This is an optimization exercise on Yosys and OpenROAD, whose aim is small area, not a production implementation. RTL that was checked went through simulation tests only; none was proved equivalent to the original. Not every run is shown, and edits may drop behaviour that the tests do not exercise. For run 3, only the layout was checked, not whether the RTL still works. Power is estimated from default activity; no workload was simulated.

--- flow/config.mk ---
export PLATFORM = sky130hd
export DESIGN_NAME = fpadd_top
export DESIGN_NICKNAME = fpadd_top
export VERILOG_FILES = /design/flow/design.v
export SDC_FILE = /design/flow/constraint.sdc
export NUM_CORES = 4
export LEC_CHECK = 0
export ABC_AREA = 1
export CAP_MARGIN = 20
export CORE_MARGIN = 2
export CORE_UTILIZATION = 60
export SLEW_MARGIN = 20
--- flow/constraint.sdc ---
create_clock -name core_clock -period 11.0 [get_ports {clk}]
set_input_delay 2.2000 -clock core_clock [delete_from_list [all_inputs] [get_ports {clk}]]
set_output_delay 2.2000 -clock core_clock [all_outputs]
set_load 0.01 [all_outputs]
--- flow/design.v ---
module fpadd_top (
    input  wire        clk,
    input  wire [31:0] a,
    input  wire [31:0] b,
    output reg  [31:0] y
);
    reg  [31:0] a_q, b_q;
    wire        s_w;
    wire [7:0]  e_w;
    wire [22:0] f_w;
    fp_adder u_add (
        .sign1(a_q[31]), .sign2(b_q[31]),
        .exp1(a_q[30:23]), .exp2(b_q[30:23]),
        .frac1(a_q[22:0]), .frac2(b_q[22:0]),
        .sign_out(s_w), .exp_out(e_w), .frac_out(f_w)
    );
    always @(posedge clk) begin
        a_q <= a;
        b_q <= b;
        y   <= {s_w, e_w, f_w};
    end
endmodule

module fp_adder(
    input wire sign1,sign2,
    input wire[7:0] exp1,exp2,
    input wire [22:0] frac1,frac2,
    output reg sign_out,
    output reg [7:0] exp_out,
    output reg [22:0] frac_out
);
reg signb,signs;
reg [7:0] expb,exps,expn,exp_diff;
reg[23:0] fracb,fracs,fraca;
reg [22:0]fracn;
reg[24:0] sum;
reg [23:0]sum_norm;
reg [4:0]leading;
integer i;
always@*
begin
    if({exp1,frac1}>{exp2,frac2})
        begin
            signb=sign1;
            signs=sign2;
            expb=exp1;
            exps=exp2;
            fracb={1'b1,frac1};
            fracs={1'b1,frac2};
        end
    else 
        begin
            signb=sign2;
            signs=sign1;
            expb=exp2;
            exps=exp1;
            fracb={1'b1,frac2};
            fracs={1'b1,frac1};
        end
    exp_diff=expb-exps;
    fraca=fracs >> exp_diff;
    if(signb==signs)
        sum={1'b0,fracb}+{1'b0,fraca};
    else
        sum={1'b0,fracb}-{1'b0,fraca};
    leading=23;
        for(i=0;i<24;i=i+1)begin
            if(sum[i])begin
                leading=23-i;
            end
            else begin
                leading=leading;
            end
        end
    sum_norm=sum<<leading;
    if(sum[24])begin
        expn=expb+1;
        fracn=sum[23:1];
    end
    else if(sum[23:0]==24'd0)begin
        expn=0;
        fracn=0;
    end
    else if(leading>expb)begin
        expn=0;
        fracn=0;
    end
    else begin
        expn=expb-leading;
        fracn=sum_norm[22:0];
    end
    sign_out=(sum==25'd0)?1'b0:signb;
    exp_out=expn;
    frac_out=fracn;
end
endmodule
--- flow/run.sh ---
#!/bin/bash
# synth_recipe.tcl (not shown) runs the flow's synth.tcl, then flattens the netlist and writes it again
# the make line also repeats each setting of config.mk as NAME=value (left out here)
make -C /OpenROAD-flow-scripts/flow DESIGN_CONFIG=/design/flow/config.mk WORK_HOME=/design/flow/orfs CLKGATE_MAP_FILE= SYNTH_SCRIPT=/design/flow/synth_recipe.tcl finish
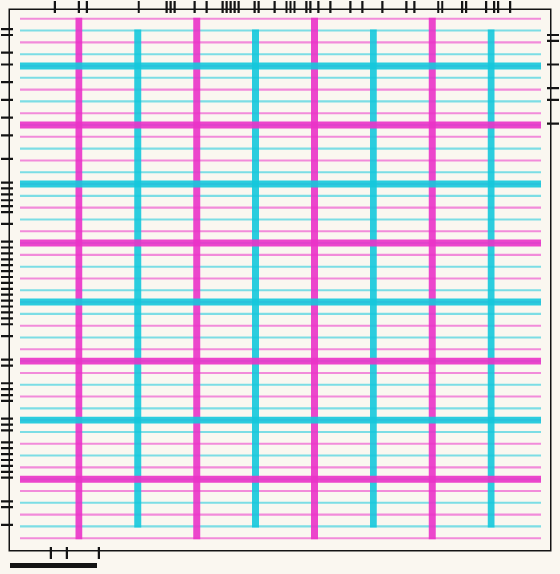
Fig. 1. Power grid (run 1).
Scale bar: 20 um. Pins as bars on the die edge.
net	color
VSS	magenta
VDD	cyan
met5 straps	8
signal pins	97
rows	44
met1 rails	45
core area: 14,370 sq um
worst vdd ir: 0.1545 mV
DIE HEIGHT: 124.4 um
die width: 124.4 um

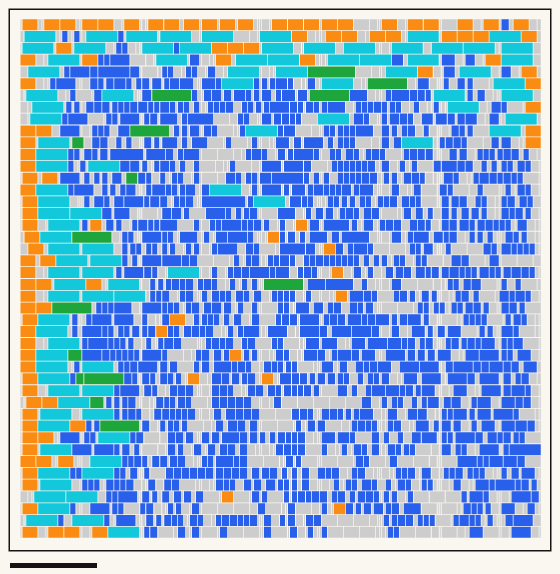
Fig. 2. Placement by cell class (run 1).
Scale bar: 20 um. Fill, decap, tap and diode cells in gray.
class	color	cells	share of their area
clock drivers and dummy loads	green	15	3.0%
other buffers and delay cells	orange	108	11%
flip-flops	cyan	96	19%
all other logic	blue	1,262	67%
Finished Core Util: 70.37%
number of core rows: 44

==> results.txt, run 1 <==
MaxCap Viol Count=0; sequential cell area share=19.01%; initial antenna violation count=0; leading area contributor after synthesis=dfxtp_1; CP endpoint kind=register; minimum hold slack=559.8 ps; Max Freq=100.2 MHz; Hold Vio Cnt, Final=0; WL/cell=16.55 um; Initial Util=60.55%; nonclk buf count=108; status=no timing/DRC/antenna violations; endpoints failing setup=0; logic gate share of total power=77.6%; Leading cell kind=multi-input gates; Crit Path Max Fanout=37; Post-Syn Nets=1,531; fin crit period=9984 ps; Avg Cell Area, Syn=6.206 sq um; total power=3.440 mW; seq_cells=96; Final WS setup=1016 ps; register area=1922 sq um; fin area=10,110 sq um; post-route ant nets=0; H-tree levels=3; yosys warns=2; TritonCTS clock tree=built; first-pass GRT wire length=43,240 um; most frequent cells in the layout=431 x nand2_1, 221 x nand3_1, 139 x inv_1, 96 x dfxtp_1, 96 x clkdlybuf4s50_1; synthesized area=8701 sq um; Post-synth EDFFs=0; Hold Crit Class=register to register; Post-Syn Instances=1,402; vias in the first global route=8,656; P_seq=0.459 mW; Main power group=combinational cells; most numerous cell in the Yosys netlist=nand2_1; Final Slew Violations=0; critical-path cell with the highest stage delay=fa_1; Area contributors post-synth=dfxtp_1 22%, nand2_1 19%, nand3_1 13%; GR Util met3=7.302%; Fillers=1,306; Root Driver=clkbuf_16; Flop pwr share=13.3%; Initial DRC Count=1,277; fin nets=1,606; cell mode on critical path=nand2_1; First-pass DRT Iterations=6; input/output buffers=96; area growth from synthesis to layout=16.21%; Setup crit start kind=register; gpl congestion=0.9878; Clock Tree Buf Depth=2; R2R setup slack=1020 ps; Clock-cell share=2.896%; placed cells=1,640; worst endpoint data arrival time=10,220 ps; clk_buf instances=9; clock sinks=96; die footprint=15,480 sq um; I/O pin count=97; Crit path largest cell delay=460 ps; met1 Usage GRT=45.59%; WS Path Type=register to register; pin count of the biggest net entering global routing=74; Max-slew headroom=44.84%; Power Internal=1.491 mW; met2 Track Usage GR=55.29%; fraction of area in multi-input gates=59.61%; Fin Setup TNS=0 ps; Synth cell types=48; placed wire-length estimate=21,020 um; Most Used Layer, Global Route=met2; fraction of cell area in non-clock buffers=10.39%; P_comb=2.67 mW; Tcrit/Tclk final=90.76%; Non-clk invs=154; number of buffers created by CTS=9; Sw Ratio=56.65%; power per standard cell area=340.2 nW/um^2; Ant. Diodes=0; Post-synth ARST share=0%; Synth Flop Type=dfxtp_1; ratio of cells with drive above 1 in the final layout=7.495%
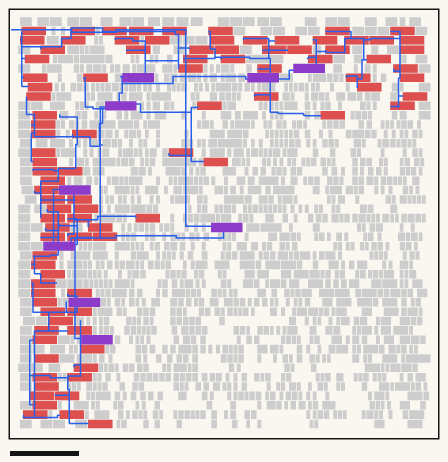
Fig. 3. Clock network drawn from the DEF (run 1).
Scale bar: 20 um.
[flip-flops] red | count: 96
[clock wires] blue | length: 1,150 um
[cells driving clock nets] purple | count: 9
flops lie	all over the die
routed clock nets	10
worst skew pair latency: 350 ps
clock share of power: 9.1%
clk_skew: 9.955 ps
Clock group: 0.312 mW

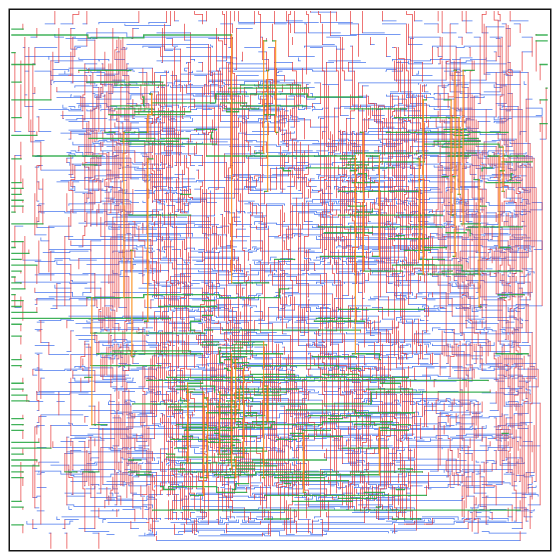
Fig. 4. Signal wires by layer (run 1).
layer	color	wire length
met3	green	2,450 um
met4	orange	826 um
met2	red	12,700 um
met1	blue	11,600 um
via count: 9,664
Post-Route WL: 27,560 um
overall routing resource usage: 34.12%

## run 1: cell families (layout without fill, tap and decap cells)
kind of cell	count (synthesis)	count (layout)	synth area share, %
and+or+nand+nor	803	811	41.90
buffers and inverters	206	277	9.850
AOI/OAI and AO/OA	185	185	11.63
DFF	96	96	22.09
adders and majority gates	64	64	9.376
xor gates and xnor gates	47	47	5.033
muxes	1	1	0.1150
## run 1: layer usage
layer,vias up,share of wire (%)
met5,-,0
met4,0,3.0
met3,77,8.9
met2,503,46
met1,4311,42
li1,4773,-
## run 1: worst max-delay path, delay by kind of cell, from the launching register on
family,cells,cell delay (ps)
AND/OR/NAND/NOR,50,5610
adder cells (fa/ha/maj),6,1920
AO/OA/AOI/OAI,5,1050
buffers and inverters,12,920
flip-flops,1,330
## run 1: state kept, by name (all words and copies together), names as in the netlist
name	count
a_q	32
b_q	32
y	32
## run 1: final timing paths
check,cells after the start,startpoint,end
max,73,b_q[28],y[22]
min,2,a_q[31],y[31]
max reg2reg,73,b_q[28],y[22]
min reg2reg,2,a_q[31],y[31]
## run 1: timing repair
item                                   CTS  global route
resized for setup                        0            12
endpoints found under the hold margin    0             0
buffers inserted                         0             1
setup endpoints to repair                0            31
==> run 1 -> run 2 <==
--- a/flow/config.mk
+++ b/flow/config.mk
@@ -5,8 +5,7 @@
 export SDC_FILE = /design/flow/constraint.sdc
 export NUM_CORES = 4
 export LEC_CHECK = 0
-export ABC_AREA = 1
 export CAP_MARGIN = 20
 export CORE_MARGIN = 2
-export CORE_UTILIZATION = 60
+export CORE_UTILIZATION = 40
 export SLEW_MARGIN = 20
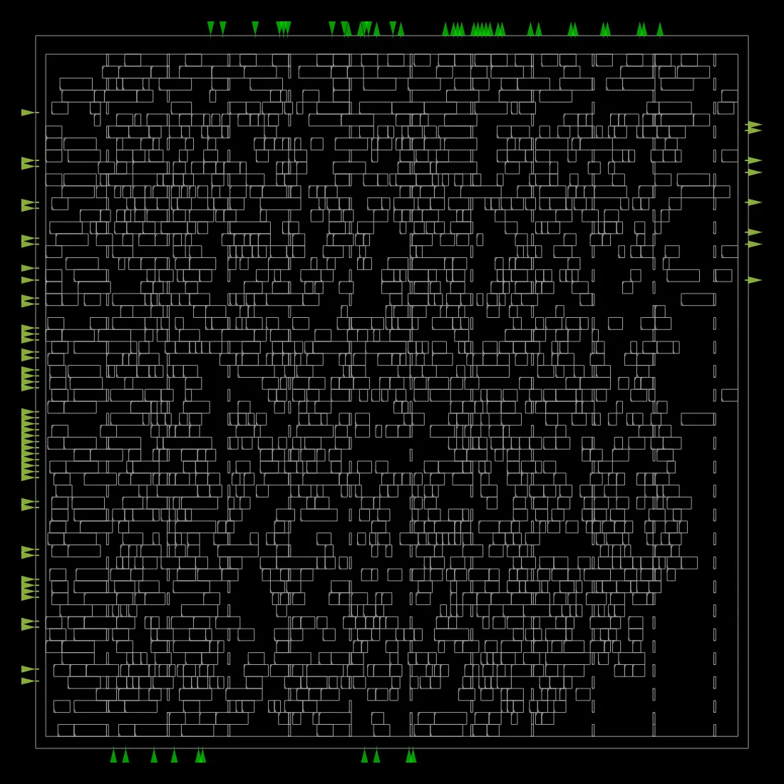
Fig. 5. Cell outlines without signal wires (run 2).
seq_cells: 96
core area: 24,390 sq um
Fillers: 2,431

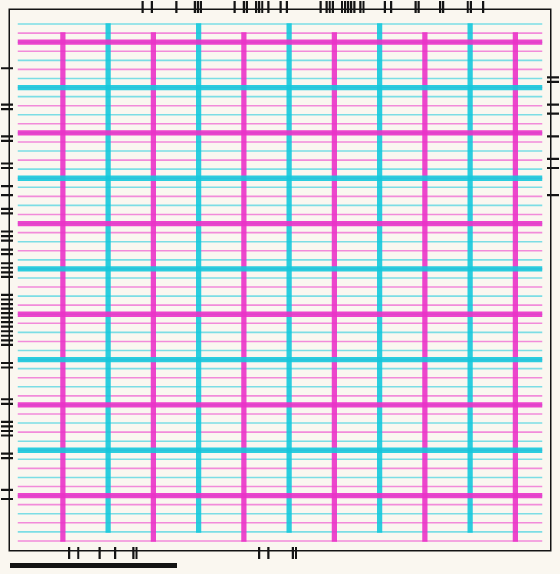
Fig. 6. Power grid (run 2).
Scale bar: 50 um. Pins as bars on the die edge.
net	color
VSS	magenta
VDD	cyan
met4 straps	11
rows	57
met1 rails	58
signal pins	97
met5 straps	11
die width: 162.0 um
worst vdd ir: 0.1008 mV

==> results.txt, run 2 <==
I/O pin count=97 (unchanged); post-CTS setup buffer count=1 (+1); most frequent cells in the layout=122 x nand2_1, 106 x buf_4, 96 x dfxtp_1, 96 x clkdlybuf4s50_1, 93 x o21ai_0; most numerous cell in the Yosys netlist=nand2_1; Area contributors post-synth=dfxtp_1 19%, ha_1 7.8%, mux2i_1 6.6%; MaxCap Viol Count=0 (unchanged); reg2reg path depth=49 (-33%); Fin Setup TNS=0 ps (unchanged); clock share of power=11.4% (+2.3 points); Clock Tree Buf Depth=2 (unchanged); first-pass GRT wire length=59,450 um (+38%); met3 wire len=2409 um (-1.5%); Hold Crit Class=register to register; R2R Path Start=b_q[22]; clk_skew=23.06 ps (+13.10 ps); Post-synth ARST share=0% (unchanged); TritonCTS clock tree=built; endpoints failing setup=0 (unchanged); number of core rows=57 (+30%); Main power group=combinational cells; CP endpoint kind=register; area fraction in compound gates after synthesis=31.39% (+20 points); Flop pwr share=15.3% (+2.0 points); gpl congestion=0.9919 (+0.42%); DP Area=11,800 sq um; Avg Cell Area, Syn=7.806 sq um (+26%); worst endpoint data arrival time=10,650 ps (+430 ps); Max-slew headroom=34.31% (-11 points); met1 Usage GRT=37.40% (-8.2 points); R2R setup slack=610 ps (-410 ps); Power Internal=1.479 mW (-0.83%); Max Freq=96.25 MHz (-3.9%); fin nets=1,558 (-3.0%); Synth Flop Type=dfxtp_1; post-route non-filler standard cell count=1,758; met2 routed WL=18,610 um (+47%); Clock group=0.343 mW (+9.9%); DRC errors left=0; Worst Tran Pin Value=976.3 ps; Post-synth EDFFs=0 (unchanged); input/output buffers=96 (unchanged); vias per cell=6.115; Initial DRC Count=839 (-34%); hold_sp=b_q[28]; WS Path Type=register to register; Synth cell types=106 (+120%); CTS clk-pin slew, worst paths=80 ps; H-tree levels=3 (unchanged); Crit path largest cell delay=560 ps (+100 ps); Ant. Diodes=0 (unchanged); via count=10,750 (+11%); Post-Route WL=39,250 um (+42%); total power=2.999 mW (-13%); hold_buf cts=0; Post-Synth Adder-Cell Area=8.171% (-1.2 points); GR Util met3=4.111% (-3.2 points); Hold Crit Depth=3 (+1); Metal-1 WL=16,480 um (+42%); Final WS setup=610.5 ps (-405.5 ps); mux cell area share after synthesis=12.06% (+12 points); Crit Path Max Fanout=8 (-78%); Root Driver=clkbuf_16; status=no timing/DRC/antenna violations; fin area=12,280 sq um (+21%); First-pass DRT Iterations=5 (-1); Worst EP required=11,260 ps; ratio of cells with drive above 1 in the final layout=15.76% (+8.3 points); leading area contributor after synthesis=dfxtp_1; minimum hold slack=791.8 ps (+232.0 ps); fin crit period=10,390 ps (+405.5 ps); yosys warns=2 (unchanged); synthesis-stage register bit count=96; number of buffers created by CTS=9 (unchanged); most common cell after layout, fill and taps aside=nand2_1; Switch Pwr=1.520 mW; clock sinks=96 (unchanged); Post-CTS Resized=4 (+4); P_comb=2.20 mW (-18%); critical-path cell with the highest stage delay=or4_1; Post-Syn Nets=1,408 (-8.0%); Most Used Layer, Global Route=met2; placed cells=1,733 (+5.7%); post-route ant nets=0 (unchanged); placed wire-length estimate=31,710 um (+51%); Seq/Total Area, Yosys=19.25%; met2 Track Usage GR=49.07% (-6.2 points); worst skew pair latency=370 ps (+20 ps); Finished Core Util=50.36% (-20 points); global route overflow=0; pin count of the biggest net entering global routing=44 (-41%); power per standard cell area=244.1 nW/um^2 (-28%); Final Slew Violations=0 (unchanged); logic gate share of total power=73.3% (-4.3 points); Initial Util=40.93% (-20 points); simple-gate portion of the synthesized area=18.80% (-23 points); WL/cell=22.33 um (+35%); Sw Ratio=50.68% (-6.0 points); Top Registers=a_q x32, b_q x32, y x32; vias in the first global route=10,170 (+17%); Post-Syn Instances=1,279 (-8.8%); synthesized area=9983 sq um (+15%); XOR/XNOR Fraction of Synth Area=4.737% (-0.30 points); initial antenna violation count=0 (unchanged); Leak=5.104 nW; combinational family with the most area after synthesis=compound AO/OA/AOI/OAI gates; Setup crit start kind=register; Tcrit/Tclk final=94.45% (+3.7 points); pre-CTS setup slack=-220.4 ps; area growth from synthesis to layout=23.04%; uppermost layer routed=met4; Yosys top cell area share=19.25%; overall routing resource usage=29.31% (-4.8 points); r2r endpoint=y[17]; top cells by count, synth=122 x nand2_1, 97 x o21ai_0, 96 x dfxtp_1; Hold Vio Cnt, Final=0 (unchanged); Hold Path End=y[28]; die footprint=26,240 sq um (+69%); P_seq=0.459 mW (about the same)
[run 2: cell types whose count changed after synthesis, moves of 25 or more]
cell      previous run  this run
a211oi_1             0        35
xnor2_1              7        38
nand2_1            431       122
nor2_1              60        87
inv_1              140        66
nand3_1            222        30
nand4_1             35        10
mux2i_1              1        66
nor3_1               2        35
[run 2: worst max-delay path by stage]
stage            start    end  slack, ps  cells after the start
5_1_grt        b_q[25]  y[17]        -30                     55
4_1_cts        b_q[22]  y[17]         40                     54
3_3_place_gp   b_q[22]  y[10]        -40                     54
6_report       b_q[22]  y[17]        610                     49
2_1_floorplan  b_q[27]  y[10]         20                     56
3_5_place_dp   b_q[22]  y[12]       -220                     54
[run 2: layout make-up]
class,instances,area [sq um]
clock buffer,10,229.0
clock inverter,6,73.82
fill,2431,12110
inverter,69,261.5
multi-input combinational,1051,7635
sequential,96,1922
tap,324,405.4
timing repair buffer,202,1757
[run 2: worst max-delay path, delay by kind of cell (launching register included)]
kind,cells,cell delay (ps)
AOI/OAI and AO/OA,23,4430
xor gates and xnor gates,2,180
adders and majority gates,4,1060
buffers and inverters,5,700
DFF,1,410
and+or+nand+nor,15,3530
==> run 2 -> run 3 <==
==> flow/design.v (replaced) <==
module fpadd_top (
    input  wire        clk,
    input  wire [31:0] a,
    input  wire [31:0] b,
    output reg  [31:0] y
);
    reg  [31:0] a_q, b_q;
    wire        s_w;
    wire [7:0]  e_w;
    wire [22:0] f_w;
    fp_adder u_add (
        .sign1(a_q[31]), .sign2(b_q[31]),
        .exp1(a_q[30:23]), .exp2(b_q[30:23]),
        .frac1(a_q[22:0]), .frac2(b_q[22:0]),
        .sign_out(s_w), .exp_out(e_w), .frac_out(f_w)
    );
    always @(posedge clk) begin
        a_q <= a;
        b_q <= b;
        y   <= {s_w, e_w, f_w};
    end
endmodule

module fp_adder(
    input wire sign1,sign2,
    input wire[7:0] exp1,exp2,
    input wire [22:0] frac1,frac2,
    output wire sign_out,
    output wire [7:0] exp_out,
    output wire [22:0] frac_out
);
    wire [8:0] ed  = {1'b0,exp1} - {1'b0,exp2};
    wire       elt = ed[8];                  
    wire       eeq = (exp1 == exp2);
    wire       fgt = frac1 > frac2;
    wire       gt  = eeq ? fgt : ~elt;       
    wire [7:0] eb  = elt ? exp2 : exp1;
    wire [7:0] d   = elt ? (exp2 - exp1) : ed[7:0];
    wire       hi  = |d[7:5];
    wire        sb = gt ? sign1 : sign2;
    wire [23:0] fb = gt ? {1'b1,frac1} : {1'b1,frac2};
    wire [23:0] fs = gt ? {1'b1,frac2} : {1'b1,frac1};
    wire [23:0] r0 = (d[4] | hi) ? {16'd0, fs[23:16]} : fs;
    wire [23:0] r1 = (d[3] | hi) ? {8'd0, r0[23:8]} : r0;
    wire [23:0] r2 = d[2] ? {4'd0, r1[23:4]} : r1;
    wire [23:0] r3 = d[1] ? {2'd0, r2[23:2]} : r2;
    wire [23:0] fa = d[0] ? {1'd0, r3[23:1]} : r3;
    wire [24:0] sum = (sign1 ^ sign2) ? ({1'b0,fb} - {1'b0,fa}) : ({1'b0,fb} + {1'b0,fa});
    wire z4 = ~|sum[24:9];
    wire [24:0] n0 = z4 ? {sum[8:0], 16'd0} : sum;
    wire z3 = ~|n0[24:17];
    wire [24:0] n1 = z3 ? {n0[16:0], 8'd0} : n0;
    wire z2 = ~|n1[24:21];
    wire [24:0] n2 = z2 ? {n1[20:0], 4'd0} : n1;
    wire z1 = ~|n2[24:23];
    wire [24:0] n3 = z1 ? {n2[22:0], 2'd0} : n2;
    wire z0 = ~n3[24];
    wire [24:0] n4 = z0 ? {n3[23:0], 1'd0} : n3;
    wire zero = ~n4[24];
    wire [4:0] z = {z4,z3,z2,z1,z0};
    wire [9:0] re = {2'b0,eb} + 10'd1 - {5'b0,z};
    wire flush = re[9] | zero;
    assign sign_out = sb & ~zero;
    assign exp_out  = flush ? 8'd0 : re[7:0];
    assign frac_out = flush ? 23'd0 : n4[23:1];
endmodule
--- a/flow/config.mk
+++ b/flow/config.mk
@@ -5,7 +5,8 @@
 export SDC_FILE = /design/flow/constraint.sdc
 export NUM_CORES = 4
 export LEC_CHECK = 0
+export ABC_AREA = 1
 export CAP_MARGIN = 20
 export CORE_MARGIN = 2
-export CORE_UTILIZATION = 40
+export CORE_UTILIZATION = 60
 export SLEW_MARGIN = 20
==> results.txt, run 3 <==
status=no timing/DRC/antenna violations; clk_buf instances=9 (-1); fin crit period=10,050 ps (-343.2 ps); H-tree levels=3 (unchanged); clock share of power=14.7% (+3.3 points); R2R setup slack=950 ps (+340 ps); Main power group=combinational cells; number of core rows=44 (-23%); Root Driver=clkbuf_16; total power=2.485 mW (-17%); Post-Syn Nets=1,538 (+9.2%); tap cell count=184 (-43%); simple-gate portion of the synthesized area=40.50% (+22 points); seq_cells=96 (unchanged); Post-CTS Resized=0 (-4); area of the multi-input gates=6011 sq um (-21%); fin area=10,150 sq um (-17%); Post-Synth Adder-Cell Area=10.67% (+2.5 points); R2R Path Start=a_q[23]; Hold Vio Cnt, Final=0 (unchanged); First-pass DRT Iterations=9 (+4); Synth Flop Type=dfxtp_1; TritonCTS clock tree=built; Seq/Total Area, Yosys=22.03% (+2.8 points); r2r endpoint=y[6]; Post-synth ARST share=0% (unchanged); first-pass GRT wire length=39,410 um (-34%); Initial Util=60.70% (+20 points); worst path bufs/invs=11 (+6); leading area contributor after synthesis=dfxtp_1; Yosys top cell area share=22.03% (+2.8 points); GR Util met3=5.541% (+1.4 points); ratio of cells with drive above 1 in the final layout=7.032% (-8.7 points); Clock group=0.365 mW (+6.4%); worst endpoint data arrival time=10,290 ps (-360 ps); Non-clk invs=167 (+140%); Synth cell types=51 (-52%); area growth from synthesis to layout=16.35%; Leak=5.149 nW (+0.89%); initial antenna violation count=0 (unchanged); Final WS setup=953.7 ps (+343.2 ps); clock sinks=96 (unchanged); synthesized area=8722 sq um (-13%); global route overflow=0 (unchanged); logic gate share of total power=67.1% (-6.2 points); I/O pin count=97 (unchanged); Area contributors post-synth=dfxtp_1 22%, nand2_1 17%, nand3_1 12%; WL/cell=14.75 um (-34%); Leading cell kind=multi-input gates; P_comb=1.67 mW (-24%); Metal-1 WL=10,100 um (-39%); CP endpoint kind=register; overall routing resource usage=30.80% (+1.5 points); Switch Pwr=1.225 mW (-19%); critical-path cell with the highest stage delay=fa_1; Worst EP required=11,240 ps (-20 ps); Fin Setup TNS=0 ps (unchanged); Hold Path End=y[30]; Ant. Diodes=0 (unchanged); met3 wire len=1816 um (-25%); clk_skew=10.33 ps (-12.73 ps); CP top delay family=simple AND/OR/NAND/NOR gates; Flop pwr share=18.2% (+2.9 points); placed wire-length estimate=19,100 um (-40%); synthesis-stage register bit count=96 (unchanged); Sw Ratio=49.31% (-1.4 points); Avg Cell Area, Syn=6.226 sq um (-20%); XOR/XNOR Fraction of Synth Area=5.121% (+0.38 points); WS Path Type=register to register; Clock Tree Buf Depth=2 (unchanged); post-route ant nets=0 (unchanged); vias in the first global route=8,308 (-18%); Post-Route WL=24,520 um (-38%); Max Freq=99.54 MHz (+3.4%); CTS clk-pin slew, worst paths=70 ps (about the same); worst skew pair latency=360 ps (about the same); post-route non-filler standard cell count=1,663 (-5.4%); Hold Crit Class=register to register; P_seq=0.453 mW (-1%); pin count of the biggest net entering global routing=79 (+80%); Power Internal=1.260 mW (-15%); hold_buf cts=0 (unchanged); fraction of cell area in non-clock buffers=9.949% (-4.4 points); multi-input gates=1,098 (+4.5%); Initial DRC Count=967 (+15%); uppermost layer routed=met4; reg2reg path depth=69 (+41%); Most Used Layer, Global Route=met2; Tcrit/Tclk final=91.33% (-3.1 points); Hold Crit Depth=4 (+1); via count=9,417 (-12%); Max-slew headroom=41.37% (+7.1 points); minimum hold slack=796.6 ps (+4.789 ps); cell mode on critical path=nand2_1; post-CTS setup buffer count=0 (-1); DP Area=9692 sq um (-18%); area fraction in compound gates after synthesis=11.58% (-20 points); gpl congestion=1.066 (+7.4%); Worst Tran Pin Value=870.2 ps (-106.1 ps); met1 Usage GRT=37.98% (+0.57 points); Final Slew Violations=0 (unchanged); top cells by count, synth=399 x nand2_1, 212 x nand3_1, 156 x inv_1; Post-Syn Instances=1,401 (+9.5%); fin nets=1,611 (+3.4%); yosys warns=1 (-1); most common cell after layout, fill and taps aside=nand2_1; power per standard cell area=244.9 nW/um^2 (+0.30%); nonclk buf count=102 (-50%); pre-CTS setup slack=379.0 ps (+599.5 ps); most numerous cell in the Yosys netlist=nand2_1; met2 Track Usage GR=50.24% (+1.2 points); register area=1922 sq um (unchanged); placed cells=1,640 (-5.4%); Crit Path Max Fanout=27 (+19); most frequent cells in the layout=399 x nand2_1, 211 x nand3_1, 156 x inv_1, 96 x dfxtp_1, 96 x clkdlybuf4s50_1; DRC errors left=0 (unchanged); met2 routed WL=11,180 um (-40%); Top Registers=a_q x32, b_q x32, y x32; Crit path largest cell delay=440 ps (-120 ps); combinational family with the most area after synthesis=simple AND/OR/NAND/NOR gates; sequential cell area share=18.94% (+3.3 points); Post-synth EDFFs=0 (unchanged); die footprint=15,520 sq um (-41%); MaxCap Viol Count=0 (unchanged); mux cell area share after synthesis=0% (-12 points); hold_sp=a_q[30]; endpoints failing setup=0 (unchanged); number of buffers created by CTS=9 (unchanged); fraction of area in multi-input gates=59.23% (-2.9 points); Setup crit start kind=register; Clock-cell share=3.440% (+0.97 points); input/output buffers=96 (unchanged); vias per cell=5.663 (-7.4%)
run 3: cell count changes after synthesis, moves of 20 or more:
| cell | delta |
|---|---|
| xnor2_1 | -22 |
| nor3_1 | -30 |
| nand2_2 | +27 |
| a211oi_1 | -33 |
| inv_1 | +90 |
| nand3_1 | +182 |
| o22ai_1 | -20 |
| o211ai_1 | -24 |
| nand2_1 | +277 |
| mux2i_1 | -66 |
run 3: worst max-delay path by stage:
stage | to | slack [ps] | cells after the start | from
final | y[6] | 950 | 69 | a_q[23]
after global routing | y[6] | -40 | 68 | a_q[23]
after CTS | y[6] | 360 | 62 | a_q[23]
after detailed placement | y[6] | 380 | 62 | a_q[23]
after global placement | y[9] | 820 | 65 | a_q[25]
after floorplan | y[0] | 2630 | 68 | a_q[23]
run 3: tightest hold or removal path, stage by stage (launching register included):
cell,delay [ps]
dfxtp_1,350
o21ai_0,120
xnor2_1,160
nand2_1,60
a21oi_1,50
run 3: cell families after synthesis:
family / Yosys count
buffers and inverters: 212
adders and majority gates: 72
and+or+nand+nor: 783
xor gates and xnor gates: 51
AOI/OAI and AO/OA: 187
DFF: 96
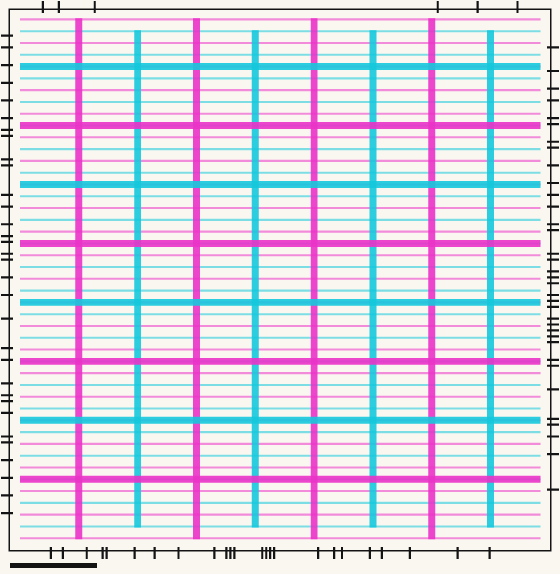
Fig. 7. Power grid (run 3).
Scale bar: 20 um. Pins as bars on the die edge.
net	color
VDD	cyan
VSS	magenta
met4 straps	8
met5 straps	8
core area: 14,370 sq um
die width: 124.6 um
worst vdd ir: 0.1362 mV

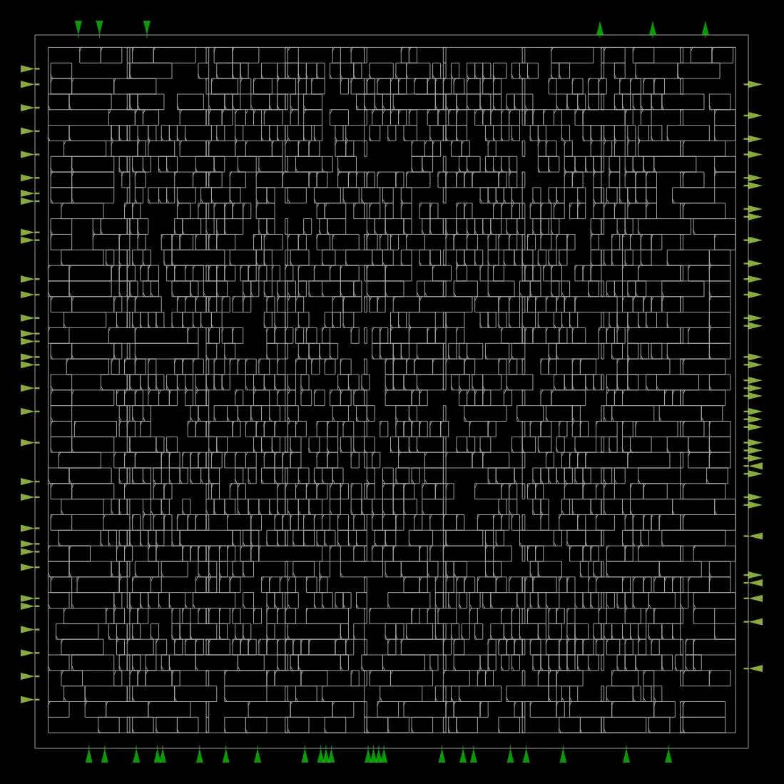
Fig. 8. Cell outlines without signal wires (run 3).
Fillers: 1,266
Finished Core Util: 70.63%

## Run 4: files that changed since run 3, shown whole
removed: flow/run.sh
==> flow/design.v <==
module fpadd_top (
    input  wire        clk,
    input  wire [31:0] a,
    input  wire [31:0] b,
    output reg  [31:0] y
);
    reg  [31:0] a_q, b_q;
    wire        s_w;
    wire [7:0]  e_w;
    wire [22:0] f_w;
    fp_adder u_add (
        .sign1(a_q[31]), .sign2(b_q[31]),
        .exp1(a_q[30:23]), .exp2(b_q[30:23]),
        .frac1(a_q[22:0]), .frac2(b_q[22:0]),
        .sign_out(s_w), .exp_out(e_w), .frac_out(f_w)
    );
    always @(posedge clk) begin
        a_q <= a;
        b_q <= b;
        y   <= {s_w, e_w, f_w};
    end
endmodule

module fp_adder(
    input wire sign1,sign2,
    input wire[7:0] exp1,exp2,
    input wire [22:0] frac1,frac2,
    output wire sign_out,
    output wire [7:0] exp_out,
    output wire [22:0] frac_out
);
    wire [8:0] ed  = {1'b0,exp1} - {1'b0,exp2};
    wire       elt = ed[8];                  
    wire       eeq = ~|ed[7:0];
    wire       fgt = frac1 > frac2;
    wire       gt  = eeq ? fgt : ~elt;       
    wire [7:0] eb  = elt ? exp2 : exp1;
    wire [7:0] d   = elt ? (exp2 - exp1) : ed[7:0];
    wire       hi  = |d[7:5];
    wire        sb = gt ? sign1 : sign2;
    wire [23:0] fb = gt ? {1'b1,frac1} : {1'b1,frac2};
    wire [23:0] fs = gt ? {1'b1,frac2} : {1'b1,frac1};
    wire [23:0] r0 = (d[4] | hi) ? {16'd0, fs[23:16]} : fs;
    wire [23:0] r1 = (d[3] | hi) ? {8'd0, r0[23:8]} : r0;
    wire [23:0] r2 = d[2] ? {4'd0, r1[23:4]} : r1;
    wire [23:0] r3 = d[1] ? {2'd0, r2[23:2]} : r2;
    wire [23:0] fa = d[0] ? {1'd0, r3[23:1]} : r3;
    wire        sub = sign1 ^ sign2;
    wire [24:0] sum = {1'b0,fb} + {sub,fa ^ {24{sub}}} + {24'd0,sub};
    wire [31:0] x = {sum, 7'h7f};
    wire [15:0] v1; wire [15:0] c1;
    genvar i;
    for (i=0;i<16;i=i+1) begin: l1
        assign v1[i] = x[2*i+1] | x[2*i];
        assign c1[i] = ~x[2*i+1];
    end
    wire [7:0] v2; wire [15:0] c2;
    for (i=0;i<8;i=i+1) begin: l2
        assign v2[i] = v1[2*i+1] | v1[2*i];
        assign c2[2*i+1:2*i] = v1[2*i+1] ? {1'b0, c1[2*i+1]} : {1'b1, c1[2*i]};
    end
    wire [3:0] v3; wire [11:0] c3;
    for (i=0;i<4;i=i+1) begin: l3
        assign v3[i] = v2[2*i+1] | v2[2*i];
        assign c3[3*i+2:3*i] = v2[2*i+1] ? {1'b0, c2[4*i+3:4*i+2]} : {1'b1, c2[4*i+1:4*i]};
    end
    wire [1:0] v4; wire [7:0] c4;
    for (i=0;i<2;i=i+1) begin: l4
        assign v4[i] = v3[2*i+1] | v3[2*i];
        assign c4[4*i+3:4*i] = v3[2*i+1] ? {1'b0, c3[6*i+5:6*i+3]} : {1'b1, c3[6*i+2:6*i]};
    end
    wire [4:0] z = v4[1] ? {1'b0, c4[7:4]} : {1'b1, c4[3:0]};
    wire [24:0] n0 = z[4] ? {sum[8:0], 16'd0} : sum;
    wire [24:0] n1 = z[3] ? {n0[16:0], 8'd0} : n0;
    wire [24:0] n2 = z[2] ? {n1[20:0], 4'd0} : n1;
    wire [24:0] n3 = z[1] ? {n2[22:0], 2'd0} : n2;
    wire [24:0] n4 = z[0] ? {n3[23:0], 1'd0} : n3;
    wire zero = ~|sum;
    wire [23:0] m = (eb >= 8'd23) ? 24'hffffff : ~(24'h7fffff >> eb[4:0]);
    wire flush = ~sum[24] & ~|(sum[23:0] & m);
    wire [7:0] re = eb + 8'd1 - {3'b0,z};
    assign sign_out = sb & ~zero;
    assign exp_out  = flush ? 8'd0 : re;
    assign frac_out = flush ? 23'd0 : n4[23:1];
endmodule
==> flow/flow/run.sh <==
#!/bin/bash
# Own layout flow: the standard ORFS flow, with three changes:
#  - synthesis maps the combinational logic with an area-oriented ABC script (flow/area.abc),
#    without the Kogge-Stone adder map and without full-adder extraction;
#  - port buffers use sky130_fd_sc_hd__buf_1;
#  - everything else (floorplan, tapcells, PDN, placement, CTS, routing) is the standard flow.
set -euo pipefail
W=$(pwd)
FLOWDIR=$W/flow
# synthesis script: ORFS synth.tcl with the abc call using our script
sed -e "s|log_cmd abc {\*}\$abc_args|log_cmd abc {*}[lreplace \$abc_args 1 1 $FLOWDIR/area.abc]|" \
  "$FLOW_HOME/scripts/synth.tcl" > "$W/own_synth_core.tcl"
grep -q "$FLOWDIR/area.abc" "$W/own_synth_core.tcl"
sed -e "s|source \$::env(SCRIPTS_DIR)/synth.tcl|source $W/own_synth_core.tcl|" \
  "$W/synth_recipe.tcl" > "$W/own_synth.tcl"
grep -q own_synth_core "$W/own_synth.tcl"
BUF="-buffer_cell sky130_fd_sc_hd__buf_1"
bash "$W/standard.sh" SYNTH_SCRIPT="$W/own_synth.tcl" ADDER_MAP_FILE= \
  SYNTH_OPERATIONS_ARGS="-noshare" BUFFER_PORTS_ARGS="$BUF" $(cat "$FLOWDIR/extra.mk" 2>/dev/null) finish \
  > "$W/flow_make.log" 2>&1
==> flow/flow/area.abc <==
strash
dch
amap
topo
stime -c
buffer -c
upsize -c
dnsize -c
==> flow/standard.sh <==
#!/bin/bash
# synth_recipe.tcl (not shown) runs the flow's synth.tcl, then flattens the netlist and writes it again
# the make line also repeats each setting of config.mk as NAME=value (left out here)
make -C /OpenROAD-flow-scripts/flow DESIGN_CONFIG=/design/flow/config.mk WORK_HOME=/design/flow/orfs CLKGATE_MAP_FILE= SYNTH_SCRIPT=/design/flow/synth_recipe.tcl "${@:-finish}"
==> flow/config.mk <==
export PLATFORM = sky130hd
export DESIGN_NAME = fpadd_top
export DESIGN_NICKNAME = fpadd_top
export VERILOG_FILES = /design/flow/design.v
export SDC_FILE = /design/flow/constraint.sdc
export NUM_CORES = 4
export LEC_CHECK = 0
export CAP_MARGIN = 20
export CORE_MARGIN = 2
export CORE_UTILIZATION = 55
export SLEW_MARGIN = 20
==> results.txt, run 4 <==
status=no timing/DRC/antenna violations; Post-Syn Nets=1,038 (-33%); worst endpoint data arrival time=10,370 ps (+80 ps); Final Slew Violations=0 (unchanged); I/O pin count=97 (unchanged); Setup crit start kind=register; fraction of cell area in non-clock buffers=7.651% (-2.3 points); met2 routed WL=8384 um (-25%); DP Area=7465 sq um (-23%); Ant. Diodes=0 (unchanged); pin count of the biggest net entering global routing=49 (-38%); input/output buffers=96 (unchanged); Crit Path Max Fanout=35 (+30%); ratio of cells with drive above 1 in the final layout=13.03% (+6.0 points); Metal-1 WL=9089 um (-10%); GR Util met3=8.770% (+3.2 points); sequential cell area share=24.33% (+5.4 points); fin crit period=10,120 ps (+70.85 ps); P_comb=1.04 mW (-38%); Crit path largest cell delay=720 ps (+280 ps); synthesized area=6927 sq um (-21%); seq_cells=96 (unchanged); Fin Setup TNS=0 ps (unchanged); vias per cell=6.121 (+8.1%); Tcrit/Tclk final=91.97% (+0.64 points); Final WS setup=882.9 ps (-70.85 ps); met1 Usage GRT=40.77% (+2.8 points); total power=1.812 mW (-27%); gpl congestion=1.029 (-3.4%); overall routing resource usage=29.38% (-1.4 points); first-pass GRT wire length=31,400 um (-20%); Most Used Layer, Global Route=met2; number of buffers created by CTS=9 (unchanged); P_seq=0.447 mW (-1%); area of the multi-input gates=4479 sq um (-25%); cell mode on critical path=nor2_1; clk_buf instances=10 (+1); Initial Util=56.95% (-3.7 points); Clock group=0.326 mW (-11%); multi-input gates=733 (-33%); most common cell after layout, fill and taps aside=nor2_1; number of core rows=40 (-9.1%); most numerous cell in the Yosys netlist=nor2_1; clock sinks=96 (unchanged); placed cells=1,210 (-26%); register area=1922 sq um (unchanged); die width=116.2 um (-6.7%); leading area contributor after synthesis=dfxtp_1; Leak=3.118 nW (-39%); H-tree levels=3 (unchanged); Flop pwr share=24.7% (+6.5 points); Area contributors post-synth=dfxtp_1 28%, o22ai_1 10%, nor2_1 8.9%; fin area=7899 sq um (-22%); Initial DRC Count=848 (-12%); Hold Crit Class=register to register; Top Registers=a_q x32, b_q x32, y x32; Post-Syn Instances=973 (-31%); Post-Route WL=19,660 um (-20%); Seq/Total Area, Yosys=27.75% (+5.7 points); most frequent cells in the layout=165 x nor2_1, 111 x o22ai_1, 108 x a21oi_1, 96 x dfxtp_1, 96 x buf_1; die footprint=13,510 sq um (-13%); worst vdd ir=0.1067 mV (-22%); Synth Flop Type=dfxtp_1; Post-synth EDFFs=0 (unchanged); power per standard cell area=229.4 nW/um^2 (-6.3%); pre-CTS setup slack=445.0 ps (+66.01 ps); Synth cell types=68 (+33%); Root Driver=clkbuf_16; worst skew pair latency=360 ps (about the same); nonclk buf count=128 (+25%); TritonCTS clock tree=built; Leading cell kind=multi-input gates
-- run 4: changes by cell type after synthesis, moves of 48 or more --
cell	previous run	this run
ha_1	68	0
inv_1	156	69
nand2_1	399	67
nand3_1	212	4
nor2_1	83	165
o21ai_0	86	38
o22ai_1	0	113
-- run 4: critical path, delay by kind of cell (launching register included) --
| family | cells | cell delay (ps) |
|---|---|---|
| DFF | 1 | 400 |
| and+or+nand+nor | 18 | 2750 |
| AOI/OAI and AO/OA | 26 | 5730 |
| buffers and inverters | 9 | 1110 |
-- run 4: cell families (layout without fill, tap and decap cells) --
kind of cell	after synthesis	in the layout	synth area share (%)
AND/OR/NAND/NOR	283	283	17.70
AO/OA/AOI/OAI	450	450	46.30
flip-flops	96	96	27.75
buffers and inverters	144	238	8.255
-- run 4: path summary, 6_finish.rpt --
check | start | endpoint | slack, ps | cells after the start
hold reg to reg | b_q[30] | y[30] | 790 | 3
hold / removal | b_q[30] | y[30] | 790 | 3
setup / recovery | a_q[25] | y[22] | 880 | 53
setup reg to reg | a_q[25] | y[22] | 880 | 53
-- run 4: repair_timing --
item / CTS / global route
endpoints found under the setup margin: 0 / 26
resized for setup: 0 / 11
hold buffers: 0 / 0
buffers inserted: 0 / 9
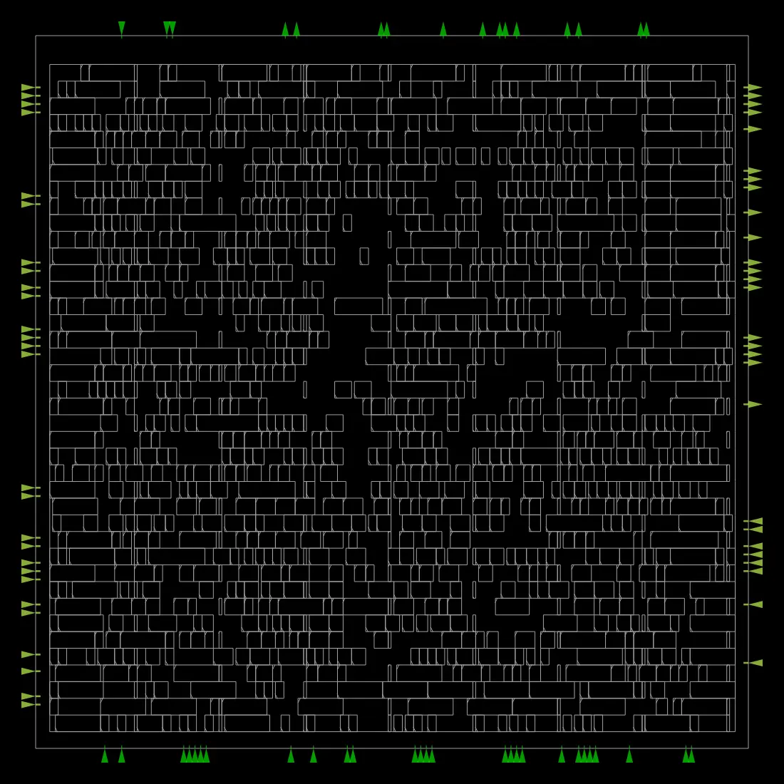
Fig. 9. Cell outlines without signal wires (run 4).
post-route non-filler standard cell count: 1,235
Fillers: 1,112
core area: 12,160 sq um
tap cell count: 168
Finished Core Util: 64.95%

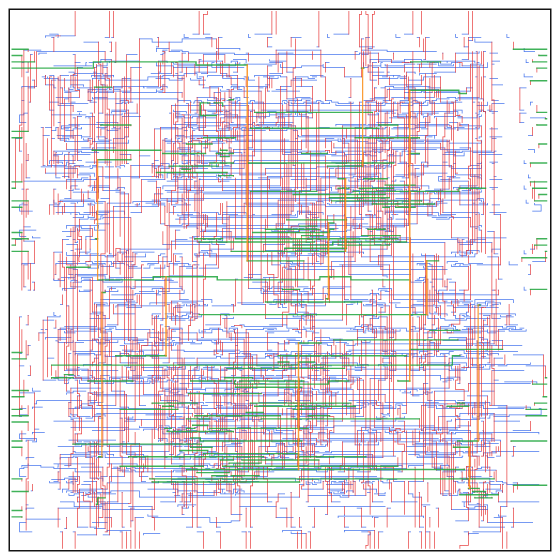
Fig. 10. Signal wires by layer (run 4).
layer	color	wire length
met1	blue	9,090 um
met4	orange	313 um
met3	green	1,870 um
met2	red	8,380 um
WL/cell: 15.92 um
via count: 7,559

==> run 4 -> run 5 <==
--- a/flow/flow/run.sh
+++ b/flow/flow/run.sh
@@ -14,7 +14,9 @@
 sed -e "s|source \$::env(SCRIPTS_DIR)/synth.tcl|source $W/own_synth_core.tcl|" \
   "$W/synth_recipe.tcl" > "$W/own_synth.tcl"
 grep -q own_synth_core "$W/own_synth.tcl"
-BUF="-buffer_cell sky130_fd_sc_hd__buf_1"
+# further make variables, one NAME=value per line
+EXTRA=()
+if [[ -f "$FLOWDIR/extra.mk" ]]; then mapfile -t EXTRA < <(grep -v '^#' "$FLOWDIR/extra.mk" | grep .); fi
 bash "$W/standard.sh" SYNTH_SCRIPT="$W/own_synth.tcl" ADDER_MAP_FILE= \
-  SYNTH_OPERATIONS_ARGS="-noshare" BUFFER_PORTS_ARGS="$BUF" $(cat "$FLOWDIR/extra.mk" 2>/dev/null) finish \
-  > "$W/flow_make.log" 2>&1
+  SYNTH_OPERATIONS_ARGS="-noshare" BUFFER_PORTS_ARGS="-buffer_cell sky130_fd_sc_hd__buf_1" \
+  "${EXTRA[@]}" finish > "$W/flow_make.log" 2>&1
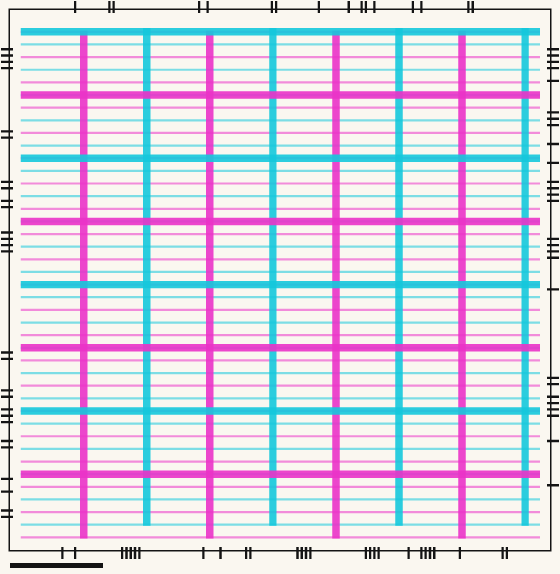
Fig. 11. Power grid (run 5).
Scale bar: 20 um. Pins as bars on the die edge.
net	color
VSS	magenta
VDD	cyan
rows	40
met4 straps	8
met1 rails	41
signal pins	97
die width: 116.2 um
worst vdd ir: 0.1067 mV
DIE HEIGHT: 116.2 um

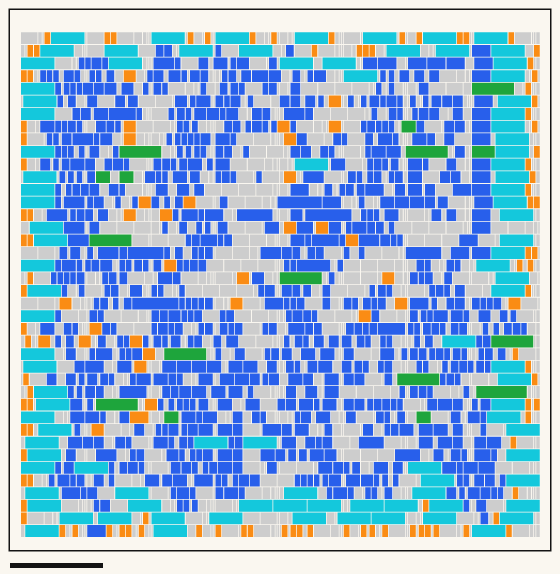
Fig. 12. Placement by cell class (run 5).
Scale bar: 20 um. Fill, decap, tap and diode cells in gray.
class	color	cells	share of their area
other buffers and delay cells	orange	128	7.9%
all other logic	blue	827	63%
flip-flops	cyan	96	25%
clock drivers and dummy loads	green	16	4.1%
fin area: 7899 sq um
number of core rows: 40
sequential cell area share: 24.33%

==> results.txt, run 5 <==
post-route ant nets=0; Clock group=0.326 mW (about the same); minimum hold slack=790.2 ps; Crit path largest cell delay=720 ps (about the same); Top Registers=a_q x32, b_q x32, y x32; Power Internal=1.005 mW; WL/cell=15.92 um (unchanged); Finished Core Util=64.95% (unchanged); Switch Pwr=0.8063 mW; CTS clk-pin slew, worst paths=70 ps; P_seq=0.447 mW (about the same); post-route non-filler standard cell count=1,235 (unchanged); Fin Setup TNS=0 ps (unchanged); Hold Crit Class=register to register; vias per cell=6.121 (unchanged); endpoints failing setup=0; Initial Util=56.95% (unchanged); worst setup path start=a_q[25]; First-pass DRT Iterations=6; placed cells=1,210 (unchanged); most frequent cells in the layout=165 x nor2_1, 111 x o22ai_1, 108 x a21oi_1, 96 x dfxtp_1, 96 x buf_1; met1 Usage GRT=40.77% (unchanged); placed wire-length estimate=15,140 um; Sw Ratio=44.51%; die footprint=13,510 sq um (unchanged); Root Driver=clkbuf_16; hold_sp=b_q[30]; status=no timing/DRC/antenna violations; via count=7,559 (unchanged); DP Area=7465 sq um (unchanged); yosys warns=1; vias in the first global route=6,417; Post-Syn Instances=973 (unchanged); CP top delay family=compound AO/OA/AOI/OAI gates; area growth from synthesis to layout=14.04%; Crit Path Max Fanout=35 (unchanged); critical-path cell with the highest stage delay=a2111oi_0; Ant. Diodes=0 (unchanged); number of buffers created by CTS=9 (unchanged); Avg Cell Area, Syn=7.119 sq um; Most Used Layer, Global Route=met2; Final WS setup=882.9 ps (unchanged); overall routing resource usage=29.38% (unchanged); logic gate share of total power=57.3%; cell mode on critical path=nor2_1; R2R Path Start=a_q[25]; Hold Vio Cnt, Final=0; MaxCap Viol Count=0; Yosys top cell area share=27.75%; Post-Route WL=19,660 um (unchanged); met2 Track Usage GR=44.50%; pin count of the biggest net entering global routing=49 (unchanged); Synth cell types=68 (unchanged); synthesized area=6927 sq um (unchanged); P_comb=1.04 mW (about the same); first-pass GRT wire length=31,400 um (unchanged); Tcrit/Tclk final=91.97% (unchanged); Worst EP required=11,250 ps; worst skew pair latency=360 ps (about the same); Area contributors post-synth=dfxtp_1 28%, o22ai_1 10%, nor2_1 8.9%; Post-synth EDFFs=0 (unchanged); Final Slew Violations=0 (unchanged); clock sinks=96 (unchanged); Worst Tran Pin Value=907.8 ps; H-tree levels=3 (unchanged); Max Freq=98.84 MHz; CP endpoint kind=register; I/O pin count=97 (unchanged); unrepaired setup endpoints after global routing=no; core area=12,160 sq um (unchanged); fin crit period=10,120 ps (unchanged); Clock Tree Buf Depth=2; DRC errors left=0; leading area contributor after synthesis=dfxtp_1; top cells by count, synth=165 x nor2_1, 113 x o22ai_1, 109 x a21oi_1; TritonCTS clock tree=built; clock share of power=18.0%; Leak=3.118 nW (unchanged); Flop pwr share=24.7% (about the same); clk_skew=7.439 ps; Seq/Total Area, Yosys=27.75% (unchanged); global route overflow=0; Post-synth ARST share=0%; Post-Syn Nets=1,038 (unchanged); Max-slew headroom=37.91%; total power=1.812 mW (unchanged); pre-CTS setup slack=445.0 ps (unchanged); ratio of cells with drive above 1 in the final layout=13.03% (unchanged); hold_buf cts=0 (unchanged); initial antenna violation count=0; Synth Flop Type=dfxtp_1; most numerous cell in the Yosys netlist=nor2_1; fin nets=1,127; WS Path Type=register to register; worst path bufs/invs=9 (unchanged); Setup crit start kind=register; worst endpoint data arrival time=10,370 ps (about the same); input/output buffers=96 (unchanged); synthesis-stage register bit count=96; gpl congestion=1.029 (unchanged); Main power group=combinational cells; Initial DRC Count=848 (unchanged); GR Util met3=8.770% (unchanged); power per standard cell area=229.4 nW/um^2 (unchanged); most common cell after layout, fill and taps aside=nor2_1
-- run 5: cell counts after synthesis --
Identical to the previous run, type by type.
-- run 5: repair_timing --
action / in CTS / in global routing
resized for setup: 0 / 11
setup endpoints to repair: 0 / 26
hold endpoints to repair: 0 / 0
buffers inserted: 0 / 9
-- run 5: layer usage --
metal | wire length, um | part of all wire (%)
met1 | 9089 | 46
met2 | 8384 | 43
met3 | 1874 | 9.5
met4 | 312 | 1.6
met5 | 0 | 0
-- run 5: path summary, 6_finish.rpt --
path	to	slack, ps	depth (start not counted)
setup / recovery	y[22]	880	53
hold / removal	y[30]	790	3
setup reg to reg	y[22]	880	53
hold reg to reg	y[30]	790	3
-- run 5: area by class of cell --
cell class,instances,area [sq um]
Clock buffer,10,239.0
Clock inverter,6,73.82
Fill cell,1112,4263
Inverter,94,370.4
Multi-Input combinational cell,733,4479
Sequential cell,96,1922
Tap cell,168,210.2
Timing Repair Buffer,128,604.3
-- run 5: kinds of logic (layout without fill, tap and decap cells) --
logic type / count (synthesis) / after routing / share of synthesized area, %
flip-flops: 96 / 96 / 27.75
AND/OR/NAND/NOR: 283 / 283 / 17.70
AO/OA/AOI/OAI: 450 / 450 / 46.30
buffers and inverters: 144 / 238 / 8.255
==> run 5 -> run 6 <==
==> flow/flow/extra.mk (new file) <==
CTS_ARGS=-sink_clustering_enable -repair_clock_nets -dont_use_dummy_load -buf_list {sky130_fd_sc_hd__clkbuf_4 sky130_fd_sc_hd__clkbuf_8}
--- a/flow/config.mk
+++ b/flow/config.mk
@@ -8,4 +8,5 @@
 export CAP_MARGIN = 20
 export CORE_MARGIN = 2
 export CORE_UTILIZATION = 55
+export CTS_BUF_LIST = sky130_fd_sc_hd__clkbuf_4 sky130_fd_sc_hd__clkbuf_8
 export SLEW_MARGIN = 20
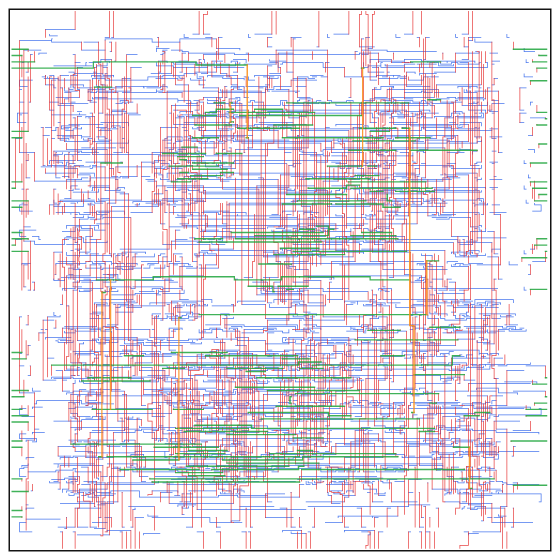
Fig. 13. Signal wires by layer (run 6).
layer	color	wire length
met1	blue	9,040 um
met4	orange	217 um
met2	red	8,400 um
met3	green	1,920 um
WL/cell: 15.94 um
Post-Route WL: 19,570 um

==> results.txt, run 6 <==
Leading cell kind=multi-input gates; TritonCTS clock tree=built; post-route non-filler standard cell count=1,228 (-0.57%); Clock-cell share=1.607% (-2.4 points); number of core rows=40 (unchanged); Max-slew headroom=39.78% (+1.9 points); Setup crit start kind=register; Synth Flop Type=dfxtp_1; hold_buf cts=0 (unchanged); Max Freq=99.09 MHz (+0.25%); Synth cell types=68 (unchanged); power per standard cell area=215.4 nW/um^2 (-6.1%); worst skew pair latency=380 ps (+20 ps); Initial DRC Count=828 (-2.4%); logic gate share of total power=62.4% (+5.1 points); global route overflow=0 (unchanged); CP endpoint kind=register; Hold Vio Cnt, Final=0 (unchanged); Tcrit/Tclk final=91.75% (-0.23 points); DRC errors left=0 (unchanged); fraction of cell area in non-clock buffers=7.840% (+0.19 points); pin count of the biggest net entering global routing=49 (unchanged); Worst Tran Pin Value=893.9 ps (-13.91 ps); uppermost layer routed=met4; DP Area=7465 sq um (unchanged); Post-Syn Nets=1,038 (unchanged); Clock Tree Buf Depth=2 (unchanged); leading area contributor after synthesis=dfxtp_1; core area=12,160 sq um (unchanged); Flop pwr share=26.9% (+2.2 points); top cells by count, synth=165 x nor2_1, 113 x o22ai_1, 109 x a21oi_1; Leak=3.030 nW (-2.8%); register area=1922 sq um (unchanged); I/O pin count=97 (unchanged); Post-synth ARST share=0% (unchanged); worst vdd ir=0.1010 mV (-5.3%); Root Driver=clkbuf_8; most common cell after layout, fill and taps aside=nor2_1; met2 Track Usage GR=44.07% (-0.43 points); die footprint=13,510 sq um (unchanged); met2 routed WL=8400 um (+0.19%); clock sinks=96 (unchanged); number of buffers created by CTS=9 (unchanged); vias in the first global route=6,376 (-0.64%); Yosys top cell area share=27.75% (unchanged); nonclk buf count=128 (unchanged); worst endpoint data arrival time=10,360 ps (about the same); overall routing resource usage=29.22% (-0.16 points); tap cell count=168 (unchanged); initial antenna violation count=0 (unchanged); synthesized area=6927 sq um (unchanged); Initial Util=56.95% (unchanged); input/output buffers=96 (unchanged); area growth from synthesis to layout=11.29%; Metal-1 WL=9039 um (-0.55%); vias per cell=6.134 (+0.21%); met1 Usage GRT=40.55% (-0.22 points); gpl congestion=1.029 (unchanged); Fillers=1,127 (+1.3%); multi-input gates=733 (unchanged); cell mode on critical path=nor2_1; Ant. Diodes=0 (unchanged); most numerous cell in the Yosys netlist=nor2_1; CTS clk-pin slew, worst paths=80 ps (about the same); DIE HEIGHT=116.2 um (unchanged); Switch Pwr=0.7681 mW (-4.7%); seq_cells=96 (unchanged); synthesis-stage register bit count=96 (unchanged); Crit path largest cell delay=660 ps (-60 ps); Crit Path Max Fanout=35 (unchanged); endpoints failing setup=0 (unchanged); area of the multi-input gates=4478 sq um (about the same); WS Path Type=register to register; H-tree levels=3 (unchanged); MaxCap Viol Count=0 (unchanged); Top Registers=a_q x32, b_q x32, y x32; Most Used Layer, Global Route=met2; Non-clk invs=94 (unchanged); fin crit period=10,090 ps (-25.10 ps); fraction of area in multi-input gates=58.09% (+1.4 points); placed cells=1,210 (unchanged); yosys warns=1 (unchanged); Sw Ratio=46.26% (+1.7 points); Seq/Total Area, Yosys=27.75% (unchanged); most frequent cells in the layout=165 x nor2_1, 111 x o22ai_1, 107 x a21oi_1, 96 x dfxtp_1, 96 x buf_1; die width=116.2 um (unchanged); First-pass DRT Iterations=5 (-1); via count=7,532 (-0.36%); Hold Crit Class=register to register; minimum hold slack=784.6 ps (-5.670 ps); fin nets=1,127 (unchanged); total power=1.660 mW (-8.3%); GR Util met3=8.926% (+0.16 points); clock share of power=10.7% (-7.3 points); ratio of cells with drive above 1 in the final layout=12.64% (-0.39 points); Power Internal=0.8924 mW (-11%); Final WS setup=908.0 ps (+25.10 ps); Worst EP required=11,270 ps (+20 ps); Area contributors post-synth=dfxtp_1 28%, o22ai_1 10%, nor2_1 8.9%; Avg Cell Area, Syn=7.119 sq um (unchanged); met3 wire len=1916 um (+2.2%); first-pass GRT wire length=31,200 um (-0.64%); status=no timing/DRC/antenna violations; Post-synth EDFFs=0 (unchanged); clk_skew=18.31 ps (+10.87 ps); Post-Syn Instances=973 (unchanged); critical-path cell with the highest stage delay=a2111oi_0; pre-CTS setup slack=445.0 ps (unchanged); Final Slew Violations=0 (unchanged); clk_buf instances=9 (-1); Fin Setup TNS=0 ps (unchanged); post-route ant nets=0 (unchanged); placed wire-length estimate=15,140 um (unchanged)
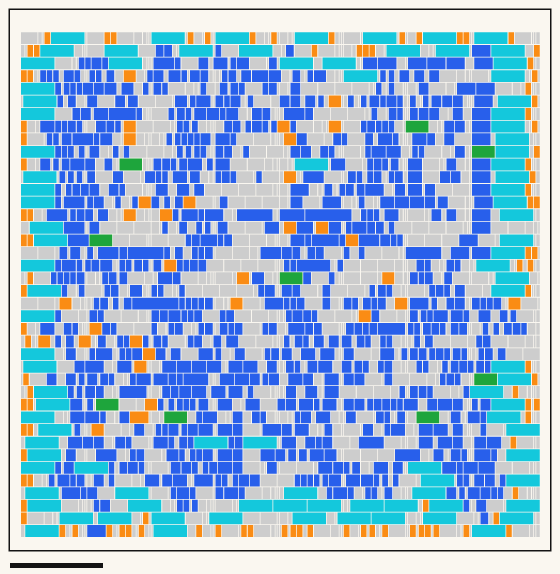
Fig. 14. Placement by cell class (run 6).
Scale bar: 20 um. Fill, decap, tap and diode cells in gray.
class	color	cells	share of their area
cells driving clock nets	green	9	1.7%
other buffers and delay cells	orange	128	8.1%
flip-flops	cyan	96	26%
all other logic	blue	827	65%
Finished Core Util: 63.38%
sequential cell area share: 24.93%
fin area: 7709 sq um

[run 6: repair_timing]
item,in CTS,in global routing
endpoints found under the setup margin,0,25
resized for setup,0,12
setup buffers,0,9
[run 6: final timing paths]
path | from | to | slack, ps | depth (start not counted)
min | a_q[23] | y[23] | 780 | 4
min reg2reg | a_q[23] | y[23] | 780 | 4
max reg2reg | a_q[25] | y[22] | 910 | 53
max | a_q[25] | y[22] | 910 | 53
[run 6: cells by family (layout without fill, tap and decap cells)]
kind of cell	after synthesis	in the layout	synth area share (%)
buffers and inverters	144	231	8.255
AO/OA/AOI/OAI	450	450	46.30
flip-flops	96	96	27.75
AND/OR/NAND/NOR	283	283	17.70
[run 6: power groups by stage]
stage	Combinational (mW)	Clock [mW]	Sequential (mW)
after floorplan	0.723	0	0.485
after global placement	1.01	0	0.454
after detailed placement	1.00	0	0.454
after CTS	1.01	0.187	0.446
after global routing	1.15	0.200	0.456
final	1.04	0.178	0.447
[run 6: critical path, delay by kind of cell (launching register included)]
family,cells,cell delay [ps]
compound gates,26,5760
buf+inv,9,1110
flops,1,400
simple gates,18,2690
==> run 6 -> run 7 <==
==> flow/flow/area.abc (replaced) <==
strash
ifraig
dch
amap
topo
stime -c
buffer -c
upsize -c
dnsize -c
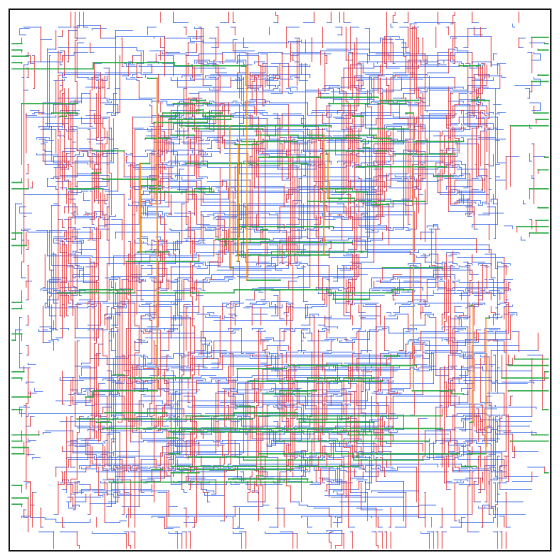
Fig. 15. Signal wires by layer (run 7).
layer	color	wire length
met4	orange	338 um
met2	red	8,620 um
met1	blue	9,240 um
met3	green	1,600 um
via count: 7,603
Post-Route WL: 19,800 um

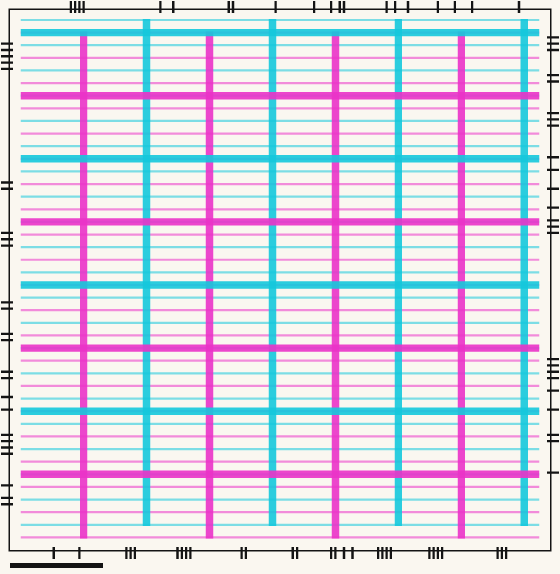
Fig. 16. Power grid (run 7).
Scale bar: 20 um. Pins as bars on the die edge.
net	color
VDD	cyan
VSS	magenta
met4 straps	8
rows	41
signal pins	97
met1 rails	42
core area: 12,470 sq um
die width: 116.4 um
worst vdd ir: 0.1054 mV

==> results.txt, run 7 <==
Tcrit/Tclk final=93.08% (+1.3 points); Final Slew Violations=0 (unchanged); top cells by count, synth=170 x nor2_1, 102 x o22ai_1, 96 x dfxtp_1; Crit path largest cell delay=430 ps (-230 ps); endpoints failing setup=0 (unchanged); TritonCTS clock tree=built; vias per cell=6.107 (-0.44%); pre-CTS setup slack=303.9 ps (-141.1 ps); Yosys top cell area share=27.66% (-0.085 points); gpl congestion=1.000 (-2.8%); CP endpoint kind=register; hold_buf cts=0 (unchanged); Sw Ratio=46.42% (+0.17 points); vias in the first global route=6,554 (+2.8%); placed cells=1,228 (+1.5%); area fraction in compound gates after synthesis=45.43% (-0.86 points); most numerous cell in the Yosys netlist=nor2_1; I/O pin count=97 (unchanged); most common cell after layout, fill and taps aside=nor2_1; Area contributors post-synth=dfxtp_1 28%, o22ai_1 9.2%, nor2_1 9.2%; combinational family with the most area after synthesis=compound AO/OA/AOI/OAI gates; DP Area=7475 sq um (+0.13%); logic gate share of total power=62.5% (about the same); Ant. Diodes=0 (unchanged); simple-gate portion of the synthesized area=18.48% (+0.77 points); Worst EP required=11,260 ps (about the same); Finished Core Util=62.19% (-1.2 points); worst skew pair latency=380 ps (about the same); Top Registers=a_q x32, b_q x32, y x32; Avg Cell Area, Syn=6.990 sq um (-1.8%); total power=1.675 mW (+0.89%); Hold Crit Class=register to register; critical-path cell with the highest stage delay=or3_4; most frequent cells in the layout=169 x nor2_1, 98 x o22ai_1, 96 x dfxtp_1, 96 x buf_1, 91 x a21oi_1; post-route ant nets=0 (unchanged); Post-synth EDFFs=0 (unchanged); CP top delay family=compound AO/OA/AOI/OAI gates; Initial DRC Count=677 (-18%); overall routing resource usage=29.48% (+0.26 points); Leak=3.040 nW (+0.32%); post-route non-filler standard cell count=1,245 (+1.4%); first-pass GRT wire length=31,790 um (+1.9%); ratio of cells with drive above 1 in the final layout=10.81% (-1.8 points); Max-slew headroom=32.86% (-6.9 points); Post-Syn Instances=994 (+2.2%); area growth from synthesis to layout=11.58%; status=no timing/DRC/antenna violations; Crit Path Max Fanout=47 (+34%); Fillers=1,212 (+7.5%); fin crit period=10,240 ps (+147.1 ps); Max Freq=97.66 MHz (-1.4%); synthesized area=6948 sq um (+0.31%); Power Internal=0.8976 mW (+0.58%); H-tree levels=3 (unchanged); Synth cell types=66 (-2.9%); synthesis-stage register bit count=96 (unchanged); Worst Tran Pin Value=1005 ps (+110.7 ps); pin count of the biggest net entering global routing=48 (-2.0%); P_seq=0.446 mW (about the same); Fin Setup TNS=0 ps (unchanged); Root Driver=clkbuf_8; Post-synth ARST share=0% (unchanged); clock share of power=10.9% (+0.2 points); Setup crit start kind=register; Post-Syn Nets=1,059 (+2.0%); DRC errors left=0 (unchanged); CTS clk-pin slew, worst paths=80 ps (about the same)
run 7: layout make-up:
type                       instances  area [sq um]  share of cell area [%]
clock buffer                       9         123.9                   1.598
inverter                         100         387.9                   5.003
tap                              172         215.2                   2.776
sequential                        96          1922                   24.79
multi-input combinational        745          4529                   58.42
timing repair buffer             123         574.3                   7.408
run 7: worst paths after layout:
path | end | cells past startpoint | start | slack, ps
max reg2reg | y[30] | 57 | a_q[24] | 760
min | y[31] | 2 | b_q[31] | 790
min reg2reg | y[31] | 2 | b_q[31] | 790
max | y[30] | 57 | a_q[24] | 760
run 7: worst reg2reg max path, delay by kind of cell (launching register included):
| family | cells | cell delay [ps] |
|---|---|---|
| buf+inv | 8 | 1110 |
| simple gates | 17 | 3140 |
| flops | 1 | 340 |
| compound gates | 32 | 5500 |
run 7: routing by layer:
metal / share of wire (%) / vias to the layer above / global-route usage [%]
met5: 0 / - / 0
li1: - / 3886 / -
met2: 44 / 269 / 44.73
met4: 1.7 / 0 / 9.048
met3: 8.1 / 26 / 7.058
met1: 47 / 3422 / 41.43
run 7: repair_timing:
item / CTS / global route
setup endpoints to repair: 0 / 30
setup buffers: 0 / 8
gates resized for setup: 0 / 28
==> run 7 -> run 8 <==
--- a/flow/design.v
+++ b/flow/design.v
@@ -47,7 +47,7 @@
     wire [23:0] fa = d[0] ? {1'd0, r3[23:1]} : r3;
     wire        sub = sign1 ^ sign2;
     wire [24:0] sum = {1'b0,fb} + {sub,fa ^ {24{sub}}} + {24'd0,sub};
-    wire [31:0] x = {sum, 7'h7f};
+    wire [31:0] x = {sum, 7'h00};
     wire [15:0] v1; wire [15:0] c1;
     genvar i;
     for (i=0;i<16;i=i+1) begin: l1
@@ -75,10 +75,10 @@
     wire [24:0] n2 = z[2] ? {n1[20:0], 4'd0} : n1;
     wire [24:0] n3 = z[1] ? {n2[22:0], 2'd0} : n2;
     wire [24:0] n4 = z[0] ? {n3[23:0], 1'd0} : n3;
-    wire zero = ~|sum;
-    wire [23:0] m = (eb >= 8'd23) ? 24'hffffff : ~(24'h7fffff >> eb[4:0]);
-    wire flush = ~sum[24] & ~|(sum[23:0] & m);
-    wire [7:0] re = eb + 8'd1 - {3'b0,z};
+    wire zero = ~(v4[1] | v4[0]);
+    wire [9:0] re9 = {2'b0,eb} + 10'd1 - {5'b0,z};
+    wire [7:0] re = re9[7:0];
+    wire flush = zero | re9[9];
     assign sign_out = sb & ~zero;
     assign exp_out  = flush ? 8'd0 : re;
     assign frac_out = flush ? 23'd0 : n4[23:1];
==> flow/flow/area.abc (replaced) <==
strash
dch
amap
topo
stime -c
buffer -c
upsize -c
dnsize -c
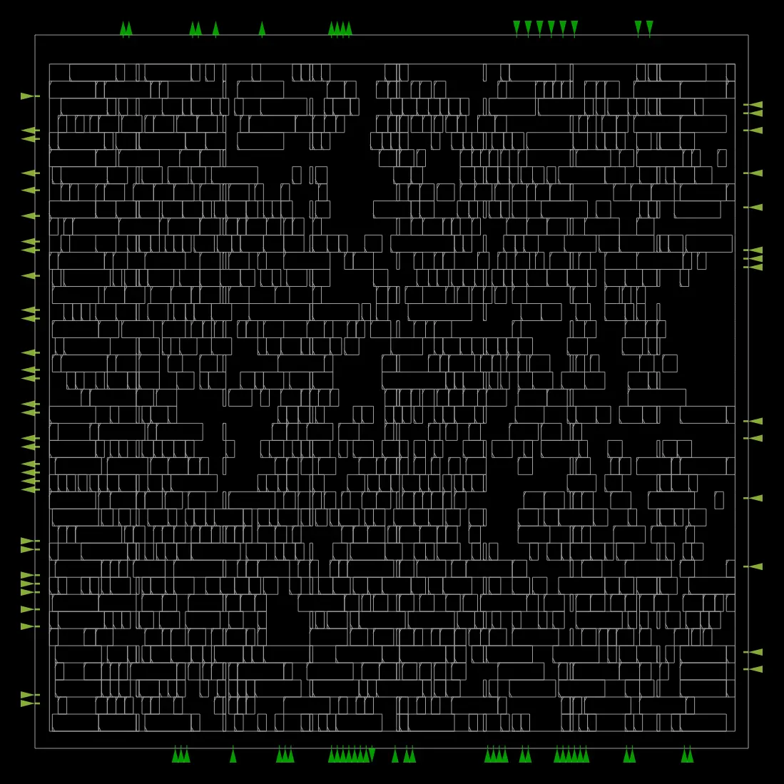
Fig. 17. Cell outlines without signal wires (run 8).
sequential cell area share: 25.16%
Finished Core Util: 66.15%
number of core rows: 39
Fillers: 1,022
tap cell count: 143

==> results.txt, run 8 <==
I/O pin count=97 (unchanged); simple-gate portion of the synthesized area=18.92% (+0.44 points); Main power group=combinational cells; clock sinks=96; leading area contributor after synthesis=dfxtp_1; post-CTS setup buffer count=0 (unchanged); Hold Crit Class=register to register; r2r endpoint=y[27]; Hold Crit Depth=2 (unchanged); DP Area=7147 sq um (-4.4%); worst vdd ir=0.1756 mV (+67%); first-pass GRT wire length=31,660 um (-0.41%); Hold Vio Cnt, Final=0; logic gate share of total power=59.8% (-2.7 points); minimum hold slack=599.3 ps; Flop pwr share=28.4%; Post-Syn Instances=930 (-6.4%); CTS clk-pin slew, worst paths=100 ps (+20 ps); worst endpoint data arrival time=10,600 ps; Post-synth EDFFs=0 (unchanged); pre-CTS setup slack=178.7 ps (-125.2 ps); gpl congestion=1.003 (+0.30%); Max-slew headroom=13.63% (-19 points); most common cell after layout, fill and taps aside=nor2_1; global route overflow=0; Avg Cell Area, Syn=7.082 sq um (+1.3%); vias per cell=6.332 (+3.7%); Leak=3.050 nW (+0.34%); combinational family with the most area after synthesis=compound AO/OA/AOI/OAI gates; Final Slew Violations=0 (unchanged); Seq/Total Area, Yosys=29.18%; Power Internal=0.8573 mW (-4.5%); hold_buf cts=0 (unchanged); Hold Path End=y[31]; synthesized area=6586 sq um (-5.2%); Sw Ratio=45.33% (-1.1 points); Worst EP required=11,260 ps (about the same); initial antenna violation count=0; Post-Synth Adder-Cell Area=0%; placed cells=1,151 (-6.3%); ratio of cells with drive above 1 in the final layout=12.80% (+2.0 points); total power=1.568 mW (-6.4%); Ant. Diodes=0 (unchanged); WL/cell=17.47 um; most frequent cells in the layout=179 x nor2_1, 96 x buf_1, 95 x a21oi_1, 94 x dfxtp_1, 81 x o22ai_1; P_comb=0.938 mW; Post-CTS Resized=0 (unchanged); DRC errors left=0 (unchanged); TritonCTS clock tree=built; Yosys top cell area share=29.18% (+1.5 points); P_seq=0.445 mW (about the same); register area=1924 sq um (+0.13%); mux cell area share after synthesis=0%; clock share of power=11.8% (+0.9 points); yosys warns=1; placed wire-length estimate=15,100 um; via count=7,434 (-2.2%); Clock Tree Buf Depth=2; H-tree levels=3 (unchanged); pin count of the biggest net entering global routing=47 (-2.1%); Tcrit/Tclk final=93.99% (+0.91 points); CP top delay family=compound AO/OA/AOI/OAI gates; Fin Setup TNS=0 ps (unchanged); input/output buffers=96; First-pass DRT Iterations=5; reg2reg path depth=59 (+3.5%); WS Path Type=register to register; endpoints failing setup=0 (unchanged); area fraction in compound gates after synthesis=44.19% (-1.2 points); critical-path cell with the highest stage delay=dfxtp_2; Post-synth ARST share=0% (unchanged); core area=11,560 sq um (-7.2%); Clock group=0.185 mW; Initial Util=56.95%; Post-Route WL=20,510 um (+3.6%); post-route non-filler standard cell count=1,174 (-5.7%); most numerous cell in the Yosys netlist=nor2_1; Setup crit start kind=register; status=no timing/DRC/antenna violations; cell mode on critical path=a21oi_2; top cells by count, synth=185 x nor2_1, 106 x a21oi_1, 96 x dfxtp_1; power per standard cell area=205.0 nW/um^2; Top Registers=a_q x32, b_q x32, y x32; worst path bufs/invs=10; Root Driver=clkbuf_8; MaxCap Viol Count=0; Synth cell types=62 (-6.1%); die footprint=12,870 sq um; vias in the first global route=6,796 (+3.7%); synthesis-stage register bit count=96 (unchanged); R2R Path Start=b_q[24]; Post-Syn Nets=995 (-6.0%); Switch Pwr=0.7110 mW; die width=113.4 um (-2.5%); Crit path largest cell delay=390 ps (-40 ps); R2R setup slack=660 ps (-100 ps); overall routing resource usage=30.18% (+0.70 points); CP endpoint kind=register; number of buffers created by CTS=9; area of the multi-input gates=4434 sq um (-2.1%); area growth from synthesis to layout=16.15%; DIE HEIGHT=113.4 um; post-route ant nets=0 (unchanged); Final WS setup=661.1 ps; Synth Flop Type=dfxtp_1; Area contributors post-synth=dfxtp_1 29%, nor2_1 11%, o22a_1 10%; fin nets=1,098; fin crit period=10,340 ps (+99.76 ps); Crit Path Max Fanout=25 (-47%); hold_sp=b_q[31]; Initial DRC Count=614 (-9.3%); Max Freq=96.72 MHz (-0.96%); Worst Tran Pin Value=1286 ps (+281.1 ps); fin area=7650 sq um; XOR/XNOR Fraction of Synth Area=0%
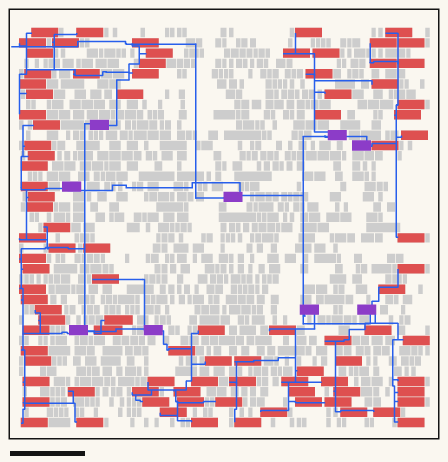
Fig. 18. Clock network drawn from the DEF (run 8).
Scale bar: 20 um.
[cells driving clock nets] purple | count: 9
[clock wires] blue | length: 1,140 um
[flip-flops] red | count: 96
flops lie	all over the die
clk_skew: 32.31 ps
worst skew pair latency: 390 ps

-- run 8: cells by family (layout without fill, tap and decap cells) --
kind of cell / after synthesis / count (layout)
and+or+nand+nor: 296 / 296
AOI/OAI and AO/OA: 416 / 420
buffers and inverters: 122 / 219
DFF: 96 / 96
-- run 8: cell type report --
cell class,count,share of cell area (%)
clock buffers,9,1.619
multi-input cells,716,57.97
repair buffers,136,9.127
well taps,143,2.339
inverters,74,3.795
flip-flops and latches,96,25.16
-- run 8: tightest hold or removal path: cells and delay by family (launching register included) --
family	cells	cell delay, ps
flip-flops	1	340
AND/OR/NAND/NOR	1	70
AO/OA/AOI/OAI	1	140
-- run 8: metal layers --
metal	routed length, um	up-vias	GRT usage (%)	part of all wire (%)
li1	-	3656	-	-
met3	1304	66	6.057	6.4
met2	9964	323	51.30	49
met1	8299	3389	35.58	40
met4	938	0	17.07	4.6
met5	0	-	0	0
-- run 8: worst max path at each step --
stage | depth (start not counted) | start | end
after global placement | 61 | b_q[24] | y[11]
after CTS | 60 | a_q[24] | y[22]
after detailed placement | 60 | a_q[24] | y[8]
after global routing | 63 | b_q[24] | y[24]
final | 59 | b_q[24] | y[27]
after floorplan | 59 | a_q[24] | y[26]
==> run 8 -> run 9 <==
==> flow/flow/area.abc (replaced) <==
strash
ifraig
dch
amap
topo
stime -c
buffer -c
upsize -c
dnsize -c
upsize -c
dnsize -c
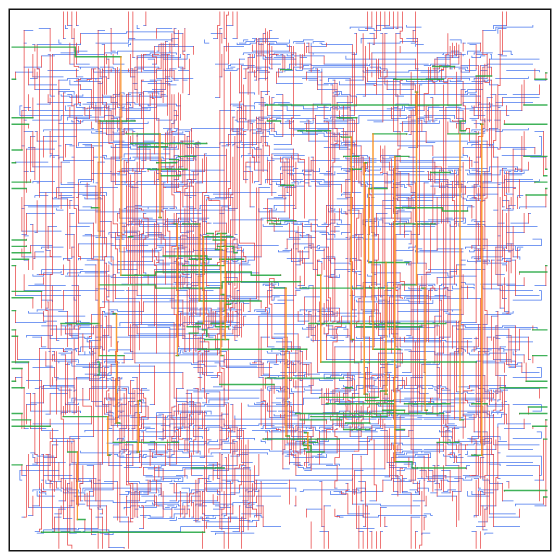
Fig. 19. Signal wires by layer (run 9).
layer	color	wire length
met1	blue	8,450 um
met4	orange	774 um
met2	red	9,480 um
met3	green	980 um
Post-Route WL: 19,680 um
overall routing resource usage: 29.35%

==> results.txt, run 9 <==
status=no timing/DRC/antenna violations; cell mode on critical path=inv_2; via count=7,217 (-2.9%); total power=1.607 mW (+2.5%); most common cell after layout, fill and taps aside=nor2_1; pre-CTS setup slack=154.4 ps (-24.32 ps); Worst EP required=11,280 ps (+20 ps); Yosys top cell area share=28.73% (-0.45 points); Post-Syn Nets=1,008 (+1.3%); Crit Path Max Fanout=46 (+84%); fin crit period=10,120 ps (-220.7 ps); clock sinks=96 (unchanged); Finished Core Util=62.14% (-4.0 points); Fin Setup TNS=0 ps (unchanged); GR Util met3=5.558% (-0.50 points); fraction of area in multi-input gates=57.53% (-0.43 points); Synth Flop Type=dfxtp_1; Avg Cell Area, Syn=7.093 sq um (+0.16%); H-tree levels=3 (unchanged); most frequent cells in the layout=183 x nor2_1, 105 x a21oi_1, 96 x dfxtp_1, 96 x buf_1, 82 x o22a_1; WS Path Type=register to register; area of the multi-input gates=4277 sq um (-3.6%); seq_cells=96 (unchanged); vias in the first global route=6,480 (-4.6%); DRC errors left=0 (unchanged); placed wire-length estimate=14,930 um (-1.2%); Max Freq=98.83 MHz (+2.2%); gpl congestion=0.9733 (-3.0%); nonclk buf count=120 (-12%); leading area contributor after synthesis=dfxtp_1; ratio of cells with drive above 1 in the final layout=9.207% (-3.6 points); vias per cell=6.179 (-2.4%); DP Area=7107 sq um (-0.56%); Hold Path End=y[31]; Final WS setup=881.8 ps (+220.7 ps); hold_sp=b_q[31]; Max-slew headroom=41.00% (+27 points); die footprint=13,060 sq um (+1.5%); met2 Track Usage GR=49.88% (-1.4 points); yosys warns=1 (unchanged); r2r endpoint=y[24]; Clock Tree Buf Depth=2 (unchanged); initial antenna violation count=0 (unchanged); pin count of the biggest net entering global routing=49 (+4.3%); Most Used Layer, Global Route=met2; Clock-cell share=1.666% (+0.047 points); worst skew pair latency=390 ps (about the same); area growth from synthesis to layout=11.13%; Crit path largest cell delay=450 ps (+60 ps); Fillers=1,125 (+10%); TritonCTS clock tree=built; Leak=2.993 nW (-1.9%); core area=11,960 sq um (+3.4%); Initial DRC Count=437 (-29%); number of core rows=40 (+2.6%); CTS clk-pin slew, worst paths=90 ps (about the same); clk_buf instances=9 (unchanged); Hold Vio Cnt, Final=0 (unchanged); Setup crit start kind=register; Root Driver=clkbuf_8; number of buffers created by CTS=9 (unchanged); input/output buffers=96 (unchanged); R2R setup slack=880 ps (+220 ps); fin area=7433 sq um (-2.8%); Hold Crit Class=register to register; Seq/Total Area, Yosys=28.73% (-0.45 points); critical path endpoint=y[24]; Synth cell types=63 (+1.6%); Tcrit/Tclk final=91.98% (-2.0 points); fraction of cell area in non-clock buffers=7.760% (-1.4 points); Top Registers=a_q x32, b_q x32, y x32; DIE HEIGHT=114.3 um (+0.75%); Post-synth EDFFs=0 (unchanged); reg2reg path depth=59 (unchanged); global route overflow=0 (unchanged); top cells by count, synth=184 x nor2_1, 109 x a21oi_1, 96 x dfxtp_1; critical-path cell with the highest stage delay=or3_1; synthesized area=6689 sq um (+1.6%); Ant. Diodes=0 (unchanged); Final Slew Violations=0 (unchanged); met1 Usage GRT=35.19% (-0.39 points); Worst Tran Pin Value=878.3 ps (-407.4 ps); worst setup path start=b_q[24]
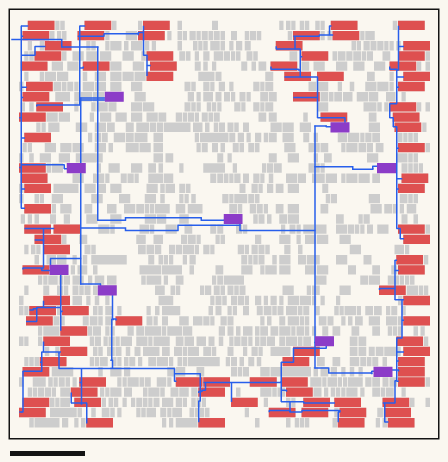
Fig. 20. Clock network drawn from the DEF (run 9).
Scale bar: 20 um.
[cells driving clock nets] purple | count: 9
[clock wires] blue | length: 1,040 um
[flip-flops] red | count: 96
routed clock nets	10
Clock group: 0.180 mW
clk_skew: 24.20 ps
clock share of power: 11.2%

## run 9: stage by stage
step                      std cells  hold WS, ps
after floorplan                 943        514.9
after global placement         1147        585.7
after detailed placement       1147        578.8
after CTS                      1156        594.6
after global routing           1168        648.6
final                          1168        583.8
## run 9: cell families after synthesis
| group | share of synthesized area (%) |
|---|---|
| DFF | 28.73 |
| and+or+nand+nor | 19.38 |
| buffers and inverters | 8.230 |
| AOI/OAI and AO/OA | 43.66 |
## run 9: timing repair
item,4_1_cts,5_1_grt
gates resized for setup,0,24
endpoints found under the setup margin,0,31
buffers inserted,0,11
hold endpoints to repair,0,0
## run 9: per-layer routing
layer / wire (um) / part of all wire, %
met3: 980 / 5.0
met2: 9479 / 48
met4: 773 / 3.9
met5: 0 / 0
met1: 8447 / 43
## run 9: worst max-delay path, delay by kind of cell, from the launching register on
kind	cells	cell delay, ps
AND/OR/NAND/NOR	18	3000
buffers and inverters	14	1820
flip-flops	1	410
AO/OA/AOI/OAI	27	4740
## run 9: report_power, final
group / switching [mW] / internal, mW / total (mW)
combinational: 0.597 / 0.385 / 0.982
sequential: 0.0260 / 0.419 / 0.445
clock: 0.107 / 0.0733 / 0.180
total: 0.730 / 0.877 / 1.61
==> run 9 -> run 10 <==
==> flow/flow/area.abc (replaced) <==
strash
ifraig
dc2
ifraig
dch
amap
topo
stime -c
buffer -c
upsize -c
dnsize -c
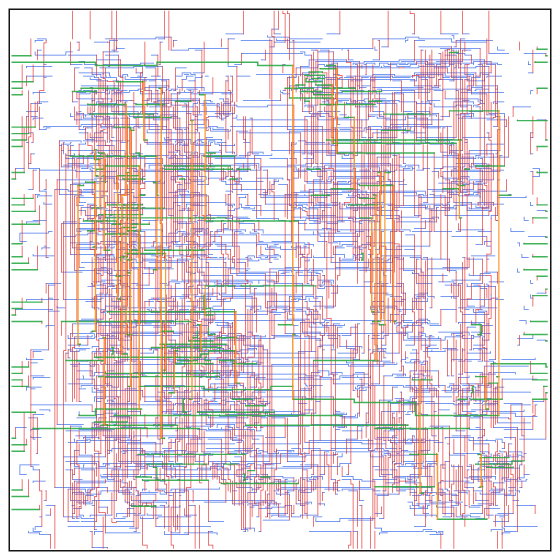
Fig. 21. Signal wires by layer (run 10).
layer	color	wire length
met1	blue	8,340 um
met3	green	1,470 um
met4	orange	974 um
met2	red	9,810 um
via count: 7,411
overall routing resource usage: 29.25%
Post-Route WL: 20,590 um
WL/cell: 17.42 um

==> results.txt, run 10 <==
DIE HEIGHT=113.3 um (-0.84%); Power Internal=0.8198 mW (-6.5%); Initial DRC Count=809 (+85%); top cells by count, synth=131 x nor2_1, 96 x dfxtp_1, 86 x o22ai_1; Yosys top cell area share=29.24% (+0.51 points); worst path bufs/invs=9 (-5); Root Driver=clkbuf_8; minimum hold slack=561.6 ps (-22.18 ps); synthesized area=6573 sq um (-1.7%); post-route non-filler standard cell count=1,182 (+1.2%); Crit path largest cell delay=470 ps (+20 ps); met3 wire len=1467 um (+50%); worst skew pair latency=390 ps (about the same); TritonCTS clock tree=built; clock sinks=96 (unchanged); logic gate share of total power=57.8% (-3.3 points); pin count of the biggest net entering global routing=45 (-8.2%); Synth cell types=67 (+6.3%); Switch Pwr=0.6479 mW (-11%); XOR/XNOR Fraction of Synth Area=0.1333% (+0.13 points); gpl congestion=1.016 (+4.4%); H-tree levels=3 (unchanged); leading area contributor after synthesis=dfxtp_1; Avg Cell Area, Syn=7.360 sq um (+3.8%); CTS clk-pin slew, worst paths=90 ps (about the same); Fin Setup TNS=0 ps (unchanged); placed cells=1,123 (-2.1%); reg2reg path depth=81 (+37%); placed wire-length estimate=14,690 um (-1.6%); Synth Flop Type=dfxtp_1; simple-gate portion of the synthesized area=17.97% (-1.4 points); most common cell after layout, fill and taps aside=nor2_1; Sw Ratio=44.14% (-1.3 points); uppermost layer routed=met4; fin area=8064 sq um (+8.5%); met2 routed WL=9808 um (+3.5%); area growth from synthesis to layout=22.69%; Final WS setup=468.7 ps (-413.0 ps); Seq/Total Area, Yosys=29.24% (+0.51 points); Leak=3.103 nW (+3.7%); hold_sp=b_q[31]; critical-path cell with the highest stage delay=a2111o_1; Max-slew headroom=39.52% (-1.5 points); worst setup path start=a_q[15]; initial antenna violation count=0 (unchanged); CP top delay family=simple AND/OR/NAND/NOR gates; yosys warns=1 (unchanged); Hold Vio Cnt, Final=0 (unchanged); Worst Tran Pin Value=897.7 ps (+19.41 ps); Post-synth EDFFs=0 (unchanged); R2R setup slack=470 ps (-410 ps); Crit Path Max Fanout=14 (-70%); ratio of cells with drive above 1 in the final layout=24.54% (+15 points); WS Path Type=register to register; input/output buffers=96 (unchanged); Fillers=984 (-13%); number of core rows=39 (-2.5%); global route overflow=0 (unchanged); clock share of power=12.3% (+1.1 points); Ant. Diodes=0 (unchanged); combinational family with the most area after synthesis=compound AO/OA/AOI/OAI gates; r2r endpoint=y[3]; most frequent cells in the layout=125 x nor2_1, 96 x buf_1, 88 x dfxtp_1, 83 x o22ai_1, 76 x nand2_1; vias in the first global route=6,283 (-3.0%); Setup crit start kind=register; Hold Path End=y[31]; Post-Syn Nets=958 (-5.0%); Top Registers=a_q x32, b_q x32, y x32; die footprint=12,840 sq um (-1.7%); DP Area=7084 sq um (-0.32%); Max Freq=94.96 MHz (-3.9%); fin crit period=10,530 ps (+413.0 ps); Post-Synth Adder-Cell Area=0% (unchanged); Hold Crit Class=register to register; mux cell area share after synthesis=0% (unchanged); Main power group=combinational cells; status=no timing/DRC/antenna violations; Final Slew Violations=0 (unchanged); Worst EP required=11,210 ps (-70 ps); Flop pwr share=29.9% (+2.2 points)
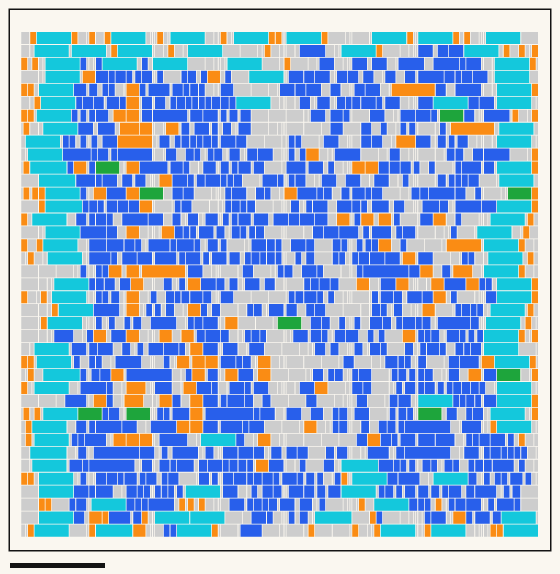
Fig. 22. Placement by cell class (run 10).
Scale bar: 20 um. Fill, decap, tap and diode cells in gray.
class	color	cells	share of their area
all other logic	blue	753	60%
cells driving clock nets	green	9	1.6%
flip-flops	cyan	96	25%
other buffers and delay cells	orange	181	14%
core area: 11,520 sq um
Finished Core Util: 70.02%
sequential cell area share: 23.96%

## run 10: cell types whose count changed after synthesis, sizes merged, moves of 13 or more
| cell | change |
|---|---|
| a21oi | -49 |
| nor2 | -48 |
| o22a | -42 |
| nand2 | +41 |
| o21ai | +37 |
| clkbuf | -24 |
| a221oi | +20 |
| o22ai | +17 |
| o21a | +13 |
## run 10: worst reg2reg max path, delay by kind of cell, from the launching register on
kind / cells / cell delay (ps)
compound gates: 27 / 3950
simple gates: 45 / 4890
flops: 1 / 340
buf+inv: 9 / 1200
## run 10: per-layer routing
metal | vias up | GRT usage (%)
met4 | 0 | 13.50
met3 | 88 | 5.678
li1 | 3596 | -
met2 | 364 | 49.74
met1 | 3363 | 35.73
met5 | - | 0
## run 10: cell type report
class                           instances  area, sq um  area share [%]
Multi-Input combinational cell        666         4389           54.43
Inverter                               85        335.3           4.158
Tap cell                              143        178.9           2.219
Sequential cell                        96         1932           23.96
Timing Repair Buffer                  181         1095           13.58
Clock buffer                            9        123.9           1.536
Timing Repair inverter                  2        10.01          0.1241
## run 10: repair_timing
action	4_1_cts	5_1_grt
pin swaps	2	35
gates resized for setup	2	103
endpoints found under the setup margin	30	32
buffers inserted	2	42
gates cloned	0	6
Fig. 23: run 10, clock network drawn from the DEF
Scale bar: 20 um.
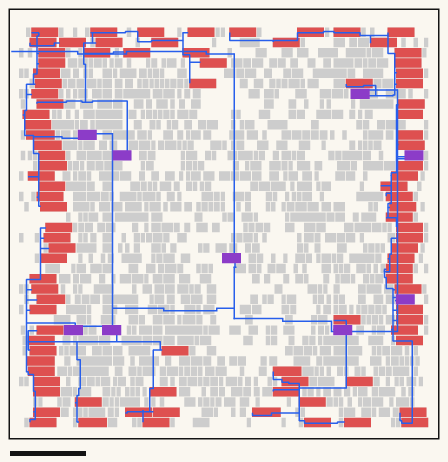

==> run 10 -> run 11 <==
==> flow/flow/area.abc (replaced) <==
strash
ifraig
dch
amap
topo
stime -c
buffer -c
upsize -c
dnsize -c
--- a/flow/config.mk
+++ b/flow/config.mk
@@ -9,4 +9,5 @@
 export CORE_MARGIN = 2
 export CORE_UTILIZATION = 55
 export CTS_BUF_LIST = sky130_fd_sc_hd__clkbuf_4 sky130_fd_sc_hd__clkbuf_8
+export PLACE_DENSITY = 0.8
 export SLEW_MARGIN = 20
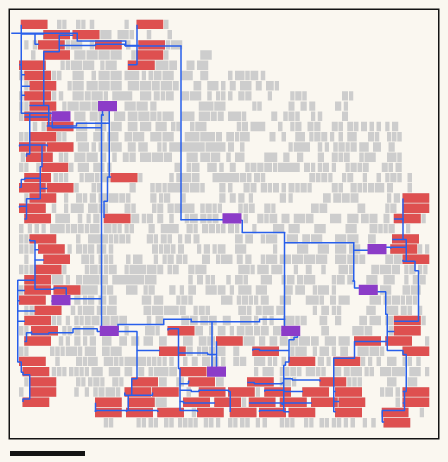
Fig. 24. Clock network drawn from the DEF (run 11).
Scale bar: 20 um.
[flip-flops] red | count: 96
[clock wires] blue | length: 1,080 um
[cells driving clock nets] purple | count: 9
flops lie	all over the die
clk_skew: 34.03 ps
Clock group: 0.181 mW
clock share of power: 11.3%

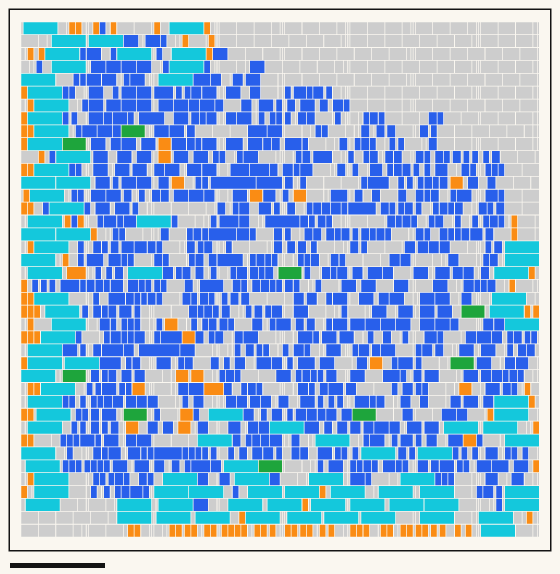
Fig. 25. Placement by cell class (run 11).
Scale bar: 20 um. Fill, decap, tap and diode cells in gray.
class	color	cells	share of their area
cells driving clock nets	green	9	1.7%
flip-flops	cyan	96	27%
all other logic	blue	796	64%
other buffers and delay cells	orange	115	7.2%
fin area: 7289 sq um
core area: 11,910 sq um
sequential cell area share: 26.36%

==> results.txt, run 11 <==
status=no timing/DRC/antenna violations; TritonCTS clock tree=built; CTS clk-pin slew, worst paths=90 ps (about the same); mux cell area share after synthesis=0% (unchanged); Crit path largest cell delay=410 ps (-60 ps); worst vdd ir=0.2592 mV; Avg Cell Area, Syn=7.057 sq um (-4.1%); worst skew pair latency=390 ps (about the same); Seq/Total Area, Yosys=28.88% (-0.36 points); synthesis-stage register bit count=96; Initial Util=55.87%; top cells by count, synth=183 x nor2_1, 110 x a21oi_1, 96 x dfxtp_1; Hold Path End=y[31]; Finished Core Util=61.20% (-8.8 points); Max Freq=99.60 MHz (+4.9%); Post-Synth Adder-Cell Area=0% (unchanged); clock sinks=96 (unchanged); via count=7,112 (-4.0%); Fin Setup TNS=0 ps (unchanged); XOR/XNOR Fraction of Synth Area=0% (-0.13 points); hold_buf cts=0; post-CTS setup buffer count=0 (-2); Hold Crit Depth=2; Worst EP required=11,260 ps (+50 ps); Hold Vio Cnt, Final=0 (unchanged); CP top delay family=compound AO/OA/AOI/OAI gates; endpoints failing setup=0; hold_sp=b_q[31]; WL/cell=15.50 um (-11%); H-tree levels=3 (unchanged); worst endpoint data arrival time=10,300 ps; most frequent cells in the layout=183 x nor2_1, 106 x a21oi_1, 96 x dfxtp_1, 96 x buf_1, 82 x o22a_1; combinational family with the most area after synthesis=compound AO/OA/AOI/OAI gates; First-pass DRT Iterations=6; fin crit period=10,040 ps (-491.6 ps); R2R setup slack=960 ps (+490 ps); DRC errors left=0; Clock Tree Buf Depth=2; Post-Syn Instances=943; Power Internal=0.8719 mW (+6.4%); worst path bufs/invs=12 (+3); Synth cell types=62 (-7.5%); simple-gate portion of the synthesized area=19.33% (+1.4 points); critical path depth=61; number of buffers created by CTS=9; Final Slew Violations=0 (unchanged); placed wire-length estimate=13,870 um (-5.6%); Post-synth ARST share=0%; DIE HEIGHT=114 um (+0.60%); leading area contributor after synthesis=dfxtp_1; vias in the first global route=6,076 (-3.3%); fin nets=1,083; Worst Tran Pin Value=756.9 ps (-140.8 ps); global route overflow=0 (unchanged); WS Path Type=register to register; Crit Path Max Fanout=33 (+19); Area contributors post-synth=dfxtp_1 29%, o22a_1 11%, nor2_1 10%; Post-Syn Nets=1,008 (+5.2%); Leak=2.931 nW (-5.6%); Post-Route WL=18,020 um (-12%); total power=1.599 mW; Root Driver=clkbuf_8; area growth from synthesis to layout=9.532%; power per standard cell area=219.4 nW/um^2; Post-synth EDFFs=0 (unchanged); input/output buffers=96 (unchanged); area of the multi-input gates=4223 sq um (-3.8%); synthesized area=6655 sq um (+1.3%); yosys warns=1 (unchanged); Main power group=combinational cells; most numerous cell in the Yosys netlist=nor2_1; ratio of cells with drive above 1 in the final layout=8.169% (-16 points); r2r endpoint=y[25]; Post-CTS Resized=0 (-2); pin count of the biggest net entering global routing=49 (+8.9%); Setup crit start kind=register; Yosys top cell area share=28.88% (-0.36 points); I/O pin count=97; R2R Path Start=b_q[24]; Tcrit/Tclk final=91.27%; P_comb=0.971 mW; register area=1922 sq um (-0.52%); Flop pwr share=28.0% (-1.9 points); Ant. Diodes=0 (unchanged); Hold Crit Class=register to register; minimum hold slack=621.8 ps (+60.12 ps); gpl congestion=0.9967 (-1.9%); Top Registers=a_q x32, b_q x32, y x32; Synth Flop Type=dfxtp_1; Max-slew headroom=49.01% (+9.5 points); area fraction in compound gates after synthesis=43.58%; vias per cell=6.115; Initial DRC Count=613 (-24%); Switch Pwr=0.7273 mW (+12%); P_seq=0.447 mW; die width=114 um; CP endpoint kind=register; first-pass GRT wire length=28,500 um; Fillers=1,135 (+15%); number of core rows=40 (+2.6%); critical-path cell with the highest stage delay=dfxtp_1; Sw Ratio=45.48% (+1.3 points); logic gate share of total power=60.7% (+2.9 points); reg2reg path depth=61 (-25%); overall routing resource usage=27.21% (-2.0 points); die footprint=13,000 sq um (+1.2%); DP Area=7092 sq um (+0.11%); initial antenna violation count=0 (unchanged); post-route ant nets=0; most common cell after layout, fill and taps aside=nor2_1; MaxCap Viol Count=0
-- run 11: changes by cell type after synthesis, sizes merged, moves of 10 or more --
cell and change:
a221oi -20, o21a -13, buf -10, nand2 -41
o21ai -37, a21oi +49, clkbuf +24, nor2 +48
o22ai -17, o22a +42
-- run 11: area by class of cell --
cell class,count,share of cell area (%)
inverters,85,4.480
well taps,147,2.523
multi-input cells,711,57.93
repair buffers,115,7.003
clock buffers,9,1.699
flip-flops and latches,96,26.36
-- run 11: per-layer routing --
layer  GRT usage, %  wire length [um]
met1          35.45              8009
met2          45.24              8339
met3          4.888              1172
met4          9.837               500
met5              0                 0
-- run 11: worst max-delay path by stage --
| stage | start | endpoint | slack, ps |
|---|---|---|---|
| final | b_q[24] | y[25] | 960 |
| after CTS | a_q[25] | y[3] | 350 |
| after global placement | a_q[25] | y[21] | 740 |
| after detailed placement | a_q[25] | y[7] | 410 |
| after global routing | b_q[24] | y[24] | -9 |
| after floorplan | a_q[25] | y[25] | 2610 |
-- run 11: through the flow --
stage          instances  setup WS (ps)
3_5_place_dp        1149          413.6
3_3_place_gp        1149          742.7
4_1_cts             1158          353.2
5_1_grt             1163         -9.365
2_1_floorplan        943           2608
6_report            1163          960.3
Fig. 26: run 11, signal wires by layer
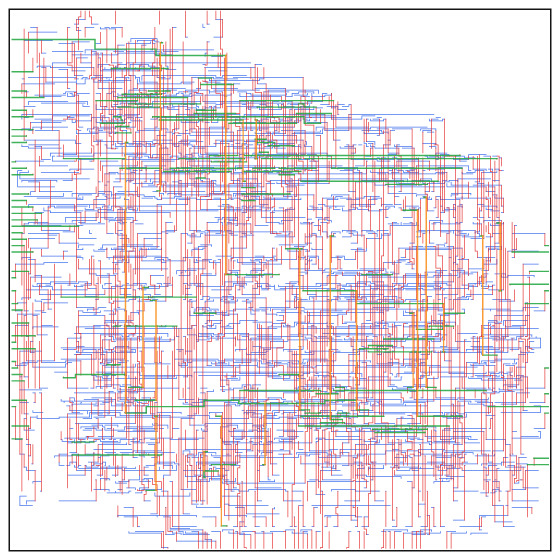

==> run 11 -> run 12 <==
--- a/flow/config.mk
+++ b/flow/config.mk
@@ -9,5 +9,4 @@
 export CORE_MARGIN = 2
 export CORE_UTILIZATION = 55
 export CTS_BUF_LIST = sky130_fd_sc_hd__clkbuf_4 sky130_fd_sc_hd__clkbuf_8
-export PLACE_DENSITY = 0.8
 export SLEW_MARGIN = 20
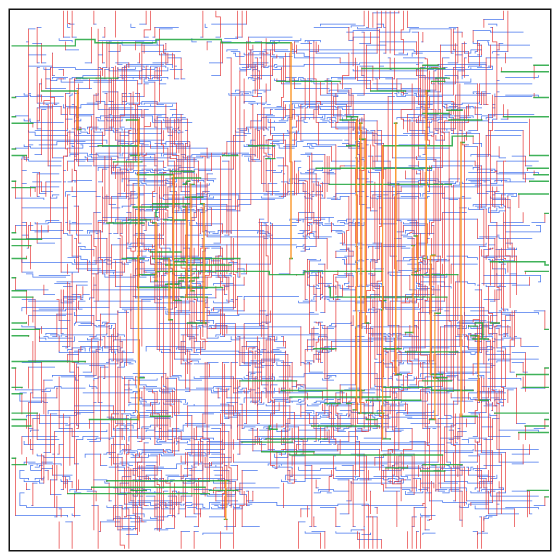
Fig. 27. Signal wires by layer (run 12).
layer	color	wire length
met2	red	8,910 um
met1	blue	8,030 um
met3	green	1,040 um
met4	orange	701 um
Post-Route WL: 18,680 um
WL/cell: 16.08 um

==> results.txt, run 12 <==
status=no timing/DRC/antenna violations; top cells by count, synth=183 x nor2_1, 110 x a21oi_1, 96 x dfxtp_1; I/O pin count=97 (unchanged); die footprint=13,000 sq um (unchanged); DIE HEIGHT=114 um (unchanged); Crit Path Max Fanout=40 (+21%); Most Used Layer, Global Route=met2; Seq/Total Area, Yosys=28.88% (unchanged); WS Path Type=register to register; number of buffers created by CTS=9 (unchanged); synthesis-stage register bit count=96 (unchanged); pre-CTS setup slack=449.6 ps (+35.99 ps); Worst EP required=11,260 ps (about the same); global route overflow=0 (unchanged); GR Util met3=4.729% (-0.16 points); fin area=7289 sq um (unchanged); total power=1.584 mW (-0.96%); Root Driver=clkbuf_8; Avg Cell Area, Syn=7.057 sq um (unchanged); Crit path largest cell delay=430 ps (+20 ps); most frequent cells in the layout=183 x nor2_1, 107 x a21oi_1, 96 x dfxtp_1, 96 x buf_1, 82 x o22a_1; ratio of cells with drive above 1 in the final layout=7.980% (-0.19 points); power per standard cell area=217.3 nW/um^2 (-0.96%); most common cell after layout, fill and taps aside=nor2_1; worst skew pair latency=380 ps (about the same); hold_buf cts=0 (unchanged); DRC errors left=0 (unchanged); area growth from synthesis to layout=9.532% (unchanged); met2 Track Usage GR=50.60% (+5.4 points); Top Registers=a_q x32, b_q x32, y x32; Initial Util=55.87% (unchanged); Fin Setup TNS=0 ps (unchanged); Worst Tran Pin Value=737.6 ps (-19.31 ps); core area=11,910 sq um (unchanged); CP top delay family=compound AO/OA/AOI/OAI gates; clk_skew=17.09 ps (-16.94 ps); vias per cell=6.104 (-0.18%); Area contributors post-synth=dfxtp_1 29%, o22a_1 11%, nor2_1 10%; Hold Crit Class=register to register; minimum hold slack=592.1 ps (-29.69 ps); uppermost layer routed=met4; die width=114 um (unchanged); Leak=2.936 nW (+0.17%); overall routing resource usage=28.75% (+1.5 points); worst path bufs/invs=12 (unchanged); CP endpoint kind=register; post-route ant nets=0 (unchanged); input/output buffers=96 (unchanged); Post-Syn Instances=943 (unchanged); Max Freq=99.06 MHz (-0.55%); Synth Flop Type=dfxtp_1; met3 wire len=1042 um (-11%); CTS clk-pin slew, worst paths=90 ps (about the same); most numerous cell in the Yosys netlist=nor2_1; Post-Syn Nets=1,008 (unchanged); Clock Tree Buf Depth=2 (unchanged); Post-synth EDFFs=0 (unchanged); Final WS setup=904.8 ps (-55.51 ps); pin count of the biggest net entering global routing=49 (unchanged); initial antenna violation count=0 (unchanged); First-pass DRT Iterations=7 (+1); DP Area=7092 sq um (unchanged); placed cells=1,149 (unchanged); Setup crit start kind=register; worst endpoint data arrival time=10,350 ps (+50 ps); MaxCap Viol Count=0 (unchanged); leading area contributor after synthesis=dfxtp_1; gpl congestion=0.9430 (-5.4%); Metal-1 WL=8031 um (+0.27%); Final Slew Violations=0 (unchanged); met1 Usage GRT=34.07% (-1.4 points); via count=7,093 (-0.27%); fin crit period=10,100 ps (+55.51 ps); Ant. Diodes=0 (unchanged); yosys warns=1 (unchanged); synthesized area=6655 sq um (unchanged); Initial DRC Count=430 (-30%); placed wire-length estimate=14,720 um (+6.2%); endpoints failing setup=0 (unchanged); critical-path cell with the highest stage delay=nor4_1; Post-synth ARST share=0% (unchanged); met2 routed WL=8909 um (+6.8%); Yosys top cell area share=28.88% (unchanged); H-tree levels=3 (unchanged); Hold Vio Cnt, Final=0 (unchanged); Tcrit/Tclk final=91.77% (+0.50 points); TritonCTS clock tree=built; worst vdd ir=0.1940 mV (-25%); R2R setup slack=900 ps (-60 ps); first-pass GRT wire length=30,140 um (+5.8%); Max-slew headroom=50.31% (+1.3 points); fin nets=1,082 (-0.092%); Synth cell types=62 (unchanged); clock sinks=96 (unchanged); number of core rows=40 (unchanged); vias in the first global route=6,402 (+5.4%)
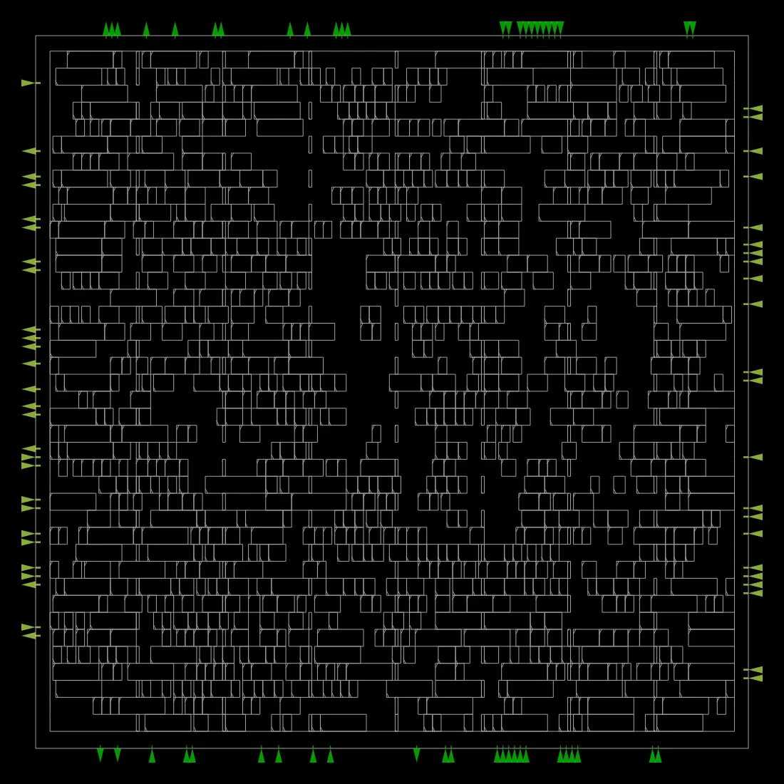
Fig. 28. Cell outlines without signal wires (run 12).
Fillers: 1,088
tap cell count: 147
post-route non-filler standard cell count: 1,162
Finished Core Util: 61.20%

## run 12: cell counts after synthesis
Identical to the previous run, type by type.
## run 12: power by group
group	switching [mW]	leakage (nW)	internal, mW	total [mW]
combinational	0.581	2.06	0.377	0.958
sequential	0.0261	0.810	0.419	0.445
clock	0.107	0.0647	0.0733	0.181
## run 12: final cells by class
type / count / area [sq um] / area share (%)
Sequential cell: 96 / 1922 / 26.36
Clock buffer: 9 / 123.9 / 1.699
Multi-Input combinational cell: 710 / 4212 / 57.78
Timing Repair Buffer: 115 / 519.2 / 7.123
Tap cell: 147 / 183.9 / 2.523
Inverter: 85 / 329.1 / 4.514
## run 12: kinds of logic (layout without fill, tap and decap cells)
kind of cell | Yosys count | count (layout) | synth area share, %
simple gates | 295 | 295 | 19.33
flops | 96 | 96 | 28.88
compound gates | 415 | 415 | 43.58
buf+inv | 137 | 209 | 8.216
## run 12: path summary, 6_finish.rpt
kind,from,cells after the start,end
min,b_q[31],2,y[31]
max,b_q[24],60,y[6]
max reg2reg,b_q[24],60,y[6]
min reg2reg,b_q[31],2,y[31]
## run 12: timing repair
item                                    CTS  global route
resized for setup                         0            13
buffers inserted                          0             4
endpoints found under the setup margin    0            30
==> run 12 -> run 13 <==
==> flow/flow/area.abc (replaced) <==
strash
ifraig
dch
amap
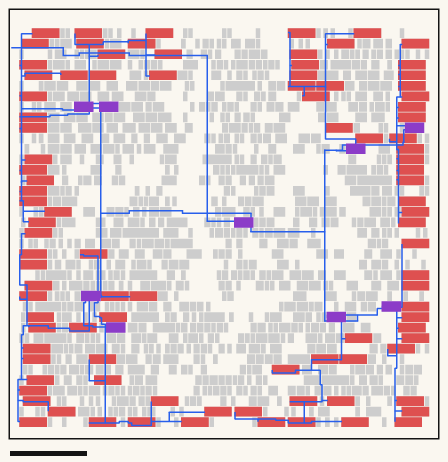
Fig. 29. Clock network drawn from the DEF (run 13).
Scale bar: 20 um.
[clock wires] blue | length: 1,030 um
[flip-flops] red | count: 96
[cells driving clock nets] purple | count: 9
flops lie	all over the die
routed clock nets	10
Clock group: 0.178 mW
clk_skew: 17.45 ps

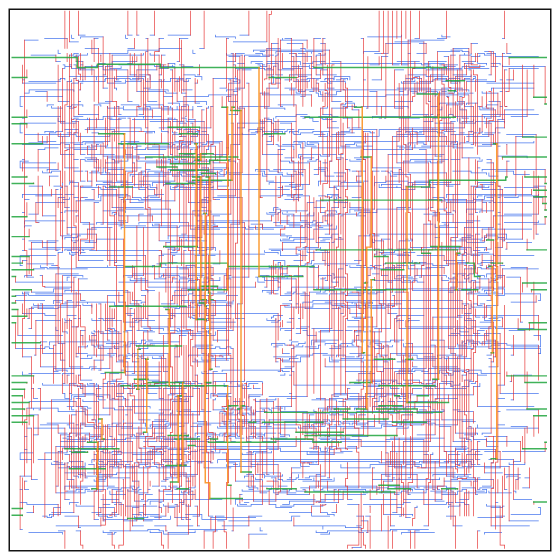
Fig. 30. Signal wires by layer (run 13).
layer	color	wire length
met3	green	955 um
met1	blue	8,160 um
met2	red	9,600 um
met4	orange	804 um
WL/cell: 16.61 um
via count: 7,369
overall routing resource usage: 30.01%
Post-Route WL: 19,520 um

==> results.txt, run 13 <==
TritonCTS clock tree=built; post-route non-filler standard cell count=1,175 (+1.1%); core area=10,980 sq um (-7.8%); hold_sp=a_q[31]; leading area contributor after synthesis=dfxtp_1; die footprint=12,260 sq um (-5.7%); clock sinks=96 (unchanged); gpl congestion=1.041 (+10%); Hold Crit Class=register to register; Hold Vio Cnt, Final=0 (unchanged); hold_buf cts=0 (unchanged); top cells by count, synth=186 x nor2_1, 116 x a21oi_1, 96 x dfxtp_1; Avg Cell Area, Syn=7.031 sq um (-0.37%); input/output buffers=96 (unchanged); Fin Setup TNS=0 ps (unchanged); worst setup path start=b_q[24]; Initial DRC Count=535 (+24%); fin crit period=10,400 ps (+301.1 ps); synthesis-stage register bit count=96 (unchanged); most frequent cells in the layout=181 x nor2_1, 102 x a21oi_1, 96 x dfxtp_1, 96 x buf_1, 82 x o22a_1; Final Slew Violations=0 (unchanged); Seq/Total Area, Yosys=30.68% (+1.8 points); cell mode on critical path=clkinv_1; CP endpoint kind=register; Post-synth ARST share=0% (unchanged); minimum hold slack=595.1 ps (+2.993 ps); DRC errors left=0 (unchanged); Setup crit start kind=register; most numerous cell in the Yosys netlist=nor2_1; DIE HEIGHT=110.7 um (-2.9%); critical-path cell with the highest stage delay=dfxtp_1; H-tree levels=3 (unchanged); most common cell after layout, fill and taps aside=nor2_1; global route overflow=0 (unchanged); worst skew pair latency=380 ps (about the same); total power=1.618 mW (+2.2%); WS Path Type=register to register; R2R Path Start=b_q[24]; pin count of the biggest net entering global routing=44 (-10%); Max Freq=96.19 MHz (-2.9%); First-pass DRT Iterations=8 (+1); Synth Flop Type=dfxtp_1; number of buffers created by CTS=9 (unchanged); Hold Crit Depth=2 (unchanged); Post-Syn Nets=956 (-5.2%); fin area=7557 sq um (+3.7%); met3 wire len=954 um (-8.4%); Post-synth EDFFs=0 (unchanged); Final WS setup=603.7 ps (-301.1 ps); post-route ant nets=0 (unchanged); placed wire-length estimate=14,670 um (-0.38%); vias per cell=6.271 (+2.7%); die width=110.7 um (-2.9%); Crit path largest cell delay=470 ps (+40 ps); simple-gate portion of the synthesized area=19.49% (+0.17 points); Initial Util=57.04% (+1.2 points); Top Registers=a_q x32, b_q x32, y x32; Most Used Layer, Global Route=met2; reg2reg path depth=53 (-12%); initial antenna violation count=0 (unchanged); number of core rows=38 (-5.0%); DP Area=7117 sq um (+0.35%); status=no timing/DRC/antenna violations; Worst EP required=11,260 ps (about the same); Yosys top cell area share=30.68% (+1.8 points); Post-Syn Instances=891 (-5.5%); fin nets=1,102 (+1.8%); mux cell area share after synthesis=0% (unchanged); CTS clk-pin slew, worst paths=80 ps (about the same); met1 Usage GRT=35.92% (+1.9 points); synthesized area=6265 sq um (-5.9%); vias in the first global route=6,728 (+5.1%); Leak=2.727 nW (-7.1%); Worst Tran Pin Value=706.7 ps (-30.89 ps); Root Driver=clkbuf_8; met2 routed WL=9598 um (+7.7%); Synth cell types=38 (-39%); Metal-1 WL=8164 um (+1.7%); met2 Track Usage GR=53.21% (+2.6 points); area growth from synthesis to layout=20.63%; endpoints failing setup=0 (unchanged); Area contributors post-synth=dfxtp_1 31%, o22a_1 11%, nor2_1 11%; I/O pin count=97 (unchanged); power per standard cell area=214.1 nW/um^2 (-1.5%); Crit Path Max Fanout=30 (-25%); Ant. Diodes=0 (unchanged); Post-Synth Adder-Cell Area=0% (unchanged); ratio of cells with drive above 1 in the final layout=9.275% (+1.3 points); Finished Core Util=68.81% (+7.6 points); XOR/XNOR Fraction of Synth Area=0% (unchanged); worst endpoint data arrival time=10,650 ps (+300 ps); placed cells=1,149 (unchanged); yosys warns=1 (unchanged); GR Util met3=4.429% (-0.30 points); MaxCap Viol Count=0 (unchanged); Max-slew headroom=52.39% (+2.1 points); uppermost layer routed=met4; Clock Tree Buf Depth=2 (unchanged); combinational family with the most area after synthesis=compound AO/OA/AOI/OAI gates; first-pass GRT wire length=30,770 um (+2.1%)
==> run 13: repair_timing <==
item,in CTS,in global routing
pin swaps,2,7
gates resized for setup,2,39
cloned,0,2
setup endpoints to repair,30,31
hold endpoints to repair,0,0
setup buffers,4,11
==> run 13: cell type report <==
| class | instances | area, sq um |
|---|---|---|
| Clock buffer | 9 | 123.9 |
| Fill cell | 950 | 3426 |
| Inverter | 85 | 354.1 |
| Multi-Input combinational cell | 710 | 4290 |
| Sequential cell | 96 | 1922 |
| Tap cell | 140 | 175.2 |
| Timing Repair Buffer | 134 | 683.2 |
| Timing Repair inverter | 1 | 8.758 |
==> run 13: report_power, final <==
part	leakage, nW	switching [mW]	total (mW)	internal (mW)
Clock	0.0647	0.105	0.178	0.0733
Combinational	1.85	0.599	0.993	0.394
Sequential	0.810	0.0280	0.447	0.419
Total	2.73	0.732	1.62	0.886
==> run 13: worst max-delay path: cells and delay by family (launching register included) <==
kind,cells,cell delay [ps]
AOI/OAI and AO/OA,25,4500
buffers and inverters,12,2210
DFF,1,470
and+or+nand+nor,16,3080
==> run 13: final timing paths <==
check               end  slack, ps
setup / recovery  y[20]        600
hold reg to reg   y[31]        600
hold / removal    y[31]        600
setup reg to reg  y[20]        600

## Gallery

Clock network drawn from the DEF.
image #1
Scale bar: 20 um.
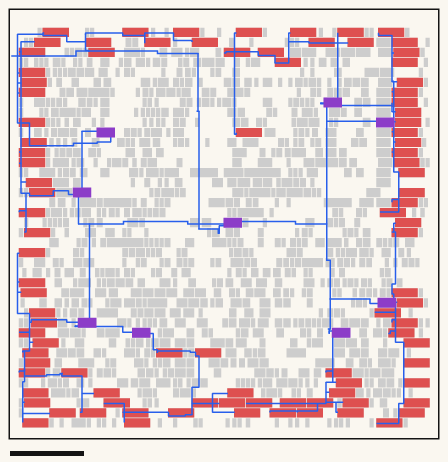
image #2
Scale bar: 20 um.
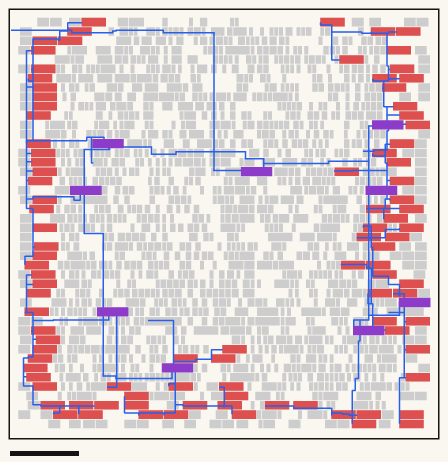
image #3
Scale bar: 20 um.
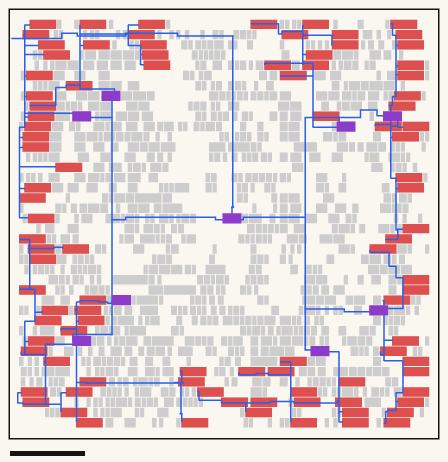
image #4
Scale bar: 50 um.
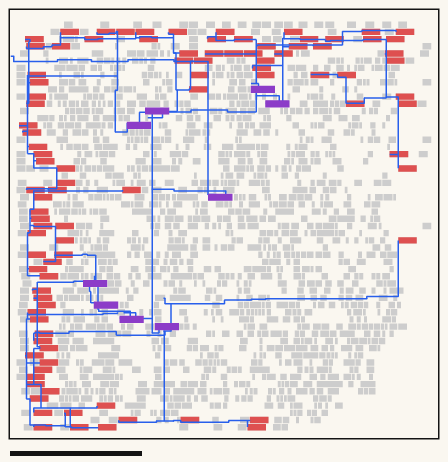
image #3 -> run 12
image #4 -> run 2
image #1 -> run 6
image #2 -> run 3


==> layout pictures side by side <==
Placement by cell class.
picture 1
Scale bar: 20 um. Fill, decap, tap and diode cells in gray.
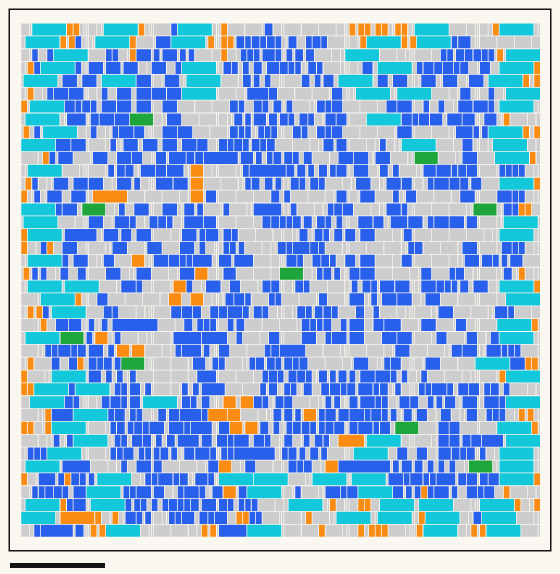
picture 2
Scale bar: 20 um. Fill, decap, tap and diode cells in gray.
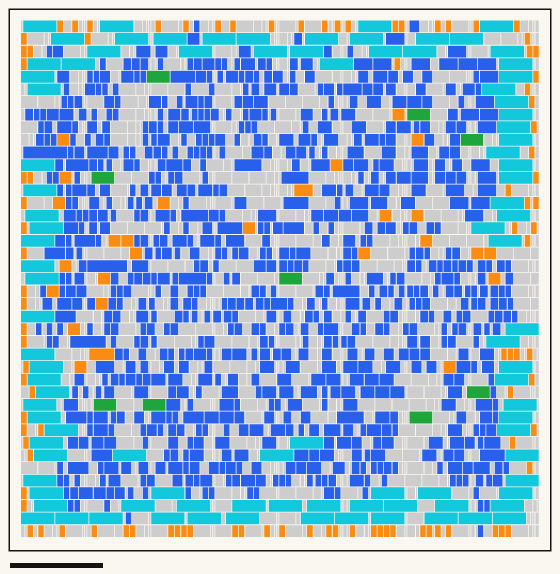
picture 3
Scale bar: 50 um. Fill, decap, tap and diode cells in gray.
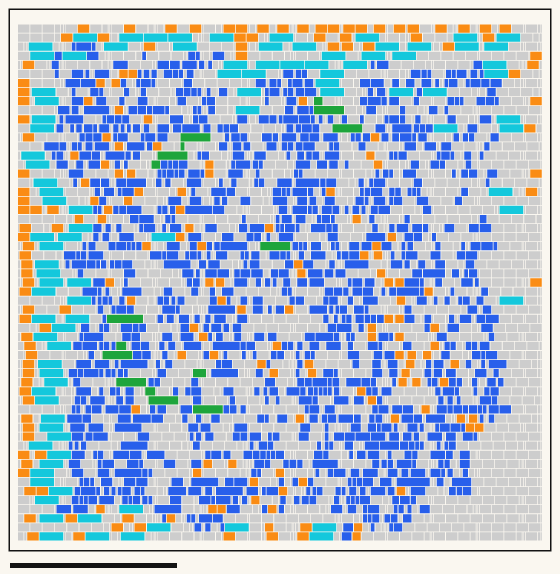
picture 4
Scale bar: 20 um. Fill, decap, tap and diode cells in gray.
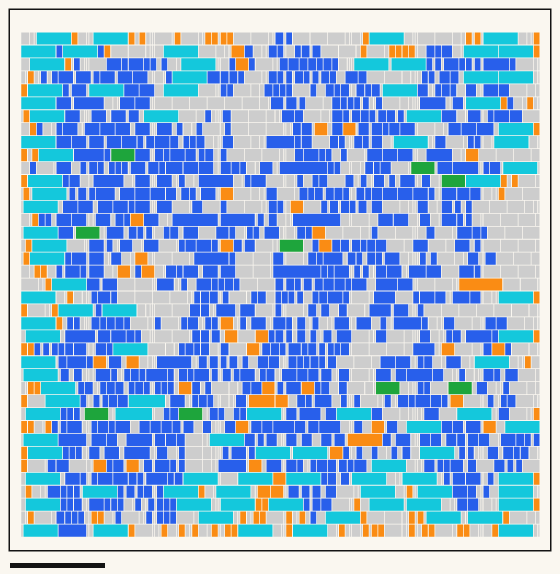
picture 5
Scale bar: 20 um. Fill, decap, tap and diode cells in gray.
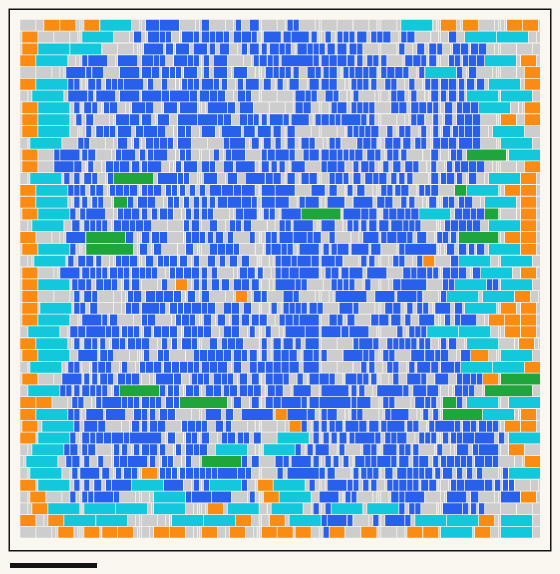
picture 6
Scale bar: 20 um. Fill, decap, tap and diode cells in gray.
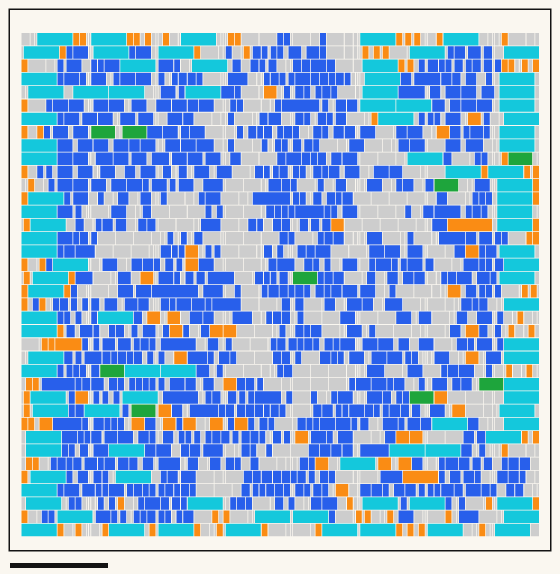
- largest die: picture 3
run 13 -> picture 6
run 7 -> picture 2
run 3 -> picture 5
run 9 -> picture 1
run 2 -> picture 3
run 8 -> picture 4

Key to picture 4:
class	color	cells	share of their area
all other logic	blue	790	63%
cells driving clock nets	green	9	1.7%
flip-flops	cyan	96	26%
other buffers and delay cells	orange	136	9.3%

## port drivers added, routing unchanged
No port has a modelled driver above. Below, the same layouts with a new extraction and two added sets of constraints.
Step 1 sets driving cells, clkbuf_16 on the clock port and buf_2 on the other inputs (assumed; they add their load-dependent delay and slew).
Step 2 moves the port delays by t, midway between the first and last clock arrival at a register: inputs arrive t later, outputs are due t later. That takes back most of the time a late clock gives input paths.
Three values: no drivers, after step 1, after step 2; two values: the first two.
run | shift t [ns] | slack for setup (ns) | worst setup path at the end | latest minus earliest clock arrival (ns)
run 1 | 0.392 | 1.016 / 1.016 / 1.016 | register to register | 0.012 / 0.012
run 2 | 0.411 | 0.611 / 0.611 / 0.611 | register to register | 0.023 / 0.023
run 3 | 0.401 | 0.954 / 0.954 / 0.954 | register to register | 0.010 / 0.011
run 4 | 0.398 | 0.883 / 0.883 / 0.883 | register to register | 0.007 / 0.007
run 5 | 0.398 | 0.883 / 0.883 / 0.883 | register to register | 0.007 / 0.007
run 6 | 0.408 | 0.908 / 0.908 / 0.908 | register to register | 0.026 / 0.026
run 7 | 0.412 | 0.761 / 0.761 / 0.761 | register to register | 0.016 / 0.016
run 8 | 0.409 | 0.661 / 0.661 / 0.661 | register to register | 0.033 / 0.032
run 9 | 0.415 | 0.882 / 0.882 / 0.882 | register to register | 0.024 / 0.024
run 10 | 0.415 | 0.469 / 0.469 / 0.469 | register to register | 0.023 / 0.023
run 11 | 0.413 | 0.960 / 0.960 / 0.960 | register to register | 0.034 / 0.034
run 12 | 0.412 | 0.905 / 0.905 / 0.905 | register to register | 0.018 / 0.017
run 13 | 0.404 | 0.604 / 0.604 / 0.604 | register to register | 0.018 / 0.018
After both steps every run listed still meets setup and hold.
